Context: an optimization exercise on an open-source flow, tuned for small area and a short achievable clock period. The choices shown serve that exercise and are no tape-out recipe. Only simulation tests tie the RTL to the original design; equivalence was not proved. The series may have gaps, and a smaller design here may also do less where the tests do not look. Power and IR drop assume default switching activity.

==> design/flow/design.v <==
`timescale 1ns / 1ps
module iq (
 input clk,
 input reset,
 input logic [3:0] inserted,
 input logic [6:0] robIdx0,
 input logic [7:0] srcReg0_1,
 input logic [7:0] srcReg0_2,
 input logic [6:0] robIdx1,
 input logic [7:0] srcReg1_1,
 input logic [7:0] srcReg1_2,
 input logic [6:0] robIdx2,
 input logic [7:0] srcReg2_1,
 input logic [7:0] srcReg2_2,
 input logic [6:0] robIdx3,
 input logic [7:0] srcReg3_1,
 input logic [7:0] srcReg3_2,
 input logic executed,
 input logic [7:0] executedReg,
 output logic [2:0] numIssued,
 output logic [6:0] issued0,
 output logic [6:0] issued1,
 output logic [6:0] issued2,
 output logic [6:0] issued3,
 output logic full
);
localparam int N = 32;
logic [N-1:0] vld_q;
logic [N-1:0] r1_q;
logic [N-1:0] r2_q;
logic [6:0]   rob_q [N];
logic [7:0]   t1_q  [N];
logic [7:0]   t2_q  [N];
logic [4:0]   cnt_q;
function automatic logic [3:0] tadd(input logic [3:0] a, input logic [3:0] b);
    tadd[0] = a[0] | b[0];
    tadd[1] = a[1] | b[1] | (a[0] & b[0]);
    tadd[2] = a[2] | b[2] | (a[1] & b[0]) | (a[0] & b[1]);
    tadd[3] = a[3] | b[3] | (a[2] & b[0]) | (a[1] & b[1]) | (a[0] & b[2]);
endfunction
logic [N-1:0] rdy, fre;
always_comb begin
    rdy = vld_q & r1_q & r2_q;
    fre = ~vld_q;
end
logic [3:0] pr [6][N];
logic [3:0] pf [6][N];
always_comb begin
    for (int i = 0; i < N; i++) begin
        pr[0][i] = {3'b0, rdy[i]};
        pf[0][i] = {3'b0, fre[i]};
    end
    for (int l = 0; l < 5; l++) begin
        for (int i = 0; i < N; i++) begin
            if (((i >> l) & 1) == 1) begin
                pr[l+1][i] = tadd(pr[l][((i >> l) << l) - 1], pr[l][i]);
                pf[l+1][i] = tadd(pf[l][((i >> l) << l) - 1], pf[l][i]);
            end else begin
                pr[l+1][i] = pr[l][i];
                pf[l+1][i] = pf[l][i];
            end
        end
    end
end
logic [N-1:0] isel [4];    
logic [N-1:0] fsel [4];    
logic [N-1:0] iss;         
always_comb begin
    for (int i = 0; i < N; i++) begin
        logic [3:0] er, ef;
        er = (i == 0) ? 4'b0 : pr[5][(i == 0) ? 0 : i-1];
        ef = (i == 0) ? 4'b0 : pf[5][(i == 0) ? 0 : i-1];
        isel[0][i] = rdy[i] & ~er[0];
        isel[1][i] = rdy[i] & er[0] & ~er[1];
        isel[2][i] = rdy[i] & er[1] & ~er[2];
        isel[3][i] = rdy[i] & er[2] & ~er[3];
        iss[i]     = rdy[i] & ~er[3];
        fsel[0][i] = fre[i] & ~ef[0];
        fsel[1][i] = fre[i] & ef[0] & ~ef[1];
        fsel[2][i] = fre[i] & ef[1] & ~ef[2];
        fsel[3][i] = fre[i] & ef[2] & ~ef[3];
    end
end
logic [3:0] tot;
assign tot = pr[5][N-1];
assign numIssued = {tot[3], tot[1] & ~tot[3], (tot[0] & ~tot[1]) | (tot[2] & ~tot[3])};
assign full = (cnt_q > 5'd27);
always_comb begin
    issued0 = '0; issued1 = '0; issued2 = '0; issued3 = '0;
    for (int i = 0; i < N; i++) begin
        issued0 |= {7{isel[0][i]}} & rob_q[i];
        issued1 |= {7{isel[1][i]}} & rob_q[i];
        issued2 |= {7{isel[2][i]}} & rob_q[i];
        issued3 |= {7{isel[3][i]}} & rob_q[i];
    end
end
logic [3:0] ins;
assign ins = inserted & {4{~full}};
logic [2:0] ins_amt;
assign ins_amt = {2'b0, ins[0]} + {2'b0, ins[1]} + {2'b0, ins[2]} + {2'b0, ins[3]};
logic [6:0] p_rob [4];
logic [7:0] p_t1  [4];
logic [7:0] p_t2  [4];
assign p_rob[0] = robIdx0; assign p_t1[0] = srcReg0_1; assign p_t2[0] = srcReg0_2;
assign p_rob[1] = robIdx1; assign p_t1[1] = srcReg1_1; assign p_t2[1] = srcReg1_2;
assign p_rob[2] = robIdx2; assign p_t1[2] = srcReg2_1; assign p_t2[2] = srcReg2_2;
assign p_rob[3] = robIdx3; assign p_t1[3] = srcReg3_1; assign p_t2[3] = srcReg3_2;
logic [N-1:0] vld_n, r1_n, r2_n;
logic [6:0] rob_n [N];
logic [7:0] t1_n  [N];
logic [7:0] t2_n  [N];
always_comb begin
    for (int i = 0; i < N; i++) begin
        vld_n[i] = (vld_q[i] & ~iss[i]) |
                   (fsel[0][i] & ins[0]) | (fsel[1][i] & ins[1]) |
                   (fsel[2][i] & ins[2]) | (fsel[3][i] & ins[3]);
        r1_n[i] = vld_q[i] & (r1_q[i] | (executed && t1_q[i] == executedReg));
        r2_n[i] = vld_q[i] & (r2_q[i] | (executed && t2_q[i] == executedReg));
        rob_n[i] = ({7{vld_q[i]}} & rob_q[i]) |
                   ({7{fsel[0][i]}} & p_rob[0]) | ({7{fsel[1][i]}} & p_rob[1]) |
                   ({7{fsel[2][i]}} & p_rob[2]) | ({7{fsel[3][i]}} & p_rob[3]);
        t1_n[i]  = ({8{vld_q[i]}} & t1_q[i]) |
                   ({8{fsel[0][i]}} & p_t1[0]) | ({8{fsel[1][i]}} & p_t1[1]) |
                   ({8{fsel[2][i]}} & p_t1[2]) | ({8{fsel[3][i]}} & p_t1[3]);
        t2_n[i]  = ({8{vld_q[i]}} & t2_q[i]) |
                   ({8{fsel[0][i]}} & p_t2[0]) | ({8{fsel[1][i]}} & p_t2[1]) |
                   ({8{fsel[2][i]}} & p_t2[2]) | ({8{fsel[3][i]}} & p_t2[3]);
    end
end
always_ff @(posedge clk) begin
    if (~reset) begin
        vld_q <= '0;
        cnt_q <= '0;
    end else begin
        vld_q <= vld_n;
        cnt_q <= cnt_q + {2'b0, ins_amt} - {2'b0, numIssued};
    end
    r1_q <= r1_n;
    r2_q <= r2_n;
    for (int i = 0; i < N; i++) begin
        rob_q[i] <= rob_n[i];
        t1_q[i]  <= t1_n[i];
        t2_q[i]  <= t2_n[i];
    end
end
endmodule
==> design/flow/run.sh <==
#!/bin/bash
# synth_recipe.tcl (not shown) runs the flow's synth.tcl, then flattens the netlist and writes it again
# the make line also repeats each setting of config.mk as NAME=value (left out here)
make -C /OpenROAD-flow-scripts/flow DESIGN_CONFIG=/design/flow/config.mk WORK_HOME=/design/flow/orfs CLKGATE_MAP_FILE= SYNTH_SCRIPT=/design/flow/synth_recipe.tcl finish
==> design/flow/config.mk <==
export PLATFORM = sky130hd
export DESIGN_NAME = iq
export DESIGN_NICKNAME = iq
export VERILOG_FILES = /design/flow/design.v
export SDC_FILE = /design/flow/constraint.sdc
export NUM_CORES = 8
export LEC_CHECK = 0
export CAP_MARGIN = 40
export CORE_MARGIN = 2
export CORE_UTILIZATION = 40
export SETUP_SLACK_MARGIN = 0.5
export SLEW_MARGIN = 40
==> design/flow/constraint.sdc <==
create_clock -name core_clock -period 18.0 [get_ports {clk}]
set_input_delay 3.6000 -clock core_clock [delete_from_list [all_inputs] [get_ports {clk}]]
set_output_delay 3.6000 -clock core_clock [all_outputs]
set_load 0.01 [all_outputs]
**Run 1: drive-strength map**

Drawn at 1.5 px/um.
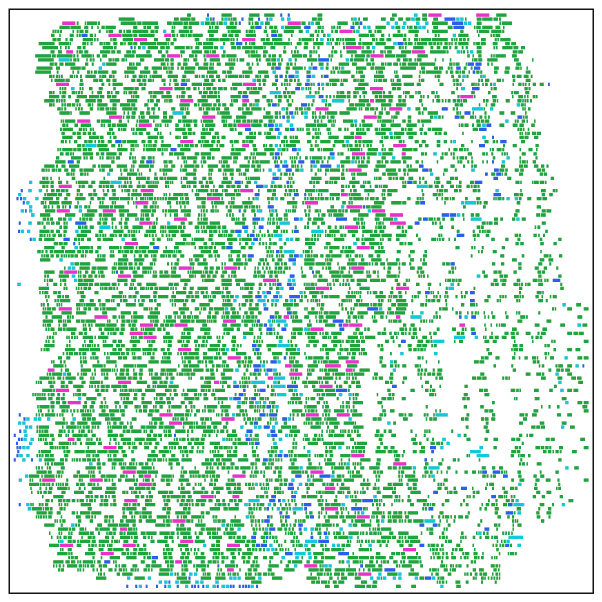
size	color	cells	share	most used
_0 and _1 cells	green	6756	89%	nand2_1
_2 cells	blue	274	3.6%	nor3_2
_3 and _4 cells	cyan	397	5.3%	buf_4
_6 and larger	magenta	125	1.7%	clkbuf_16

**Run 1: final layout**

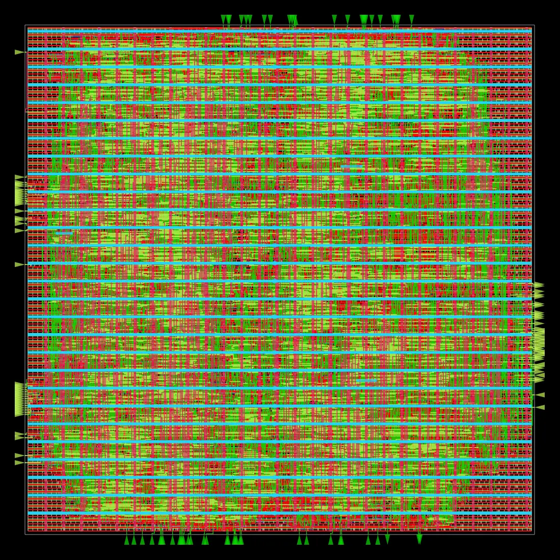
Final Util: 44.6%
WL final: 354000 um

==> results.py, run 1 <==
metrics = {
    "floorplanning": {
        "n_tap_cell": 1930,
        "die_x_um": 388,
        "rows": 141,
        "die_y_um": 388,
        "start_util_pct": 40.1,
    },
    "global_route": {
        "gr-total-overflow": 0,
        "grt_start_max_net_pins": 83,
        "grt_pass1_vias": 64100,
        "antenna_found_initial": 14,
        "grt_pass1_wl_um": 491000,
    },
    "setup_path": {
        "crit_path_end_kind": "output pin",
        "crit_buf_inv": 2,
        "cpLargestDelayFamily": "simple AND/OR/NAND/NOR gates",
        "rr_worst_depth": 20,
        "crit_arrival_ps": 7060,
        "worst_setup_path_start_kind": "register",
        "critPathRequiredTime_ps": 14400,
        "path_max_fanout": 39,
        "path_class": "reg2out",
        "path_depth": 13,
        "cp_slowest_cell": "a2111o_1",
    },
    "logic_synthesis": {
        "synth_xor_area_share_pct": 8.16,
        "synth_compound_area_share_pct": 34.4,
        "yosysUniqueCellTypes": 97,
        "synth_top_area_share_pct": 27.6,
        "synth_cells": 7856,
        "yosys.area.top_type": "dfxtp_1",
        "yosys_warnings": 14,
        "netlist_top_cells_area": "dfxtp_1, nand2_1, a22oi_1, xor2_1, clkbuf_1",
        "ys_seq_area_share_pct": 28.8,
        "synth_seq_cells": 837,
        "synthMuxAreaShare_pct": 0.443,
        "synth_edf_count": 23,
        "synthSimpleGateAreaFrac_pct": 20.7,
    },
    "timing": {
        "slew_headroom_pct": 27.0,
        "final-hold-violation-count": 0,
        "max_freq_mhz": 93.8,
        "worst_pin_slew_ps": 1090,
        "finalSetupViolCount": 0,
        "timing.final.ws_setup_ps": 7340,
        "final_max_slew_viol_count": 0,
        "rsz0062_at_grt": "false",
        "fin_crit_ps": 10660,
    },
    "route": {
        "dr.pass1.iters": 14,
        "drt_iter0_markers": 14100,
        "drcViolationCount": 0,
        "via_count": 71000,
        "via_per_inst": 7.48,
        "ant_nets": 0,
    },
    "layout": {
        "clock_area_share_pct": 4.56,
        "fin_nets": 7603,
        "multi_input_gates": 6017,
        "buf_share_pct": 5.56,
        "inv_count": 52,
        "synthToLayoutAreaGrowth_pct": 11.1,
        "fin_area_mm2": 0.0656,
        "signal_buffers": 481,
        "multi_input_area_mm2": 0.0393,
        "stdcell_count": 9493,
        "seq_cell_count": 837,
        "drive_above_1_share_pct": 10.5,
        "n_antenna_cell": 11,
        "seq_share_pct": 25.9,
        "largest_cell_class": "multi-input gates",
        "regArea_mm2": 0.0170,
    },
    "clock_network": {
        "clk_pin_slew_worst_paths_ps": 60,
        "cts_root_buf": "clkbuf_16",
        "htree_levels": 3,
        "cts_tree": "built",
        "clk_path_buf_depth": 3,
        "cts-hold-fix-buffers": 0,
        "post_cts_buffers": 0,
    },
    "placement": {
        "dp_hpwl_um": 220000,
        "io_buffer_count": 138,
        "dp.cells": 9315,
        "placed_area_mm2": 0.0624,
    },
    "pwr": {
        "leakage_nw": 24.7,
        "pwr_density_cell_mw_per_mm2": 73.8,
        "ir_drop_v": 0.0000673,
        "power_mw": 4.85,
    },
    "run_status": {
        "status": "finished clean",
    },
    "flow_run": {
        "maxCapViolCount": 0,
    },
}
**Run 1: clock routing**

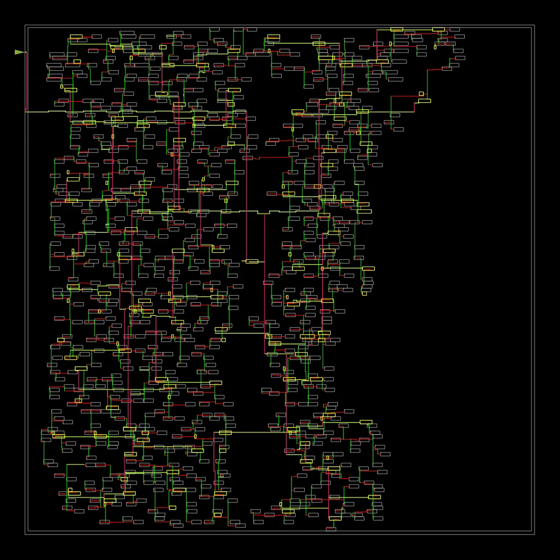
Clock buffer cells: 144
clock skew: 57.5 ps
TritonCTS Sinks: 837
Clock Latency Late Sink: 750 ps

**Run 1: clock wires, drivers and flops**

Drawn at 1 px/um.
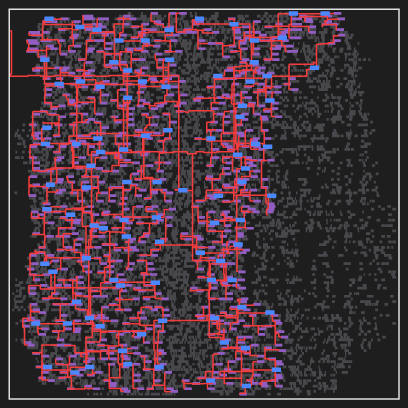
[flip-flops] purple | count: 837
[clock drivers] blue | count: 94
[clock wires] red | length: 12200 um
routed clock nets	95

==> run 1: layer usage <==
metal	global-route usage [%]	wire [um]
met3	14.4	54700
met2	62.0	141000
met4	27.0	25600
met1	58.8	133000
met5	0	39
==> run 1: per-stage QoR <==
stage	utilization, %	hold slack (ps)
floorplan	-	447
global placement	42.1	459
detailed placement	42.4	467
CTS	44.5	481
global route	44.6	499
finish	44.6	479
==> run 1: final timing paths <==
check	from	end	slack, ps
hold reg to reg	t1_q[4][1]	t1_q[4][1]	480
setup / recovery	vld_q[7]	issued3[4]	7340
hold / removal	t1_q[4][1]	t1_q[4][1]	480
setup reg to reg	vld_q[2]	cnt_q[4]	10490
==> run 1: cells in the final DEF, fill, tap and decap left out, types with 226 or more instances in the layout <==
cell type / instances
a22oi_1: 664
o21ai_0: 294
a22o_1: 226
nand2_1: 1451
a221oi_1: 265
a21oi_1: 405
nor2_1: 238
xor2_1: 396
nand3_1: 426
dfxtp_1: 794
a221o_1: 272
buf_4: 354
==> run 1: where the power goes <==
part           internal [mW]  switching [mW]
Sequential              1.97           0.144
Combinational          0.226           0.544
Clock                   1.08           0.879
Total                   3.28            1.57
==> run 2: a larger rewrite; changed files in full <==
removed: design/flow/run.sh
==> design/flow/design.v <==
`timescale 1ns / 1ps
module iq (
 input clk,
 input reset,
 input logic [3:0] inserted,
 input logic [6:0] robIdx0,
 input logic [7:0] srcReg0_1,
 input logic [7:0] srcReg0_2,
 input logic [6:0] robIdx1,
 input logic [7:0] srcReg1_1,
 input logic [7:0] srcReg1_2,
 input logic [6:0] robIdx2,
 input logic [7:0] srcReg2_1,
 input logic [7:0] srcReg2_2,
 input logic [6:0] robIdx3,
 input logic [7:0] srcReg3_1,
 input logic [7:0] srcReg3_2,
 input logic executed,
 input logic [7:0] executedReg,
 output logic [2:0] numIssued,
 output logic [6:0] issued0,
 output logic [6:0] issued1,
 output logic [6:0] issued2,
 output logic [6:0] issued3,
 output logic full
);
localparam int N = 32;
localparam int NG = 8;
logic [N-1:0] vld_q;
logic [N-1:0] r1_q;
logic [N-1:0] r2_q;
logic [6:0]   rob_q [N];
logic [7:0]   t1_q  [N];
logic [7:0]   t2_q  [N];
logic [4:0]   cnt_q;
logic [3:0]   isel_q [N];
logic [2:0]   nis_q;       
function automatic logic [3:0] tadd(input logic [3:0] a, input logic [3:0] b);
    tadd[0] = a[0] | b[0];
    tadd[1] = a[1] | b[1] | (a[0] & b[0]);
    tadd[2] = a[2] | b[2] | (a[1] & b[0]) | (a[0] & b[1]);
    tadd[3] = a[3] | b[3] | (a[2] & b[0]) | (a[1] & b[1]) | (a[0] & b[2]);
endfunction
function automatic logic [3:0] tcnt4(input logic [3:0] x);
    tcnt4 = tadd({2'b0, x[1] & x[0], x[1] | x[0]}, {2'b0, x[3] & x[2], x[3] | x[2]});
endfunction
function automatic logic [3:0] t2oh(input logic [3:0] t);
    t2oh = {t[2] & ~t[3], t[1] & ~t[2], t[0] & ~t[1], ~t[0]};
endfunction
logic [N-1:0] iss;
always_comb for (int i = 0; i < N; i++) iss[i] = |isel_q[i];
logic [6:0] issued [4];
for (genvar k = 0; k < 4; k++) begin : g_out
    for (genvar b = 0; b < 7; b++) begin : g_bit
        logic [N-1:0] s, d;
        for (genvar i = 0; i < N; i++) begin : g_i
            assign s[i] = isel_q[i][k];
            assign d[i] = rob_q[i][b];
        end
        iq_ao32 u_mux (.s(s), .d(d), .o(issued[k][b]));
    end
end
assign issued0 = issued[0];
assign issued1 = issued[1];
assign issued2 = issued[2];
assign issued3 = issued[3];
assign numIssued = nis_q;
assign full = (cnt_q > 5'd27);
logic [N-1:0] fre;
assign fre = ~vld_q;
logic [3:0] fgo [NG];
always_comb begin
    logic [3:0] c;
    c = 4'b0;
    for (int g = 0; g < NG; g++) begin
        fgo[g] = t2oh(c);
        c = tadd(c, tcnt4(fre[4*g +: 4]));
    end
end
logic [3:0] fsel [N];      
for (genvar g = 0; g < NG; g++) begin : g_fsel
    iq_grpsel_c u_sel (.m(fre[4*g +: 4]), .go(fgo[g]),
                     .s0(fsel[4*g]), .s1(fsel[4*g+1]), .s2(fsel[4*g+2]), .s3(fsel[4*g+3]));
end
logic [3:0] ins;
assign ins = inserted & {4{~full}};
logic [2:0] ins_amt;
assign ins_amt = {2'b0, ins[0]} + {2'b0, ins[1]} + {2'b0, ins[2]} + {2'b0, ins[3]};
logic [6:0] p_rob [4];
logic [7:0] p_t1  [4];
logic [7:0] p_t2  [4];
assign p_rob[0] = robIdx0; assign p_t1[0] = srcReg0_1; assign p_t2[0] = srcReg0_2;
assign p_rob[1] = robIdx1; assign p_t1[1] = srcReg1_1; assign p_t2[1] = srcReg1_2;
assign p_rob[2] = robIdx2; assign p_t1[2] = srcReg2_1; assign p_t2[2] = srcReg2_2;
assign p_rob[3] = robIdx3; assign p_t1[3] = srcReg3_1; assign p_t2[3] = srcReg3_2;
logic [N-1:0] vld_n, r1_n, r2_n, keep;
logic [6:0] rob_n [N];
logic [7:0] t1_n  [N];
logic [7:0] t2_n  [N];
always_comb begin
    for (int i = 0; i < N; i++) begin
        keep[i]  = vld_q[i] & ~iss[i];
        vld_n[i] = keep[i] | (|(fsel[i] & ins));
    end
end
for (genvar i = 0; i < N; i++) begin : g_slot
    iq_rdy u_r1 (.keep(keep[i]), .r(r1_q[i]), .ex(executed), .t(t1_q[i]), .e(executedReg), .rn(r1_n[i]));
    iq_rdy u_r2 (.keep(keep[i]), .r(r2_q[i]), .ex(executed), .t(t2_q[i]), .e(executedReg), .rn(r2_n[i]));
    for (genvar b = 0; b < 7; b++) begin : g_rob
        iq_dbit u_d (.hold(vld_q[i]), .q(rob_q[i][b]), .sel(fsel[i]),
                     .p({p_rob[3][b], p_rob[2][b], p_rob[1][b], p_rob[0][b]}), .d(rob_n[i][b]));
    end
    for (genvar b = 0; b < 8; b++) begin : g_tag
        iq_dbit u_d1 (.hold(vld_q[i]), .q(t1_q[i][b]), .sel(fsel[i]),
                      .p({p_t1[3][b], p_t1[2][b], p_t1[1][b], p_t1[0][b]}), .d(t1_n[i][b]));
        iq_dbit u_d2 (.hold(vld_q[i]), .q(t2_q[i][b]), .sel(fsel[i]),
                      .p({p_t2[3][b], p_t2[2][b], p_t2[1][b], p_t2[0][b]}), .d(t2_n[i][b]));
    end
end
logic [N-1:0] rn;
assign rn = r1_n & r2_n;
logic [3:0] gp  [4][NG];    
logic [3:0] go_n [NG];
logic [3:0] isel_n [N];
logic [2:0] nis_n;
always_comb begin
    logic [3:0] t;
    for (int g = 0; g < NG; g++) gp[0][g] = tcnt4(rn[4*g +: 4]);
    for (int l = 0; l < 3; l++) begin
        for (int g = 0; g < NG; g++) begin
            if (((g >> l) & 1) == 1) gp[l+1][g] = tadd(gp[l][((g >> l) << l) - 1], gp[l][g]);
            else                     gp[l+1][g] = gp[l][g];
        end
    end
    go_n[0] = 4'b0001;
    for (int g = 1; g < NG; g++) go_n[g] = t2oh(gp[3][g-1]);
    t = gp[3][NG-1];
    nis_n = {t[3], t[1] & ~t[3], (t[0] & ~t[1]) | (t[2] & ~t[3])};
end
for (genvar g = 0; g < NG; g++) begin : g_isel
    iq_grpsel u_sel (.m(rn[4*g +: 4]), .go(go_n[g]),
                     .s0(isel_n[4*g]), .s1(isel_n[4*g+1]), .s2(isel_n[4*g+2]), .s3(isel_n[4*g+3]));
end
always_ff @(posedge clk) begin
    if (~reset) begin
        vld_q <= '0;
        cnt_q <= '0;
        nis_q <= '0;
        for (int i = 0; i < N; i++) isel_q[i] <= '0;
    end else begin
        vld_q <= vld_n;
        cnt_q <= cnt_q + {2'b0, ins_amt} - {2'b0, numIssued};
        nis_q <= nis_n;
        for (int i = 0; i < N; i++) isel_q[i] <= isel_n[i];
    end
    r1_q <= r1_n;
    r2_q <= r2_n;
    for (int i = 0; i < N; i++) begin
        rob_q[i] <= rob_n[i];
        t1_q[i]  <= t1_n[i];
        t2_q[i]  <= t2_n[i];
    end
end
endmodule
module iq_grpsel (
 input  logic [3:0] m,
 input  logic [3:0] go,
 output logic [3:0] s0,
 output logic [3:0] s1,
 output logic [3:0] s2,
 output logic [3:0] s3
);
logic [3:0] l1, l2, l3;    
assign l1 = {2'b0, m[0], ~m[0]};
assign l2 = {1'b0, m[0] & m[1], m[0] ^ m[1], ~m[0] & ~m[1]};
assign l3 = {m[0] & m[1] & m[2],
             (m[0] & m[1] & ~m[2]) | (m[0] & ~m[1] & m[2]) | (~m[0] & m[1] & m[2]),
             (m[0] & ~m[1] & ~m[2]) | (~m[0] & m[1] & ~m[2]) | (~m[0] & ~m[1] & m[2]),
             ~m[0] & ~m[1] & ~m[2]};
always_comb begin
    for (int k = 0; k < 4; k++) begin
        s0[k] = m[0] & go[k];
        s1[k] = 1'b0;
        s2[k] = 1'b0;
        s3[k] = 1'b0;
        for (int a = 0; a <= k; a++) begin
            s1[k] |= go[a] & l1[k-a];
            s2[k] |= go[a] & l2[k-a];
            s3[k] |= go[a] & l3[k-a];
        end
        s1[k] &= m[1];
        s2[k] &= m[2];
        s3[k] &= m[3];
    end
end
endmodule
module iq_grpsel_c (
 input  logic [3:0] m,
 input  logic [3:0] go,
 output logic [3:0] s0,
 output logic [3:0] s1,
 output logic [3:0] s2,
 output logic [3:0] s3
);
logic [3:0] v1, v2, v3;
assign v1 = m[0] ? {go[2:0], 1'b0} : go;
assign v2 = m[1] ? {v1[2:0], 1'b0} : v1;
assign v3 = m[2] ? {v2[2:0], 1'b0} : v2;
assign s0 = {4{m[0]}} & go;
assign s1 = {4{m[1]}} & v1;
assign s2 = {4{m[2]}} & v2;
assign s3 = {4{m[3]}} & v3;
endmodule
module iq_ao32 (
 input  logic [31:0] s,
 input  logic [31:0] d,
 output logic        o
);
assign o = |(s & d);
endmodule
module iq_dbit (
 input  logic       hold,
 input  logic       q,
 input  logic [3:0] sel,
 input  logic [3:0] p,
 output logic       d
);
assign d = (hold & q) | (sel[0] & p[0]) | (sel[1] & p[1]) | (sel[2] & p[2]) | (sel[3] & p[3]);
endmodule
module iq_rdy (
 input  logic       keep,
 input  logic       r,
 input  logic       ex,
 input  logic [7:0] t,
 input  logic [7:0] e,
 output logic       rn
);
assign rn = keep & (r | (ex & (t == e)));
endmodule
==> design/flow/flow/run.sh <==
#!/bin/bash
# Standard ORFS layout (standard.sh, standard synthesis unchanged), with
# timing repair aimed at a tighter setup margin than the design's clock period needs.
set -euo pipefail
bash standard.sh SETUP_SLACK_MARGIN=12 finish > standard_flow.log 2>&1
==> design/flow/standard.sh <==
#!/bin/bash
# synth_recipe.tcl (not shown) runs the flow's synth.tcl, then flattens the netlist and writes it again
# the make line also repeats each setting of config.mk as NAME=value (left out here)
make -C /OpenROAD-flow-scripts/flow DESIGN_CONFIG=/design/flow/config.mk WORK_HOME=/design/flow/orfs CLKGATE_MAP_FILE= SYNTH_SCRIPT=/design/flow/synth_recipe.tcl "${@:-finish}"
==> design/flow/config.mk <==
export PLATFORM = sky130hd
export DESIGN_NAME = iq
export DESIGN_NICKNAME = iq
export VERILOG_FILES = /design/flow/design.v
export SDC_FILE = /design/flow/constraint.sdc
export NUM_CORES = 8
export LEC_CHECK = 0
export CAP_MARGIN = 40
export CORE_MARGIN = 2
export CORE_UTILIZATION = 50
export SLEW_MARGIN = 40
export SYNTH_HIERARCHICAL = 1
export SYNTH_MINIMUM_KEEP_SIZE = 0
==> results.py, run 2 <==
metrics = {
    "timing": {
        "final_max_slew_viol_count": 76,
        "worst_pin_slew_ps": 2570,
    },
    "route": {
        "wl_met1_um": 117000,
        "via_per_inst": 8.29,
        "met2_wirelength_um": 133000,
        "wl_met3_um": 70500,
        "drt-total-wl_um": 356000,
        "dr.pass1.iters": 17,
        "drt_iter0_markers": 17000,
    },
    "clock_network": {
        "clk_path_buf_depth": 3,
        "cts_root_buf": "clkbuf_16",
        "cts.sinks": 968,
        "clk_latency_ps": 760,
    },
    "layout": {
        "seq_share_pct": 27.6,
        "buf_share_pct": 9.20,
        "clock_area_share_pct": 5.35,
        "n_antenna_cell": 9,
        "multi_input_area_mm2": 0.0387,
        "layout_commonest_cell": "a22oi_1",
    },
    "setup_path": {
        "path_class": "in2reg",
        "critPathRequiredTime_ps": 18610,
        "cp_slowest_cell": "a2111o_2",
        "crit_buf_inv": 2,
        "crit_arrival_ps": 7310,
    },
    "global_route": {
        "antenna_found_initial": 22,
        "gr-total-overflow": 0,
        "grt-busiest-layer": "met2",
    },
    "pwr": {
        "intPower_mw": 4.08,
        "p_sw_share_pct": 32.8,
        "seq_power_share_pct": 40.7,
        "p_clk_mw": 2.42,
        "power.switching_mw": 1.99,
        "p_seq_mw": 2.48,
        "pwr_density_cell_mw_per_mm2": 85.6,
    },
    "floorplanning": {
        "rows": 123,
        "n_tap_cell": 1500,
    },
    "run_status": {
        "violations": "slew limit",
        "status": "finished with violations",
    },
    "placement": {
        "placed_area_mm2": 0.0607,
        "dp.cells": 7988,
    },
    "logic_synthesis": {
        "synth_top_area_share_pct": 34.3,
        "synth_edf_count": 0,
        "synth_cells": 6245,
        "synth_seq_cells": 968,
        "yosys_warnings": 34,
    },
}
==> run 2: changes by cell type in the layout (fill, tap and decap cells not counted), moves of 128 or more <==
cell,previous run,this run
a222oi_1,162,790
nand2_1,1451,896
a22oi_1,664,1082
xor2_1,396,3
xnor2_1,154,486
nand3_1,426,136
a21oi_1,405,132
a221o_1,272,0
a221oi_1,265,3
o21ai_0,294,35
a22o_1,226,1
and2_1,21,186
a22oi_2,0,128
==> run 2: final timing paths <==
path	start	to	slack (ps)	cells after the start
hold / removal	r1_q[30]	r1_q[30]	460	2
setup reg to reg	vld_q[2]	vld_q[30]	12170	17
setup / recovery	executedReg[4]	isel_q[31][3]	11300	18
hold reg to reg	r1_q[30]	r1_q[30]	460	2
==> run 2: per-stage QoR <==
stage | setup slack (ps) | power (mW)
floorplan | 11560 | 2.97
global placement | 8320 | 3.47
detailed placement | 8170 | 3.49
CTS | 11550 | 5.91
global route | 11250 | 6.14
finish | 11300 | 6.07
==> run 2: what timing repair did <==
item / 4_1_cts / 5_1_grt
buffers inserted: 207 / 74
pin swaps: 218 / 170
setup endpoints to repair: 150 / 133
resized for setup: 712 / 170
cloned: 31 / 1
**Run 2: port wiring**

Drawn at 1 px/um.
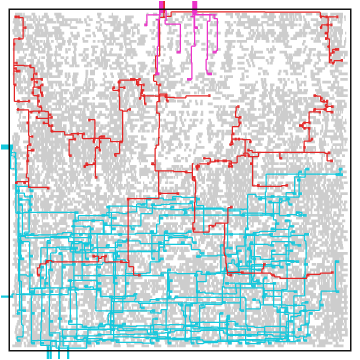
port	color	bits	direction	edge	end cells	buffers	wire
issued3	magenta	7	output	north	7	7	418 um
srcReg3_2	cyan	8	input	4 west, 4 south	256	13	8890 um
reset	red	1	input	north	168	3	2550 um

**Run 2: clock routing**

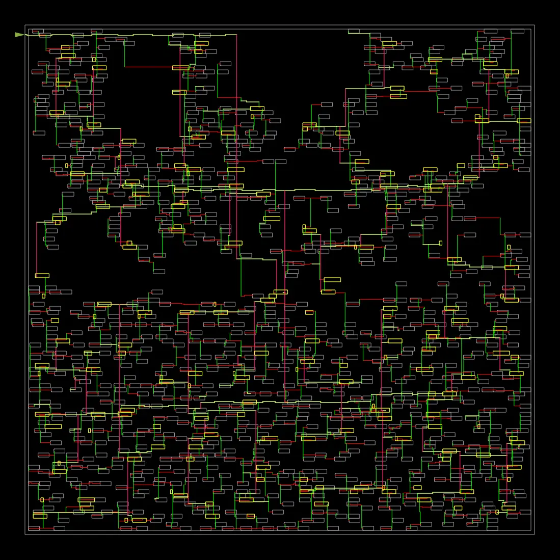
clock skew: 39.4 ps
Inserted Clock Buffers: 109

==> run 3: a larger rewrite; changed files in full <==
==> design/flow/design.v <==
`timescale 1ns / 1ps
module iq (
 input clk,
 input reset,
 input logic [3:0] inserted,
 input logic [6:0] robIdx0,
 input logic [7:0] srcReg0_1,
 input logic [7:0] srcReg0_2,
 input logic [6:0] robIdx1,
 input logic [7:0] srcReg1_1,
 input logic [7:0] srcReg1_2,
 input logic [6:0] robIdx2,
 input logic [7:0] srcReg2_1,
 input logic [7:0] srcReg2_2,
 input logic [6:0] robIdx3,
 input logic [7:0] srcReg3_1,
 input logic [7:0] srcReg3_2,
 input logic executed,
 input logic [7:0] executedReg,
 output logic [2:0] numIssued,
 output logic [6:0] issued0,
 output logic [6:0] issued1,
 output logic [6:0] issued2,
 output logic [6:0] issued3,
 output logic full
);
localparam int N = 32;
logic [N-1:0] vld_q;
logic [N-1:0] r1_q;
logic [N-1:0] r2_q;
logic [6:0]   rob_q [N];
logic [7:0]   t1_q  [N];
logic [7:0]   t2_q  [N];
logic [4:0]   cnt_q;       
logic [3:0]   isel_q [N];
logic [2:0]   nis_q;       
logic [6:0] issued [4];
for (genvar k = 0; k < 4; k++) begin : g_out
    for (genvar b = 0; b < 7; b++) begin : g_bit
        logic [N-1:0] s, d;
        logic [3:0] o8;
        logic [1:0] n16;
        for (genvar i = 0; i < N; i++) begin : g_i
            assign s[i] = isel_q[i][k];
            assign d[i] = rob_q[i][b];
        end
        for (genvar q = 0; q < 4; q++) begin : g_q
            iq_ao8 u_ao (.s(s[8*q +: 8]), .d(d[8*q +: 8]), .o(o8[q]));
        end
        iq_nor2  u_n0 (.a(o8[0]), .b(o8[1]), .y(n16[0]));
        iq_nor2  u_n1 (.a(o8[2]), .b(o8[3]), .y(n16[1]));
        iq_nand2 u_o  (.a(n16[0]), .b(n16[1]), .y(issued[k][b]));
    end
end
assign issued0 = issued[0];
assign issued1 = issued[1];
assign issued2 = issued[2];
assign issued3 = issued[3];
assign numIssued = nis_q;
assign full = (cnt_q > 5'd27);
logic [N-1:0] fre;
assign fre = ~vld_q;
logic [3:0] fsel [N];      
logic [4*N-1:0] fsel_w;
iq_pick u_fpick (.m(fre), .sel(fsel_w), .tot());
always_comb for (int i = 0; i < N; i++) fsel[i] = fsel_w[4*i +: 4];
logic [3:0] ins;
assign ins = inserted & {4{~full}};
logic [2:0] ins_amt;
assign ins_amt = {2'b0, ins[0]} + {2'b0, ins[1]} + {2'b0, ins[2]} + {2'b0, ins[3]};
logic [6:0] p_rob [4];
logic [7:0] p_t1  [4];
logic [7:0] p_t2  [4];
assign p_rob[0] = robIdx0; assign p_t1[0] = srcReg0_1; assign p_t2[0] = srcReg0_2;
assign p_rob[1] = robIdx1; assign p_t1[1] = srcReg1_1; assign p_t2[1] = srcReg1_2;
assign p_rob[2] = robIdx2; assign p_t1[2] = srcReg2_1; assign p_t2[2] = srcReg2_2;
assign p_rob[3] = robIdx3; assign p_t1[3] = srcReg3_1; assign p_t2[3] = srcReg3_2;
logic [N-1:0] iss, keep, vld_n, r1_n, r2_n;
logic [6:0] rob_n [N];
logic [7:0] t1_n  [N];
logic [7:0] t2_n  [N];
always_comb begin
    for (int i = 0; i < N; i++) begin
        iss[i]   = |isel_q[i];
        keep[i]  = vld_q[i] & ~iss[i] & reset;
        vld_n[i] = keep[i] | (|(fsel[i] & ins));
    end
end
logic exn;
assign exn = ~executed;
for (genvar i = 0; i < N; i++) begin : g_slot
    iq_rdy u_r1 (.keep(keep[i]), .r(r1_q[i]), .exn(exn), .t(t1_q[i]), .e(executedReg), .rn(r1_n[i]));
    iq_rdy u_r2 (.keep(keep[i]), .r(r2_q[i]), .exn(exn), .t(t2_q[i]), .e(executedReg), .rn(r2_n[i]));
    for (genvar b = 0; b < 7; b++) begin : g_rob
        iq_dbit u_d (.hold(vld_q[i]), .q(rob_q[i][b]), .sel(fsel[i]),
                     .p({p_rob[3][b], p_rob[2][b], p_rob[1][b], p_rob[0][b]}), .d(rob_n[i][b]));
    end
    for (genvar b = 0; b < 8; b++) begin : g_tag
        iq_dbit u_d1 (.hold(vld_q[i]), .q(t1_q[i][b]), .sel(fsel[i]),
                      .p({p_t1[3][b], p_t1[2][b], p_t1[1][b], p_t1[0][b]}), .d(t1_n[i][b]));
        iq_dbit u_d2 (.hold(vld_q[i]), .q(t2_q[i][b]), .sel(fsel[i]),
                      .p({p_t2[3][b], p_t2[2][b], p_t2[1][b], p_t2[0][b]}), .d(t2_n[i][b]));
    end
end
logic [N-1:0] rn;
assign rn = r1_n & r2_n;
logic [3:0] isel_n [N];
logic [3:0] tot;
logic [2:0] nis_n;
logic [4*N-1:0] isel_w;
iq_pick u_ipick (.m(rn), .sel(isel_w), .tot(tot));
always_comb for (int i = 0; i < N; i++) isel_n[i] = isel_w[4*i +: 4];
assign nis_n = {~(|tot), tot[3] | tot[2], tot[3] | tot[1]};
always_ff @(posedge clk) begin
    if (~reset) begin
        vld_q <= '0;
        cnt_q <= '0;
    end else begin
        vld_q <= vld_n;
        cnt_q <= cnt_q + {2'b0, ins_amt} - {2'b0, numIssued};
    end
    nis_q <= nis_n;
    for (int i = 0; i < N; i++) isel_q[i] <= isel_n[i];
    r1_q <= r1_n;
    r2_q <= r2_n;
    for (int i = 0; i < N; i++) begin
        rob_q[i] <= rob_n[i];
        t1_q[i]  <= t1_n[i];
        t2_q[i]  <= t2_n[i];
    end
end
endmodule
module iq_pick (
 input  logic [31:0]  m,
 output logic [127:0] sel,
 output logic [3:0]   tot
);
logic [3:0] gc [8];         
logic [3:0] go [8];         
logic [3:0] c01, c23, c45, c46, c67, c47;
logic [1:0] l1  [8];        
logic [2:0] l2  [8];
logic [3:0] l3  [8];
iq_grp u_g0 (.m(m[3:0]), .c(gc[0]), .l1(sel[5:4]), .l2(sel[10:8]), .l3(sel[15:12]));
iq_buf u_g0s (.a(m[0]), .y(sel[0]));
assign sel[3:1] = 3'b0;
assign sel[7:6] = 2'b0;
assign sel[11]  = 1'b0;
for (genvar g = 1; g < 8; g++) begin : g_grp
    iq_grp u_g (.m(m[4*g +: 4]), .c(gc[g]), .l1(l1[g]), .l2(l2[g]), .l3(l3[g]));
end
iq_cadd u_p01 (.a(gc[0]), .b(gc[1]), .c(c01));
iq_cadd u_p23 (.a(gc[2]), .b(gc[3]), .c(c23));
iq_cadd u_p45 (.a(gc[4]), .b(gc[5]), .c(c45));
iq_cadd u_p46 (.a(c45),   .b(gc[6]), .c(c46));
iq_cadd u_p02 (.a(c01),   .b(gc[2]), .c(go[3]));
iq_cadd u_p03 (.a(c01),   .b(c23),   .c(go[4]));
iq_cadd u_p04 (.a(go[4]), .b(gc[4]), .c(go[5]));
iq_cadd u_p05 (.a(go[4]), .b(c45),   .c(go[6]));
iq_cadd u_p06 (.a(go[4]), .b(c46),   .c(go[7]));
iq_cadd u_p67 (.a(gc[6]), .b(gc[7]), .c(c67));
iq_cadd u_p47 (.a(c45),   .b(c67),   .c(c47));
iq_cadd u_p07 (.a(go[4]), .b(c47),   .c(tot));
assign go[0] = 4'b0001;
assign go[1] = gc[0];
assign go[2] = c01;
for (genvar g = 1; g < 8; g++) begin : g_sel
    iq_sel0 u_s0 (.go(go[g]), .l(m[4*g]), .s(sel[16*g    +: 4]));
    iq_sel1 u_s1 (.go(go[g]), .l(l1[g]), .s(sel[16*g+4  +: 4]));
    iq_sel2 u_s2 (.go(go[g]), .l(l2[g]), .s(sel[16*g+8  +: 4]));
    iq_cadd u_s3 (.a(go[g]),  .b(l3[g]), .c(sel[16*g+12 +: 4]));
end
endmodule
module iq_grp (
 input  logic [3:0] m,
 output logic [3:0] c,
 output logic [1:0] l1,
 output logic [2:0] l2,
 output logic [3:0] l3
);
logic [2:0] h01, h23;       
logic [3:0] c3;             
logic       m0n;
iq_ha3   u_h01 (.a(m[0]), .b(m[1]), .h(h01));
iq_ha3   u_h23 (.a(m[2]), .b(m[3]), .h(h23));
iq_cadd3 u_c   (.a(h01), .b(h23), .c(c));
iq_cinc  u_c3  (.a(h01), .b(m[2]), .c(c3));
iq_inv  u_m0n (.a(m[0]), .y(m0n));
iq_and2 u_l10 (.a(m0n), .b(m[1]), .y(l1[0]));
iq_and2 u_l11 (.a(m[0]), .b(m[1]), .y(l1[1]));
for (genvar k = 0; k < 3; k++) begin : g_l2
    iq_and2 u_l2 (.a(h01[k]), .b(m[2]), .y(l2[k]));
end
for (genvar k = 0; k < 4; k++) begin : g_l3
    iq_and2 u_l3 (.a(c3[k]), .b(m[3]), .y(l3[k]));
end
endmodule
module iq_ha3 (
 input  logic       a,
 input  logic       b,
 output logic [2:0] h
);
iq_nor2 u_0 (.a(a), .b(b), .y(h[0]));
iq_xor2 u_1 (.a(a), .b(b), .y(h[1]));
iq_and2 u_2 (.a(a), .b(b), .y(h[2]));
endmodule
module iq_cinc (
 input  logic [2:0] a,
 input  logic       b,
 output logic [3:0] c
);
logic bn;
iq_inv   u_bn (.a(b), .y(bn));
iq_and2  u_0  (.a(bn), .b(a[0]), .y(c[0]));
iq_ao2   u_1  (.a(b), .b(a[0]), .c(bn), .d(a[1]), .y(c[1]));
iq_ao2   u_2  (.a(b), .b(a[1]), .c(bn), .d(a[2]), .y(c[2]));
iq_and2  u_3  (.a(b), .b(a[2]), .y(c[3]));
endmodule
module iq_cadd3 (
 input  logic [2:0] a,
 input  logic [2:0] b,
 output logic [3:0] c
);
iq_and2 u_0 (.a(a[0]), .b(b[0]), .y(c[0]));
iq_ao2  u_1 (.a(a[0]), .b(b[1]), .c(a[1]), .d(b[0]), .y(c[1]));
iq_ao3  u_2 (.a(a[0]), .b(b[2]), .c(a[1]), .d(b[1]), .e(a[2]), .f(b[0]), .y(c[2]));
iq_ao2  u_3 (.a(a[1]), .b(b[2]), .c(a[2]), .d(b[1]), .y(c[3]));
endmodule
module iq_cadd (
 input  logic [3:0] a,
 input  logic [3:0] b,
 output logic [3:0] c
);
iq_and2 u_0 (.a(a[0]), .b(b[0]), .y(c[0]));
iq_ao2  u_1 (.a(a[0]), .b(b[1]), .c(a[1]), .d(b[0]), .y(c[1]));
iq_ao3  u_2 (.a(a[0]), .b(b[2]), .c(a[1]), .d(b[1]), .e(a[2]), .f(b[0]), .y(c[2]));
iq_ao4  u_3 (.a(a[0]), .b(b[3]), .c(a[1]), .d(b[2]), .e(a[2]), .f(b[1]), .g(a[3]), .h(b[0]), .y(c[3]));
endmodule
module iq_sel0 (
 input  logic [3:0] go,
 input  logic       l,
 output logic [3:0] s
);
for (genvar k = 0; k < 4; k++) begin : g_k
    iq_and2 u_s (.a(go[k]), .b(l), .y(s[k]));
end
endmodule
module iq_sel1 (
 input  logic [3:0] go,
 input  logic [1:0] l,
 output logic [3:0] s
);
iq_and2 u_0 (.a(go[0]), .b(l[0]), .y(s[0]));
iq_ao2  u_1 (.a(go[0]), .b(l[1]), .c(go[1]), .d(l[0]), .y(s[1]));
iq_ao2  u_2 (.a(go[1]), .b(l[1]), .c(go[2]), .d(l[0]), .y(s[2]));
iq_ao2  u_3 (.a(go[2]), .b(l[1]), .c(go[3]), .d(l[0]), .y(s[3]));
endmodule
module iq_sel2 (
 input  logic [3:0] go,
 input  logic [2:0] l,
 output logic [3:0] s
);
iq_and2 u_0 (.a(go[0]), .b(l[0]), .y(s[0]));
iq_ao2  u_1 (.a(go[0]), .b(l[1]), .c(go[1]), .d(l[0]), .y(s[1]));
iq_ao3  u_2 (.a(go[0]), .b(l[2]), .c(go[1]), .d(l[1]), .e(go[2]), .f(l[0]), .y(s[2]));
iq_ao3  u_3 (.a(go[1]), .b(l[2]), .c(go[2]), .d(l[1]), .e(go[3]), .f(l[0]), .y(s[3]));
endmodule
module iq_ao2 (input logic a, input logic b, input logic c, input logic d, output logic y);
logic x0, x1;
iq_nand2 u_0 (.a(a), .b(b), .y(x0));
iq_nand2 u_1 (.a(c), .b(d), .y(x1));
iq_nand2 u_y (.a(x0), .b(x1), .y(y));
endmodule
module iq_ao3 (input logic a, input logic b, input logic c, input logic d,
               input logic e, input logic f, output logic y);
logic x0, x1, x2;
iq_nand2 u_0 (.a(a), .b(b), .y(x0));
iq_nand2 u_1 (.a(c), .b(d), .y(x1));
iq_nand2 u_2 (.a(e), .b(f), .y(x2));
iq_nand3 u_y (.a(x0), .b(x1), .c(x2), .y(y));
endmodule
module iq_ao4 (input logic a, input logic b, input logic c, input logic d,
               input logic e, input logic f, input logic g, input logic h, output logic y);
logic x0, x1, x2, x3;
iq_nand2 u_0 (.a(a), .b(b), .y(x0));
iq_nand2 u_1 (.a(c), .b(d), .y(x1));
iq_nand2 u_2 (.a(e), .b(f), .y(x2));
iq_nand2 u_3 (.a(g), .b(h), .y(x3));
iq_nand4 u_y (.a(x0), .b(x1), .c(x2), .d(x3), .y(y));
endmodule
module iq_buf (input logic a, output logic y);
assign y = a;
endmodule
module iq_inv (input logic a, output logic y);
assign y = ~a;
endmodule
module iq_and2 (input logic a, input logic b, output logic y);
assign y = a & b;
endmodule
module iq_xor2 (input logic a, input logic b, output logic y);
assign y = a ^ b;
endmodule
module iq_nand3 (input logic a, input logic b, input logic c, output logic y);
assign y = ~(a & b & c);
endmodule
module iq_nand4 (input logic a, input logic b, input logic c, input logic d, output logic y);
assign y = ~(a & b & c & d);
endmodule
module iq_ao8 (
 input  logic [7:0] s,
 input  logic [7:0] d,
 output logic       o
);
assign o = |(s & d);
endmodule
module iq_nor2 (input logic a, input logic b, output logic y);
assign y = ~(a | b);
endmodule
module iq_nand2 (input logic a, input logic b, output logic y);
assign y = ~(a & b);
endmodule
module iq_dbit (
 input  logic       hold,
 input  logic       q,
 input  logic [3:0] sel,
 input  logic [3:0] p,
 output logic       d
);
assign d = (hold & q) | (sel[0] & p[0]) | (sel[1] & p[1]) | (sel[2] & p[2]) | (sel[3] & p[3]);
endmodule
module iq_rdy (
 input  logic       keep,
 input  logic       r,
 input  logic       exn,
 input  logic [7:0] t,
 input  logic [7:0] e,
 output logic       rn
);
assign rn = keep & (r | ~(exn | (|(t ^ e))));
endmodule
==> design/flow/flow/run.sh <==
#!/bin/bash
# The standard layout (standard.sh, standard synthesis unchanged), with
# timing repair aimed at a setup margin of 12 ns (a period near 6 ns) instead
# of the design's 18 ns, and a repair_design pass after global route's timing
# repair (post_grt.tcl) so that no max-slew or max-cap violation is left.
set -euo pipefail
F="$(pwd)/flow"
bash standard.sh SETUP_SLACK_MARGIN=12 POST_GLOBAL_ROUTE_TCL="$F/post_grt.tcl" finish > standard_flow.log 2>&1
==> design/flow/flow/post_grt.tcl <==
# Timing repair in global_route.tcl can leave max-slew or max-capacitance
# violations behind it; repair them and re-route the nets that changed.
global_route -start_incremental
repair_design_helper
detailed_placement
global_route -end_incremental
estimate_parasitics -global_routing
write_guides $::env(RESULTS_DIR)/route.guide
==> results.py, run 3 <==
metrics = {
    "run_status": {
        "status": "finished clean",
    },
    "timing": {
        "skew_ps": 25.4,
        "fin_setup_tns_ps": 0,
        "final_max_slew_viol_count": 0,
        "worst_pin_slew_ps": 898,
    },
    "pwr": {
        "intPower_mw": 4.04,
        "power.switching_mw": 1.94,
        "pwr_density_cell_mw_per_mm2": 91.2,
        "p_sw_share_pct": 32.4,
        "combPwrFrac_pct": 18.8,
        "seq_power_share_pct": 40.8,
        "power_mw": 5.98,
    },
    "global_route": {
        "gr-total-overflow": 0,
        "met1_usage_pct": 63.1,
        "grt_usage_pct": 51.6,
        "grt-busiest-layer": "met2",
        "antenna_found_initial": 8,
        "grt_pass1_wl_um": 430000,
    },
    "clock_network": {
        "cts_root_buf": "clkbuf_16",
        "cts_resized": 346,
        "clk_path_buf_depth": 3,
        "post_cts_buffers": 37,
        "clk_latency_ps": 740,
        "cts_tree": "built",
    },
    "setup_path": {
        "crit_buf_inv": 4,
        "crit_arrival_ps": 6850,
        "cp_slowest_cell": "nor3_2",
        "path_class": "in2reg",
        "critPathRequiredTime_ps": 18650,
        "r2r_slack_ps": 12620,
    },
    "floorplanning": {
        "rows": 121,
        "core_mm2": 0.109,
    },
    "flow_run": {
        "maxCapViolCount": 0,
    },
    "route": {
        "dr.pass1.iters": 14,
        "via_per_inst": 7.88,
        "drt-total-wl_um": 307000,
        "wl_met3_um": 51000,
        "wl_met1_um": 104000,
        "drt_iter0_markers": 14800,
        "met2_wirelength_um": 123000,
    },
    "logic_synthesis": {
        "yosys_warnings": 36,
        "synth_cells": 6364,
    },
    "layout": {
        "reg.largest.list": "t1_q: 256 flops, t2_q: 256 flops, rob_q: 224 flops",
        "layout_commonest_cell": "nand2_1",
    },
}
## run 3: metrics by stage
step	instance area, um2	hold WS, ps	instances	utilization (%)	setup WS (ps)
6_report	65500	466	8340	60.2	11810
4_1_cts	64700	464	8304	59.4	11910
3_5_place_dp	59200	447	8044	54.4	9730
3_3_place_gp	58900	441	8044	54.1	9750
2_1_floorplan	55200	435	6374	-	11570
## run 3: layout make-up
type / count / area, um2
multi-input cells: 5292 / 36500
repair buffers: 382 / 3580
clock inverters: 46 / 553
diodes: 3 / 7.51
inverters: 74 / 294
flip-flops and latches: 968 / 19500
well taps: 1414 / 1770
clock buffers: 161 / 3290
fillers: 9714 / 43300
## run 3: worst paths after layout
check,from,end,cells after the start
max,executedReg[7],nis_q[2],19
min,r1_q[23],r1_q[23],1
min reg2reg,r1_q[23],r1_q[23],1
max reg2reg,vld_q[2],vld_q[30],17
## run 3: power groups by stage
stage | Sequential, mW | Combinational, mW | Clock (mW)
floorplan | 2.44 | 0.516 | 0
global placement | 2.47 | 0.983 | 0
detailed placement | 2.47 | 0.999 | 0
CTS | 2.43 | 1.05 | 2.40
finish | 2.44 | 1.13 | 2.41
**Run 3: clock routing**

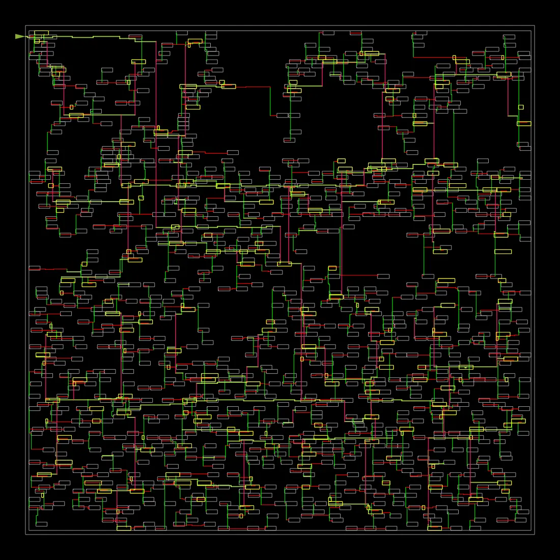
Seq Cell Count: 968
Inserted Clock Buffers: 111
TritonCTS Sinks: 968

**Run 3: final layout**

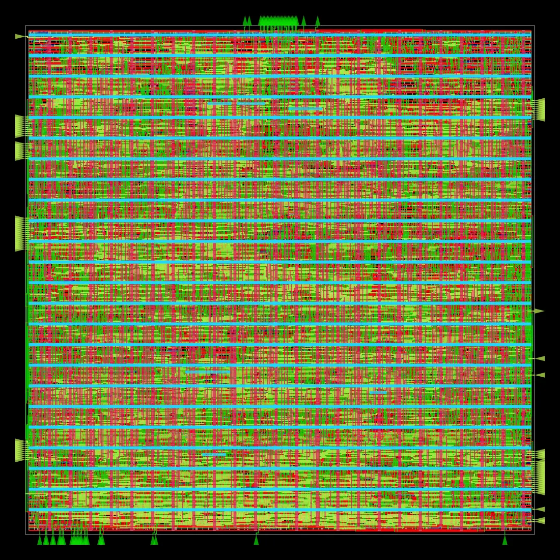
die outline area: 0.112 mm2
Post-Layout Cell Count: 8340
post-route cell area: 0.0655 mm2
Final Util: 60.2%

==> run 3 -> run 4 <==
--- a/design/flow/design.v
+++ b/design/flow/design.v
@@ -62,7 +62,7 @@
 assign fre = ~vld_q;
 logic [3:0] fsel [N];      
 logic [4*N-1:0] fsel_w;
-iq_pick u_fpick (.m(fre), .sel(fsel_w), .tot());
+iq_pick #(.TOT(0)) u_fpick (.m(fre), .sel(fsel_w), .tot());
 always_comb for (int i = 0; i < N; i++) fsel[i] = fsel_w[4*i +: 4];
 logic [3:0] ins;
 assign ins = inserted & {4{~full}};
@@ -120,7 +120,8 @@
         cnt_q <= cnt_q + {2'b0, ins_amt} - {2'b0, numIssued};
     end
     nis_q <= nis_n;
-    for (int i = 0; i < N; i++) isel_q[i] <= isel_n[i];
+    for (int i = 0; i < N; i++)
+        for (int k = 0; k < 4; k++) isel_q[i][k] <= (k <= i) ? isel_n[i][k] : 1'b0;
     r1_q <= r1_n;
     r2_q <= r2_n;
     for (int i = 0; i < N; i++) begin
@@ -130,7 +131,9 @@
     end
 end
 endmodule
-module iq_pick (
+module iq_pick #(
+ parameter bit TOT = 1      
+) (
  input  logic [31:0]  m,
  output logic [127:0] sel,
  output logic [3:0]   tot
@@ -158,9 +161,13 @@
 iq_cadd u_p04 (.a(go[4]), .b(gc[4]), .c(go[5]));
 iq_cadd u_p05 (.a(go[4]), .b(c45),   .c(go[6]));
 iq_cadd u_p06 (.a(go[4]), .b(c46),   .c(go[7]));
-iq_cadd u_p67 (.a(gc[6]), .b(gc[7]), .c(c67));
-iq_cadd u_p47 (.a(c45),   .b(c67),   .c(c47));
-iq_cadd u_p07 (.a(go[4]), .b(c47),   .c(tot));
+if (TOT) begin : g_tot
+    iq_cadd u_p67 (.a(gc[6]), .b(gc[7]), .c(c67));
+    iq_cadd u_p47 (.a(c45),   .b(c67),   .c(c47));
+    iq_cadd u_p07 (.a(go[4]), .b(c47),   .c(tot));
+end else begin : g_nt
+    assign tot = 4'b0;
+end
 assign go[0] = 4'b0001;
 assign go[1] = gc[0];
 assign go[2] = c01;
==> design/flow/flow/run.sh (replaced) <==
#!/bin/bash
# The standard layout (standard.sh, standard synthesis unchanged) with:
#  - timing repair aimed at a setup margin of 12 ns (a period near 6 ns)
#    instead of the design's 18 ns;
#  - a repair_design pass after global route's timing repair (post_grt.tcl),
#    so that no max-slew or max-cap violation is left;
#  - CTS sink clusters of up to 20 flip-flops within 80 um and no dummy loads,
#    which needs about half the clock buffers.
set -euo pipefail
F="$(pwd)/flow"
bash standard.sh \
  SETUP_SLACK_MARGIN=12 \
  POST_GLOBAL_ROUTE_TCL="$F/post_grt.tcl" \
  "CTS_ARGS=-sink_clustering_enable -repair_clock_nets -dont_use_dummy_load -sink_clustering_size 20 -sink_clustering_max_diameter 80" \
  finish > standard_flow.log 2>&1
--- a/design/flow/config.mk
+++ b/design/flow/config.mk
@@ -7,7 +7,7 @@
 export LEC_CHECK = 0
 export CAP_MARGIN = 40
 export CORE_MARGIN = 2
-export CORE_UTILIZATION = 50
+export CORE_UTILIZATION = 56
 export SLEW_MARGIN = 40
 export SYNTH_HIERARCHICAL = 1
 export SYNTH_MINIMUM_KEEP_SIZE = 0
==> results.py, run 4 <==
metrics = {
    "layout": {
        "nFillCells": 8306,
        "clock_area_share_pct": 2.26,
        "layout_commonest_cell": "nand2_1",
        "reg.largest.list": "t1_q: 256 flops, t2_q: 256 flops, rob_q: 224 flops",
        "seq_share_pct": 30.8,
        "multi_input_area_mm2": 0.0365,
        "n_antenna_cell": 3,
        "final_core_util_pct": 65.4,
        "multi_input_gates": 5278,
        "fin_area_mm2": 0.0631,
        "signal_buffers": 364,
        "largest_cell_class": "multi-input gates",
        "inv_count": 76,
        "regArea_mm2": 0.0194,
    },
    "pwr": {
        "power.switching_mw": 1.65,
        "power_mw": 4.80,
        "pwr_density_cell_mw_per_mm2": 76.1,
        "p_sw_share_pct": 34.4,
        "combPwrFrac_pct": 22.3,
        "intPower_mw": 3.15,
        "seq_power_share_pct": 49.8,
    },
    "clock_network": {
        "clk_path_buf_depth": 3,
        "cts_tree": "built",
        "post_cts_buffers": 37,
        "cts_resized": 355,
        "cts_root_buf": "clkbuf_16",
        "clk_latency_ps": 780,
    },
    "setup_path": {
        "r2r_slack_ps": 12350,
        "critPathRequiredTime_ps": 18590,
        "cp_slowest_cell": "clkbuf_16",
        "crit_arrival_ps": 6700,
    },
    "route": {
        "dr.pass1.iters": 15,
        "drt_iter0_markers": 17600,
        "drt-total-wl_um": 303000,
        "met2_wirelength_um": 115000,
        "via_per_inst": 8.25,
        "wl_met1_um": 97700,
    },
    "global_route": {
        "gr-total-overflow": 0,
        "grt_pass1_vias": 60500,
        "grt-busiest-layer": "met2",
        "antenna_found_initial": 5,
        "grt_pass1_wl_um": 419000,
        "met1_usage_pct": 68.2,
        "grt_usage_pct": 56.9,
    },
    "logic_synthesis": {
        "yosys_warnings": 43,
        "synth_cells": 6297,
    },
    "floorplanning": {
        "n_tap_cell": 1276,
        "core_mm2": 0.0964,
        "die_y_um": 315,
        "dieArea_mm2": 0.0995,
    },
    "timing": {
        "worst_pin_slew_ps": 1020,
        "final_max_slew_viol_count": 0,
        "skew_ps": 147,
        "fin_setup_tns_ps": 0,
    },
    "run_status": {
        "status": "finished clean",
    },
    "flow_run": {
        "maxCapViolCount": 0,
    },
}
## run 4: metrics by stage
stage          setup WS [ps]  cells
2_1_floorplan          11540   6343
3_5_place_dp            9780   7859
6_report               11880   8016
4_1_cts                11950   7968
3_3_place_gp            9880   7858
## run 4: critical path, delay by kind of cell
family / cells / cell delay, ps
AOI/OAI and AO/OA: 1 / 260
and+or+nand+nor: 12 / 1920
xor gates and xnor gates: 2 / 240
buffers and inverters: 2 / 600
## run 4: power groups by stage
stage | clock [mW] | combinational (mW) | sequential, mW
floorplan | 0 | 0.461 | 2.40
global placement | 0 | 0.888 | 2.43
detailed placement | 0 | 0.909 | 2.43
CTS | 1.31 | 0.945 | 2.38
finish | 1.34 | 1.07 | 2.39
## run 4: worst paths after layout
| kind | cells after the start | to | startpoint |
|---|---|---|---|
| worst max-delay path | 17 | nis_q[2] | executedReg[5] |
| worst min-delay path | 1 | r2_q[8] | r2_q[8] |
| worst max register to register | 16 | t2_q[27][1] | vld_q[0] |
| worst min register to register | 1 | r2_q[8] | r2_q[8] |
**Run 4: drive-strength map**

Drawn at 2 px/um.
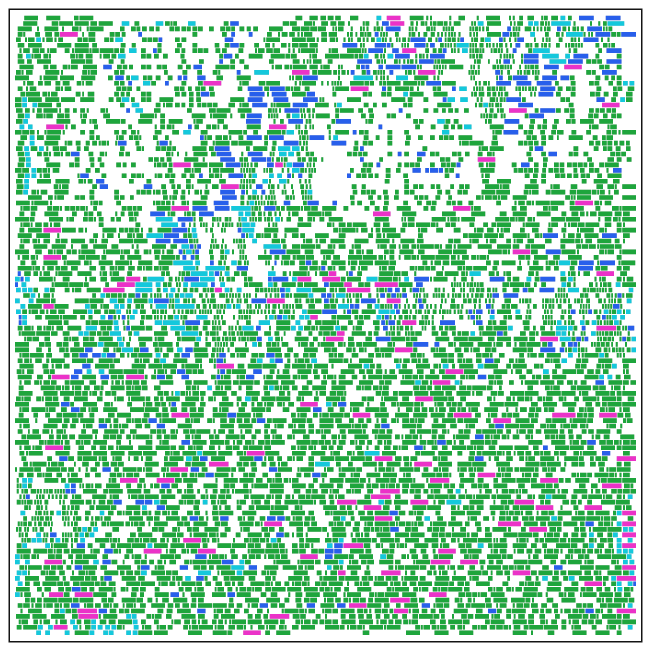
size	color	cells	share	most used
_6 and larger	magenta	114	1.7%	clkbuf_16
_0 and _1 cells	green	5886	87%	nand2_1
_2 cells	blue	372	5.5%	dfxtp_2
_3 and _4 cells	cyan	365	5.4%	buf_4

**Run 4: clock routing**

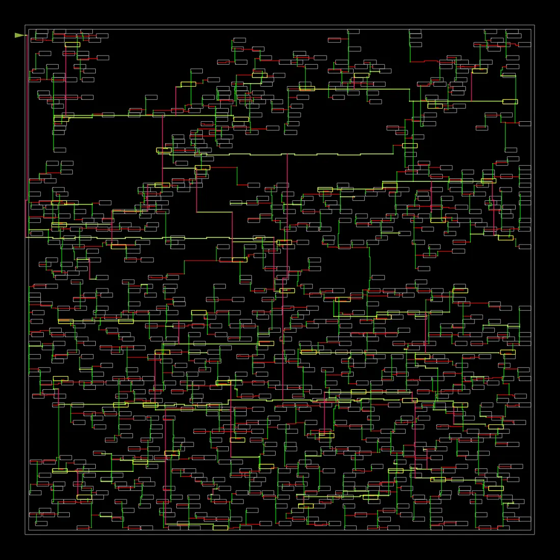
Seq Cell Count: 962
Inserted Clock Buffers: 57
Clock buffer cells: 57
TritonCTS Sinks: 962

==> run 4 -> run 5 <==
--- a/design/flow/design.v
+++ b/design/flow/design.v
@@ -33,7 +33,7 @@
 logic [7:0]   t2_q  [N];
 logic [4:0]   cnt_q;       
 logic [3:0]   isel_q [N];
-logic [2:0]   nis_q;       
+logic [3:0]   tot_q;       
 logic [6:0] issued [4];
 for (genvar k = 0; k < 4; k++) begin : g_out
     for (genvar b = 0; b < 7; b++) begin : g_bit
@@ -56,7 +56,7 @@
 assign issued1 = issued[1];
 assign issued2 = issued[2];
 assign issued3 = issued[3];
-assign numIssued = nis_q;
+assign numIssued = {~(|tot_q), tot_q[3] | tot_q[2], tot_q[3] | tot_q[1]};
 assign full = (cnt_q > 5'd27);
 logic [N-1:0] fre;
 assign fre = ~vld_q;
@@ -106,11 +106,9 @@
 assign rn = r1_n & r2_n;
 logic [3:0] isel_n [N];
 logic [3:0] tot;
-logic [2:0] nis_n;
 logic [4*N-1:0] isel_w;
 iq_pick u_ipick (.m(rn), .sel(isel_w), .tot(tot));
 always_comb for (int i = 0; i < N; i++) isel_n[i] = isel_w[4*i +: 4];
-assign nis_n = {~(|tot), tot[3] | tot[2], tot[3] | tot[1]};
 always_ff @(posedge clk) begin
     if (~reset) begin
         vld_q <= '0;
@@ -119,7 +117,7 @@
         vld_q <= vld_n;
         cnt_q <= cnt_q + {2'b0, ins_amt} - {2'b0, numIssued};
     end
-    nis_q <= nis_n;
+    tot_q <= tot;
     for (int i = 0; i < N; i++)
         for (int k = 0; k < 4; k++) isel_q[i][k] <= (k <= i) ? isel_n[i][k] : 1'b0;
     r1_q <= r1_n;
--- a/design/flow/flow/run.sh
+++ b/design/flow/flow/run.sh
@@ -5,11 +5,16 @@
 #  - a repair_design pass after global route's timing repair (post_grt.tcl),
 #    so that no max-slew or max-cap violation is left;
 #  - CTS sink clusters of up to 20 flip-flops within 80 um and no dummy loads,
-#    which needs about half the clock buffers.
+#    which needs about half the clock buffers;
+#  - buf_4 as the port buffer (the default pick is a slow delay cell, which
+#    timing repair cannot swap as it keeps cell footprints).
+# The whole make output goes to standard_flow.log; ORFS keeps each step's log
+# under orfs/logs.
 set -euo pipefail
 F="$(pwd)/flow"
 bash standard.sh \
   SETUP_SLACK_MARGIN=12 \
   POST_GLOBAL_ROUTE_TCL="$F/post_grt.tcl" \
   "CTS_ARGS=-sink_clustering_enable -repair_clock_nets -dont_use_dummy_load -sink_clustering_size 20 -sink_clustering_max_diameter 80" \
+  "BUFFER_PORTS_ARGS=-buffer_cell sky130_fd_sc_hd__buf_4" \
   finish > standard_flow.log 2>&1
==> results.py, run 5 <==
metrics = {
    "layout": {
        "final_core_util_pct": 63.8,
        "fin_nets": 6869,
        "drive_above_1_share_pct": 9.31,
        "synthToLayoutAreaGrowth_pct": 12.6,
        "final_cell_mix": "nand2_1, a22oi_1, dfxtp_1",
        "reg.largest.list": "t1_q: 256 flops, t2_q: 256 flops, rob_q: 224 flops",
        "fin_area_mm2": 0.0619,
        "stdcell_count": 8027,
        "layout_commonest_cell": "nand2_1",
    },
    "clock_network": {
        "htree_levels": 2,
        "clk_pin_slew_worst_paths_ps": 90,
        "post_cts_buffers": 8,
        "cts_root_buf": "clkbuf_16",
        "cts-hold-fix-buffers": 0,
        "clk_path_buf_depth": 3,
        "cts_buffers": 58,
        "clk_latency_ps": 750,
        "cts.sinks": 963,
        "cts_tree": "built",
        "cts_resized": 121,
    },
    "setup_path": {
        "critPathRequiredTime_ps": 18570,
        "path_class": "in2reg",
        "path_max_fanout": 26,
        "worst_setup_path_start_kind": "primary input",
        "crit_path_start": "executedReg[4]",
        "rr_worst_depth": 18,
        "crit_path_end_kind": "register",
        "r2r_start": "vld_q[2]",
        "crit_arrival_ps": 6670,
        "r2r_slack_ps": 12840,
        "r2r_end": "vld_q[27]",
    },
    "pwr": {
        "power-top-group": "sequential cells",
        "ir_drop_v": 0.000113,
        "pwr_density_cell_mw_per_mm2": 78.5,
        "power.switching_mw": 1.69,
        "seq_power_share_pct": 49.4,
        "p_comb_mw": 1.10,
        "clkPwrFrac_pct": 27.9,
        "combPwrFrac_pct": 22.6,
        "p_seq_mw": 2.40,
        "p_clk_mw": 1.36,
        "leakage_nw": 25.5,
        "p_sw_share_pct": 34.8,
        "intPower_mw": 3.17,
        "power_mw": 4.86,
    },
    "logic_synthesis": {
        "synth_area_mm2": 0.0550,
        "yosys_warnings": 43,
        "syn_avg_cell_area_um2": 8.60,
        "synth_cells": 6392,
    },
    "timing": {
        "fin_setup_tns_ps": 0,
        "final-hold-violation-count": 0,
        "finalSetupViolCount": 0,
        "timing.final.ws_setup_ps": 11900,
        "whs_ps": 469,
        "skew_ps": 96.8,
        "fin_crit_ps": 6100,
        "final_max_slew_viol_count": 0,
        "slew_headroom_pct": 35.1,
        "worst_pin_slew_ps": 973,
        "max_freq_mhz": 164,
        "min_period_over_period_pct": 33.9,
    },
    "route": {
        "drcViolationCount": 0,
        "drt_iter0_markers": 16500,
        "ant_nets": 0,
        "via_count": 65800,
        "wl_per_cell_um": 36.7,
        "via_per_inst": 8.20,
        "dr.pass1.iters": 17,
    },
    "placement": {
        "dp.cells": 7896,
        "io_buffer_count": 138,
        "placed_area_mm2": 0.0586,
        "dp_hpwl_um": 168000,
        "place.gp.congestion": 1.06,
        "pre_cts_ws_ps": 9940,
    },
    "floorplanning": {
        "die_x_um": 317,
        "rows": 114,
        "start_util_pct": 56.7,
        "dieArea_mm2": 0.101,
        "io_pins": 139,
        "core_mm2": 0.0970,
    },
    "run_status": {
        "status": "finished clean",
    },
    "global_route": {
        "grt_usage_pct": 54.7,
        "gr-total-overflow": 0,
        "grt_start_max_net_pins": 47,
        "antenna_found_initial": 10,
        "grt_pass1_vias": 59600,
        "grt_pass1_wl_um": 408000,
    },
    "worst_hold_path": {
        "hold-path-endpoint": "r1_q[30]",
        "hold_path_depth": 1,
        "min-delay-start": "r1_q[30]",
        "hold_class": "reg2reg",
    },
    "flow_run": {
        "maxCapViolCount": 0,
    },
}
-- run 5: final cells by class --
class | instances | area [um2]
Inverter | 89 | 364
Timing Repair inverter | 2 | 22.5
Sequential cell | 963 | 19300
Timing Repair Buffer | 290 | 2890
Tap cell | 1276 | 1600
Clock buffer | 58 | 1450
Multi-Input combinational cell | 5345 | 36300
Fill cell | 8429 | 35100
Antenna cell | 4 | 10.0
-- run 5: layer usage --
layer	vias to the layer above	part of all wire [%]	wire length [um]	track usage, %
met5	-	0.040	118	0.568
met4	16	11	31900	45.3
met3	2021	18	53700	23.9
met2	6943	39	114000	76.1
met1	30400	32	95200	64.6
li1	26400	-	-	-
-- run 5: critical path, stage by stage --
cell       delay (ps)
buf_12            240
bufbuf_16         410
xor2_1             90
nor4_1            410
a32o_1            260
and2_2            430
nor2_1            190
and2_1            290
and2_1            200
nand2_1            70
nand4_1           200
nand2_1           130
nand4_1            90
-- run 5: worst max path at each step --
stage	end	slack [ps]
finish	isel_q[31][3]	11900
detailed placement	isel_q[31][3]	9940
CTS	isel_q[31][3]	11970
floorplan	isel_q[20][2]	11640
global placement	isel_q[31][3]	9980
**Run 5: clock wires, drivers and flops**

Drawn at 1.5 px/um.
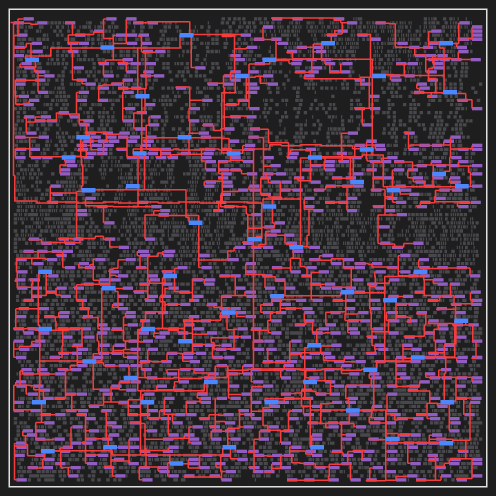
[clock drivers] blue | count: 58
[clock wires] red | length: 11900 um
[flip-flops] purple | count: 963
routed clock nets	59

**Run 5: final layout**

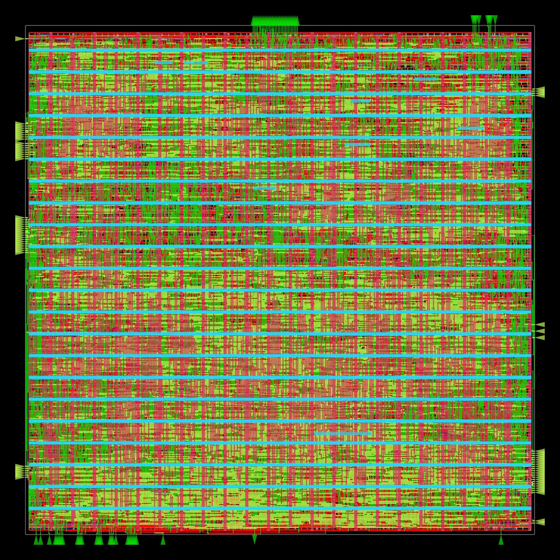
chip height: 317 um
WL final: 295000 um

==> run 5 -> run 6 <==
--- a/design/flow/design.v
+++ b/design/flow/design.v
@@ -24,7 +24,7 @@
  output logic [6:0] issued3,
  output logic full
 );
-localparam int N = 32;
+localparam int N = 31;      
 logic [N-1:0] vld_q;
 logic [N-1:0] r1_q;
 logic [N-1:0] r2_q;
@@ -37,13 +37,15 @@
 logic [6:0] issued [4];
 for (genvar k = 0; k < 4; k++) begin : g_out
     for (genvar b = 0; b < 7; b++) begin : g_bit
-        logic [N-1:0] s, d;
+        logic [31:0] s, d;
         logic [3:0] o8;
         logic [1:0] n16;
         for (genvar i = 0; i < N; i++) begin : g_i
             assign s[i] = isel_q[i][k];
             assign d[i] = rob_q[i][b];
         end
+        assign s[31] = 1'b0;
+        assign d[31] = 1'b0;
         for (genvar q = 0; q < 4; q++) begin : g_q
             iq_ao8 u_ao (.s(s[8*q +: 8]), .d(d[8*q +: 8]), .o(o8[q]));
         end
@@ -61,9 +63,11 @@
 logic [N-1:0] fre;
 assign fre = ~vld_q;
 logic [3:0] fsel [N];      
-logic [4*N-1:0] fsel_w;
-iq_pick #(.TOT(0)) u_fpick (.m(fre), .sel(fsel_w), .tot());
-always_comb for (int i = 0; i < N; i++) fsel[i] = fsel_w[4*i +: 4];
+logic [127:0] fsel_w;
+iq_pick #(.TOT(0)) u_fpick (.m({1'b0, fre}), .sel(fsel_w), .tot());
+always_comb
+    for (int i = 0; i < N; i++)
+        for (int k = 0; k < 4; k++) fsel[i][k] = (k >= i - 27) ? fsel_w[4*i + k] : 1'b0;
 logic [3:0] ins;
 assign ins = inserted & {4{~full}};
 logic [2:0] ins_amt;
@@ -89,16 +93,17 @@
 logic exn;
 assign exn = ~executed;
 for (genvar i = 0; i < N; i++) begin : g_slot
+    localparam int KMIN = (i > 27) ? i - 27 : 0;    
     iq_rdy u_r1 (.keep(keep[i]), .r(r1_q[i]), .exn(exn), .t(t1_q[i]), .e(executedReg), .rn(r1_n[i]));
     iq_rdy u_r2 (.keep(keep[i]), .r(r2_q[i]), .exn(exn), .t(t2_q[i]), .e(executedReg), .rn(r2_n[i]));
     for (genvar b = 0; b < 7; b++) begin : g_rob
-        iq_dbit u_d (.hold(vld_q[i]), .q(rob_q[i][b]), .sel(fsel[i]),
+        iq_dbit #(.KMIN(KMIN)) u_d (.hold(vld_q[i]), .q(rob_q[i][b]), .sel(fsel[i]),
                      .p({p_rob[3][b], p_rob[2][b], p_rob[1][b], p_rob[0][b]}), .d(rob_n[i][b]));
     end
     for (genvar b = 0; b < 8; b++) begin : g_tag
-        iq_dbit u_d1 (.hold(vld_q[i]), .q(t1_q[i][b]), .sel(fsel[i]),
+        iq_dbit #(.KMIN(KMIN)) u_d1 (.hold(vld_q[i]), .q(t1_q[i][b]), .sel(fsel[i]),
                       .p({p_t1[3][b], p_t1[2][b], p_t1[1][b], p_t1[0][b]}), .d(t1_n[i][b]));
-        iq_dbit u_d2 (.hold(vld_q[i]), .q(t2_q[i][b]), .sel(fsel[i]),
+        iq_dbit #(.KMIN(KMIN)) u_d2 (.hold(vld_q[i]), .q(t2_q[i][b]), .sel(fsel[i]),
                       .p({p_t2[3][b], p_t2[2][b], p_t2[1][b], p_t2[0][b]}), .d(t2_n[i][b]));
     end
 end
@@ -106,8 +111,8 @@
 assign rn = r1_n & r2_n;
 logic [3:0] isel_n [N];
 logic [3:0] tot;
-logic [4*N-1:0] isel_w;
-iq_pick u_ipick (.m(rn), .sel(isel_w), .tot(tot));
+logic [127:0] isel_w;
+iq_pick u_ipick (.m({1'b0, rn}), .sel(isel_w), .tot(tot));
 always_comb for (int i = 0; i < N; i++) isel_n[i] = isel_w[4*i +: 4];
 always_ff @(posedge clk) begin
     if (~reset) begin
@@ -324,14 +329,19 @@
 module iq_nand2 (input logic a, input logic b, output logic y);
 assign y = ~(a & b);
 endmodule
-module iq_dbit (
+module iq_dbit #(
+ parameter int KMIN = 0
+) (
  input  logic       hold,
  input  logic       q,
  input  logic [3:0] sel,
  input  logic [3:0] p,
  output logic       d
 );
-assign d = (hold & q) | (sel[0] & p[0]) | (sel[1] & p[1]) | (sel[2] & p[2]) | (sel[3] & p[3]);
+always_comb begin
+    d = hold & q;
+    for (int k = KMIN; k < 4; k++) d |= sel[k] & p[k];
+end
 endmodule
 module iq_rdy (
  input  logic       keep,
==> results.py, run 6 <==
metrics = {
    "route": {
        "ant_nets": 0,
        "wl_per_cell_um": 35.1,
        "drt_iter0_markers": 15500,
        "dr.pass1.iters": 14,
        "drt-total-wl_um": 273000,
        "drcViolationCount": 0,
    },
    "setup_path": {
        "crit_buf_inv": 1,
        "slowest_delay_ps": 490,
        "r2r_start": "vld_q[0]",
        "critPathRequiredTime_ps": 14400,
        "rr_worst_depth": 17,
        "cp_slowest_cell": "dfxtp_1",
        "crit_arrival_ps": 2530,
        "crit_path_start": "isel_q[27][2]",
        "path_max_fanout": 8,
        "crit_chain": "a22oi_1, nand4_1, nor2_1, nand2_1, buf_4",
        "path_depth": 5,
        "cpLargestDelayFamily": "simple AND/OR/NAND/NOR gates",
        "crit_path_end_kind": "output pin",
    },
    "floorplanning": {
        "dieArea_mm2": 0.0966,
        "rows": 112,
        "core_mm2": 0.0933,
        "start_util_pct": 56.5,
    },
    "placement": {
        "placed_area_mm2": 0.0565,
        "dp.cells": 7662,
        "io_buffer_count": 138,
        "dp_hpwl_um": 161000,
    },
    "timing": {
        "max_freq_mhz": 163,
        "fin_setup_tns_ps": 0,
        "final-hold-violation-count": 0,
        "min_period_over_period_pct": 34.0,
        "fin_crit_ps": 6130,
        "final_max_slew_viol_count": 0,
        "timing.final.ws_setup_ps": 11870,
        "finalSetupViolCount": 0,
    },
    "worst_hold_path": {
        "min-delay-start": "r2_q[28]",
        "hold-path-endpoint": "r2_q[28]",
        "hold_path_depth": 1,
        "hold_class": "reg2reg",
    },
    "layout": {
        "layout_commonest_cell": "nand2_1",
        "synthToLayoutAreaGrowth_pct": 12.9,
        "reg.largest.list": "t1_q: 248 flops, t2_q: 248 flops, rob_q: 217 flops",
        "stdcell_count": 7785,
        "drive_above_1_share_pct": 9.21,
        "final_core_util_pct": 63.8,
    },
    "global_route": {
        "grt_start_max_net_pins": 40,
        "grt_pass1_vias": 56500,
        "antenna_found_initial": 4,
        "grt_usage_pct": 53.0,
    },
    "clock_network": {
        "cts_root_buf": "clkbuf_16",
        "clk_latency_ps": 740,
        "cts_resized": 132,
        "cts-hold-fix-buffers": 0,
        "clk_pin_slew_worst_paths_ps": 90,
        "cts.sinks": 933,
        "cts_buffers": 57,
        "htree_levels": 2,
        "clk_path_buf_depth": 3,
        "post_cts_buffers": 14,
        "cts_tree": "built",
    },
    "logic_synthesis": {
        "syn_avg_cell_area_um2": 8.61,
        "synth_area_mm2": 0.0527,
        "yosys_warnings": 47,
        "synth_cells": 6123,
    },
    "run_status": {
        "status": "finished clean",
    },
    "flow_run": {
        "maxCapViolCount": 0,
    },
    "pwr": {
        "ir_drop_v": 0.000143,
        "pwr_density_cell_mw_per_mm2": 81.1,
    },
}
run 6: cell types whose count changed in the layout (fill, tap and decap cells not counted), moves of 16 or more:
cell and change:
a222oi_1 -68, a22o_1 +18, a22oi_1 -49, conb_1 +59, dfxtp_1 -34, nand2_1 -103
o211ai_1 +16
run 6: per-layer routing:
layer / up-vias / wire length [um] / global-route usage [%]
met5: - / 30 / 1.19
met4: 6 / 25800 / 40.2
met3: 1605 / 48900 / 21.8
met2: 6259 / 108000 / 74.3
met1: 28800 / 90500 / 64.3
li1: 25300 / - / -
run 6: per-stage QoR:
stage	power, mW	hold slack, ps
CTS	4.70	469
global placement	3.40	439
detailed placement	3.42	447
finish	4.83	474
floorplan	2.92	435
run 6: area by class of cell:
cell class,instances,area [um2]
Clock buffer,57,1430
Timing Repair inverter,3,30.0
Sequential cell,933,18700
Antenna cell,2,5.00
Inverter,96,390
Tap cell,1254,1570
Multi-Input combinational cell,5162,34800
Fill cell,8136,33800
Timing Repair Buffer,278,2620
run 6: power by group:
group / switching, mW / internal, mW
Clock: 0.754 / 0.559
Sequential: 0.146 / 2.21
Combinational: 0.796 / 0.362
**Run 6: port wiring**

Drawn at 1 px/um.
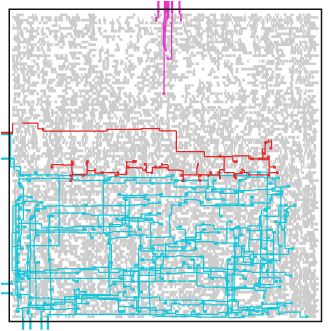
port	color	bits	direction	edge	end cells	buffers	wire
issued3	magenta	7	output	north	7	7	255 um
srcReg3_2	cyan	8	input	4 west, 4 south	248	8	7730 um
reset	red	1	input	west	46	5	798 um

**Run 6: final layout**

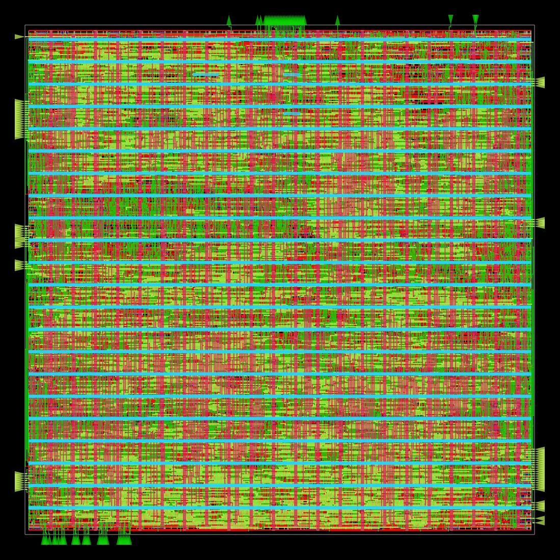
I/O pins: 139
die width: 311 um

==> run 6 -> run 7 <==
--- a/design/flow/design.v
+++ b/design/flow/design.v
@@ -94,16 +94,17 @@
 assign exn = ~executed;
 for (genvar i = 0; i < N; i++) begin : g_slot
     localparam int KMIN = (i > 27) ? i - 27 : 0;    
+    localparam int KMAX = (i < 3) ? i : 3;           
     iq_rdy u_r1 (.keep(keep[i]), .r(r1_q[i]), .exn(exn), .t(t1_q[i]), .e(executedReg), .rn(r1_n[i]));
     iq_rdy u_r2 (.keep(keep[i]), .r(r2_q[i]), .exn(exn), .t(t2_q[i]), .e(executedReg), .rn(r2_n[i]));
     for (genvar b = 0; b < 7; b++) begin : g_rob
-        iq_dbit #(.KMIN(KMIN)) u_d (.hold(vld_q[i]), .q(rob_q[i][b]), .sel(fsel[i]),
+        iq_dbit #(.KMIN(KMIN), .KMAX(KMAX)) u_d (.hold(vld_q[i]), .q(rob_q[i][b]), .sel(fsel[i]),
                      .p({p_rob[3][b], p_rob[2][b], p_rob[1][b], p_rob[0][b]}), .d(rob_n[i][b]));
     end
     for (genvar b = 0; b < 8; b++) begin : g_tag
-        iq_dbit #(.KMIN(KMIN)) u_d1 (.hold(vld_q[i]), .q(t1_q[i][b]), .sel(fsel[i]),
+        iq_dbit #(.KMIN(KMIN), .KMAX(KMAX)) u_d1 (.hold(vld_q[i]), .q(t1_q[i][b]), .sel(fsel[i]),
                       .p({p_t1[3][b], p_t1[2][b], p_t1[1][b], p_t1[0][b]}), .d(t1_n[i][b]));
-        iq_dbit #(.KMIN(KMIN)) u_d2 (.hold(vld_q[i]), .q(t2_q[i][b]), .sel(fsel[i]),
+        iq_dbit #(.KMIN(KMIN), .KMAX(KMAX)) u_d2 (.hold(vld_q[i]), .q(t2_q[i][b]), .sel(fsel[i]),
                       .p({p_t2[3][b], p_t2[2][b], p_t2[1][b], p_t2[0][b]}), .d(t2_n[i][b]));
     end
 end
@@ -330,7 +331,8 @@
 assign y = ~(a & b);
 endmodule
 module iq_dbit #(
- parameter int KMIN = 0
+ parameter int KMIN = 0,
+ parameter int KMAX = 3
 ) (
  input  logic       hold,
  input  logic       q,
@@ -340,7 +342,7 @@
 );
 always_comb begin
     d = hold & q;
-    for (int k = KMIN; k < 4; k++) d |= sel[k] & p[k];
+    for (int k = KMIN; k <= KMAX; k++) d |= sel[k] & p[k];
 end
 endmodule
 module iq_rdy (
==> results.py, run 7 <==
metrics = {
    "run_status": {
        "status": "finished clean",
    },
    "clock_network": {
        "clk_pin_slew_worst_paths_ps": 90,
        "htree_levels": 2,
        "post_cts_buffers": 23,
        "cts_root_buf": "clkbuf_16",
        "clk_path_buf_depth": 3,
        "cts_resized": 156,
        "cts_buffers": 57,
    },
    "global_route": {
        "grt_start_max_net_pins": 40,
        "met1_usage_pct": 65.4,
        "grt-busiest-layer": "met2",
        "grt_usage_pct": 53.7,
    },
    "pwr": {
        "combPwrFrac_pct": 24.4,
        "pwr_density_cell_mw_per_mm2": 81.8,
        "seq_power_share_pct": 48.7,
        "ir_drop_v": 0.000136,
        "p_sw_share_pct": 35.5,
        "power.switching_mw": 1.74,
        "clkPwrFrac_pct": 26.9,
        "p_comb_mw": 1.19,
    },
    "placement": {
        "placed_area_mm2": 0.0559,
        "io_buffer_count": 138,
        "dp_hpwl_um": 156000,
        "dp.cells": 7568,
    },
    "layout": {
        "synthToLayoutAreaGrowth_pct": 14.7,
        "final_core_util_pct": 65.1,
        "nFillCells": 8004,
        "drive_above_1_share_pct": 10.5,
    },
    "flow_run": {
        "maxCapViolCount": 0,
    },
    "route": {
        "drt-total-wl_um": 276000,
        "dr.pass1.iters": 14,
        "ant_nets": 0,
        "wl_per_cell_um": 35.6,
    },
    "setup_path": {
        "crit_arrival_ps": 2470,
        "r2r_start": "vld_q[0]",
    },
    "worst_hold_path": {
        "hold_path_depth": 1,
    },
    "timing": {
        "final-hold-violation-count": 0,
        "finalSetupViolCount": 0,
    },
    "logic_synthesis": {
        "synth_area_mm2": 0.0522,
        "synth_cells": 6054,
    },
    "floorplanning": {
        "core_mm2": 0.0919,
        "dieArea_mm2": 0.0957,
        "rows": 111,
    },
}
-- run 7: layout make-up --
class                      instances  area [um2]  share of cell area, %
antenna                            6        15.0                 0.0251
inverter                         119         463                  0.774
timing repair buffer             320        3230                   5.40
clock buffer                      57        1430                   2.38
timing repair inverter             1        7.51                 0.0125
multi-input combinational       5070       34400                   57.6
sequential                       933       18700                   31.3
tap                             1243        1560                   2.60
-- run 7: layer usage --
layer	wire (um)	vias to the layer above
met1	91000	28600
met3	50200	1755
met4	27700	10
met2	107000	6219
li1	-	25000
met5	209	-
-- run 7: worst max-delay path by stage --
stage                    end           start  cells after the start  slack, ps
2_1_floorplan  isel_q[30][2]        executed                     15      11680
3_3_place_gp   isel_q[27][3]  executedReg[6]                     17      10000
3_5_place_dp   isel_q[27][3]  executedReg[2]                     16       9870
4_1_cts        isel_q[27][3]           reset                     19      11990
6_report          issued1[2]   isel_q[16][1]                      5      11930
-- run 7: worst max-delay path: cells and delay by family, from the launching register on --
kind	cells	cell delay [ps]
flops	1	410
simple gates	3	760
buf+inv	1	220
compound gates	1	400
**Run 7: clock routing**

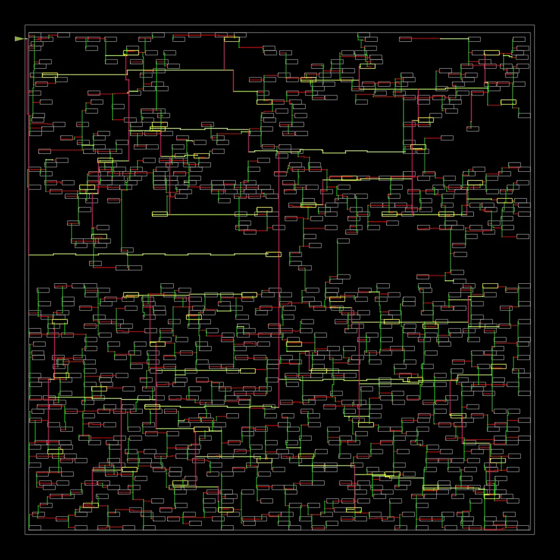
clock-net power: 1.32 mW
TritonCTS Sinks: 933

**Run 7: port wiring**

Drawn at 1 px/um.
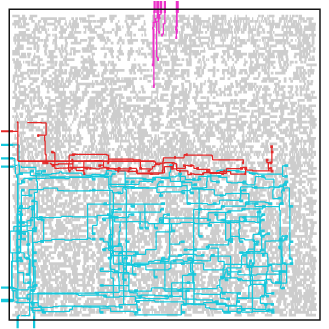
port	color	bits	direction	edge	end cells	buffers	wire
reset	red	1	input	west	44	4	1110 um
srcReg3_2	cyan	8	input	6 west, 2 south	224	8	7470 um
issued3	magenta	7	output	north	7	7	290 um


==> screenshots <==
Port wiring.
Drawn at 1 px/um.
shot_01.png
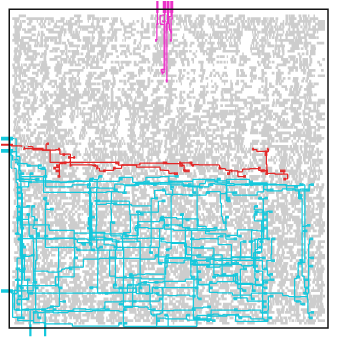
shot_02.png
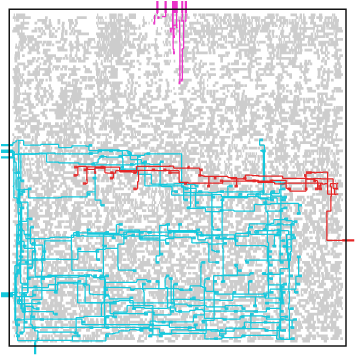
shot_03.png
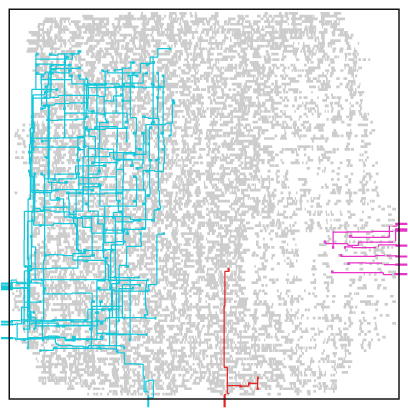
shot_04.png
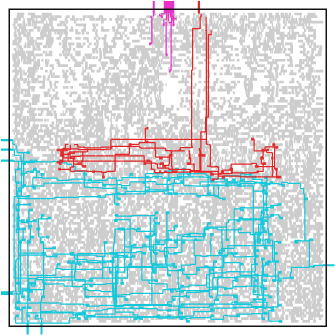
shot_01.png comes from run 5.
shot_04.png comes from run 4.
shot_03.png comes from run 1.
shot_02.png comes from run 3.

[afterwards: timing with drivers on the ports]
Ports are ideal in the flow. The routed layouts listed here were re-timed in OpenROAD. Step 1, drivers: a clkbuf_16 drives clk and a buf_2 each remaining input, both assumed. Step 2 also shifts input and output timing later by t, the mid clock arrival at the registers, as if the neighbouring blocks saw the same clock. Three values: ideal, step 1, step 2; two values: the first two.
| run | t, ns | slack for setup (ns) | worst register clock-pin slew, ns |
|---|---|---|---|
| run 1 | 0.806 | 7.341 / 7.259 / 8.065 | 0.07 / 0.07 |
| run 2 | 0.824 | 11.303 / 11.029 / 10.205 | 0.07 / 0.07 |
| run 3 | 0.816 | 11.807 / 11.791 / 10.976 | 0.07 / 0.07 |
| run 4 | 0.789 | 11.883 / 11.764 / 10.975 | 0.10 / 0.10 |
| run 5 | 0.788 | 11.896 / 11.842 / 11.064 | 0.09 / 0.09 |
| run 6 | 0.778 | 11.874 / 11.792 / 11.133 | 0.09 / 0.09 |
| run 7 | 0.785 | 11.925 / 11.851 / 11.082 | 0.09 / 0.09 |
The setup slack of run 2, which loses most, moves by -0.274 ns with the drivers and by -1.098 ns with both steps.
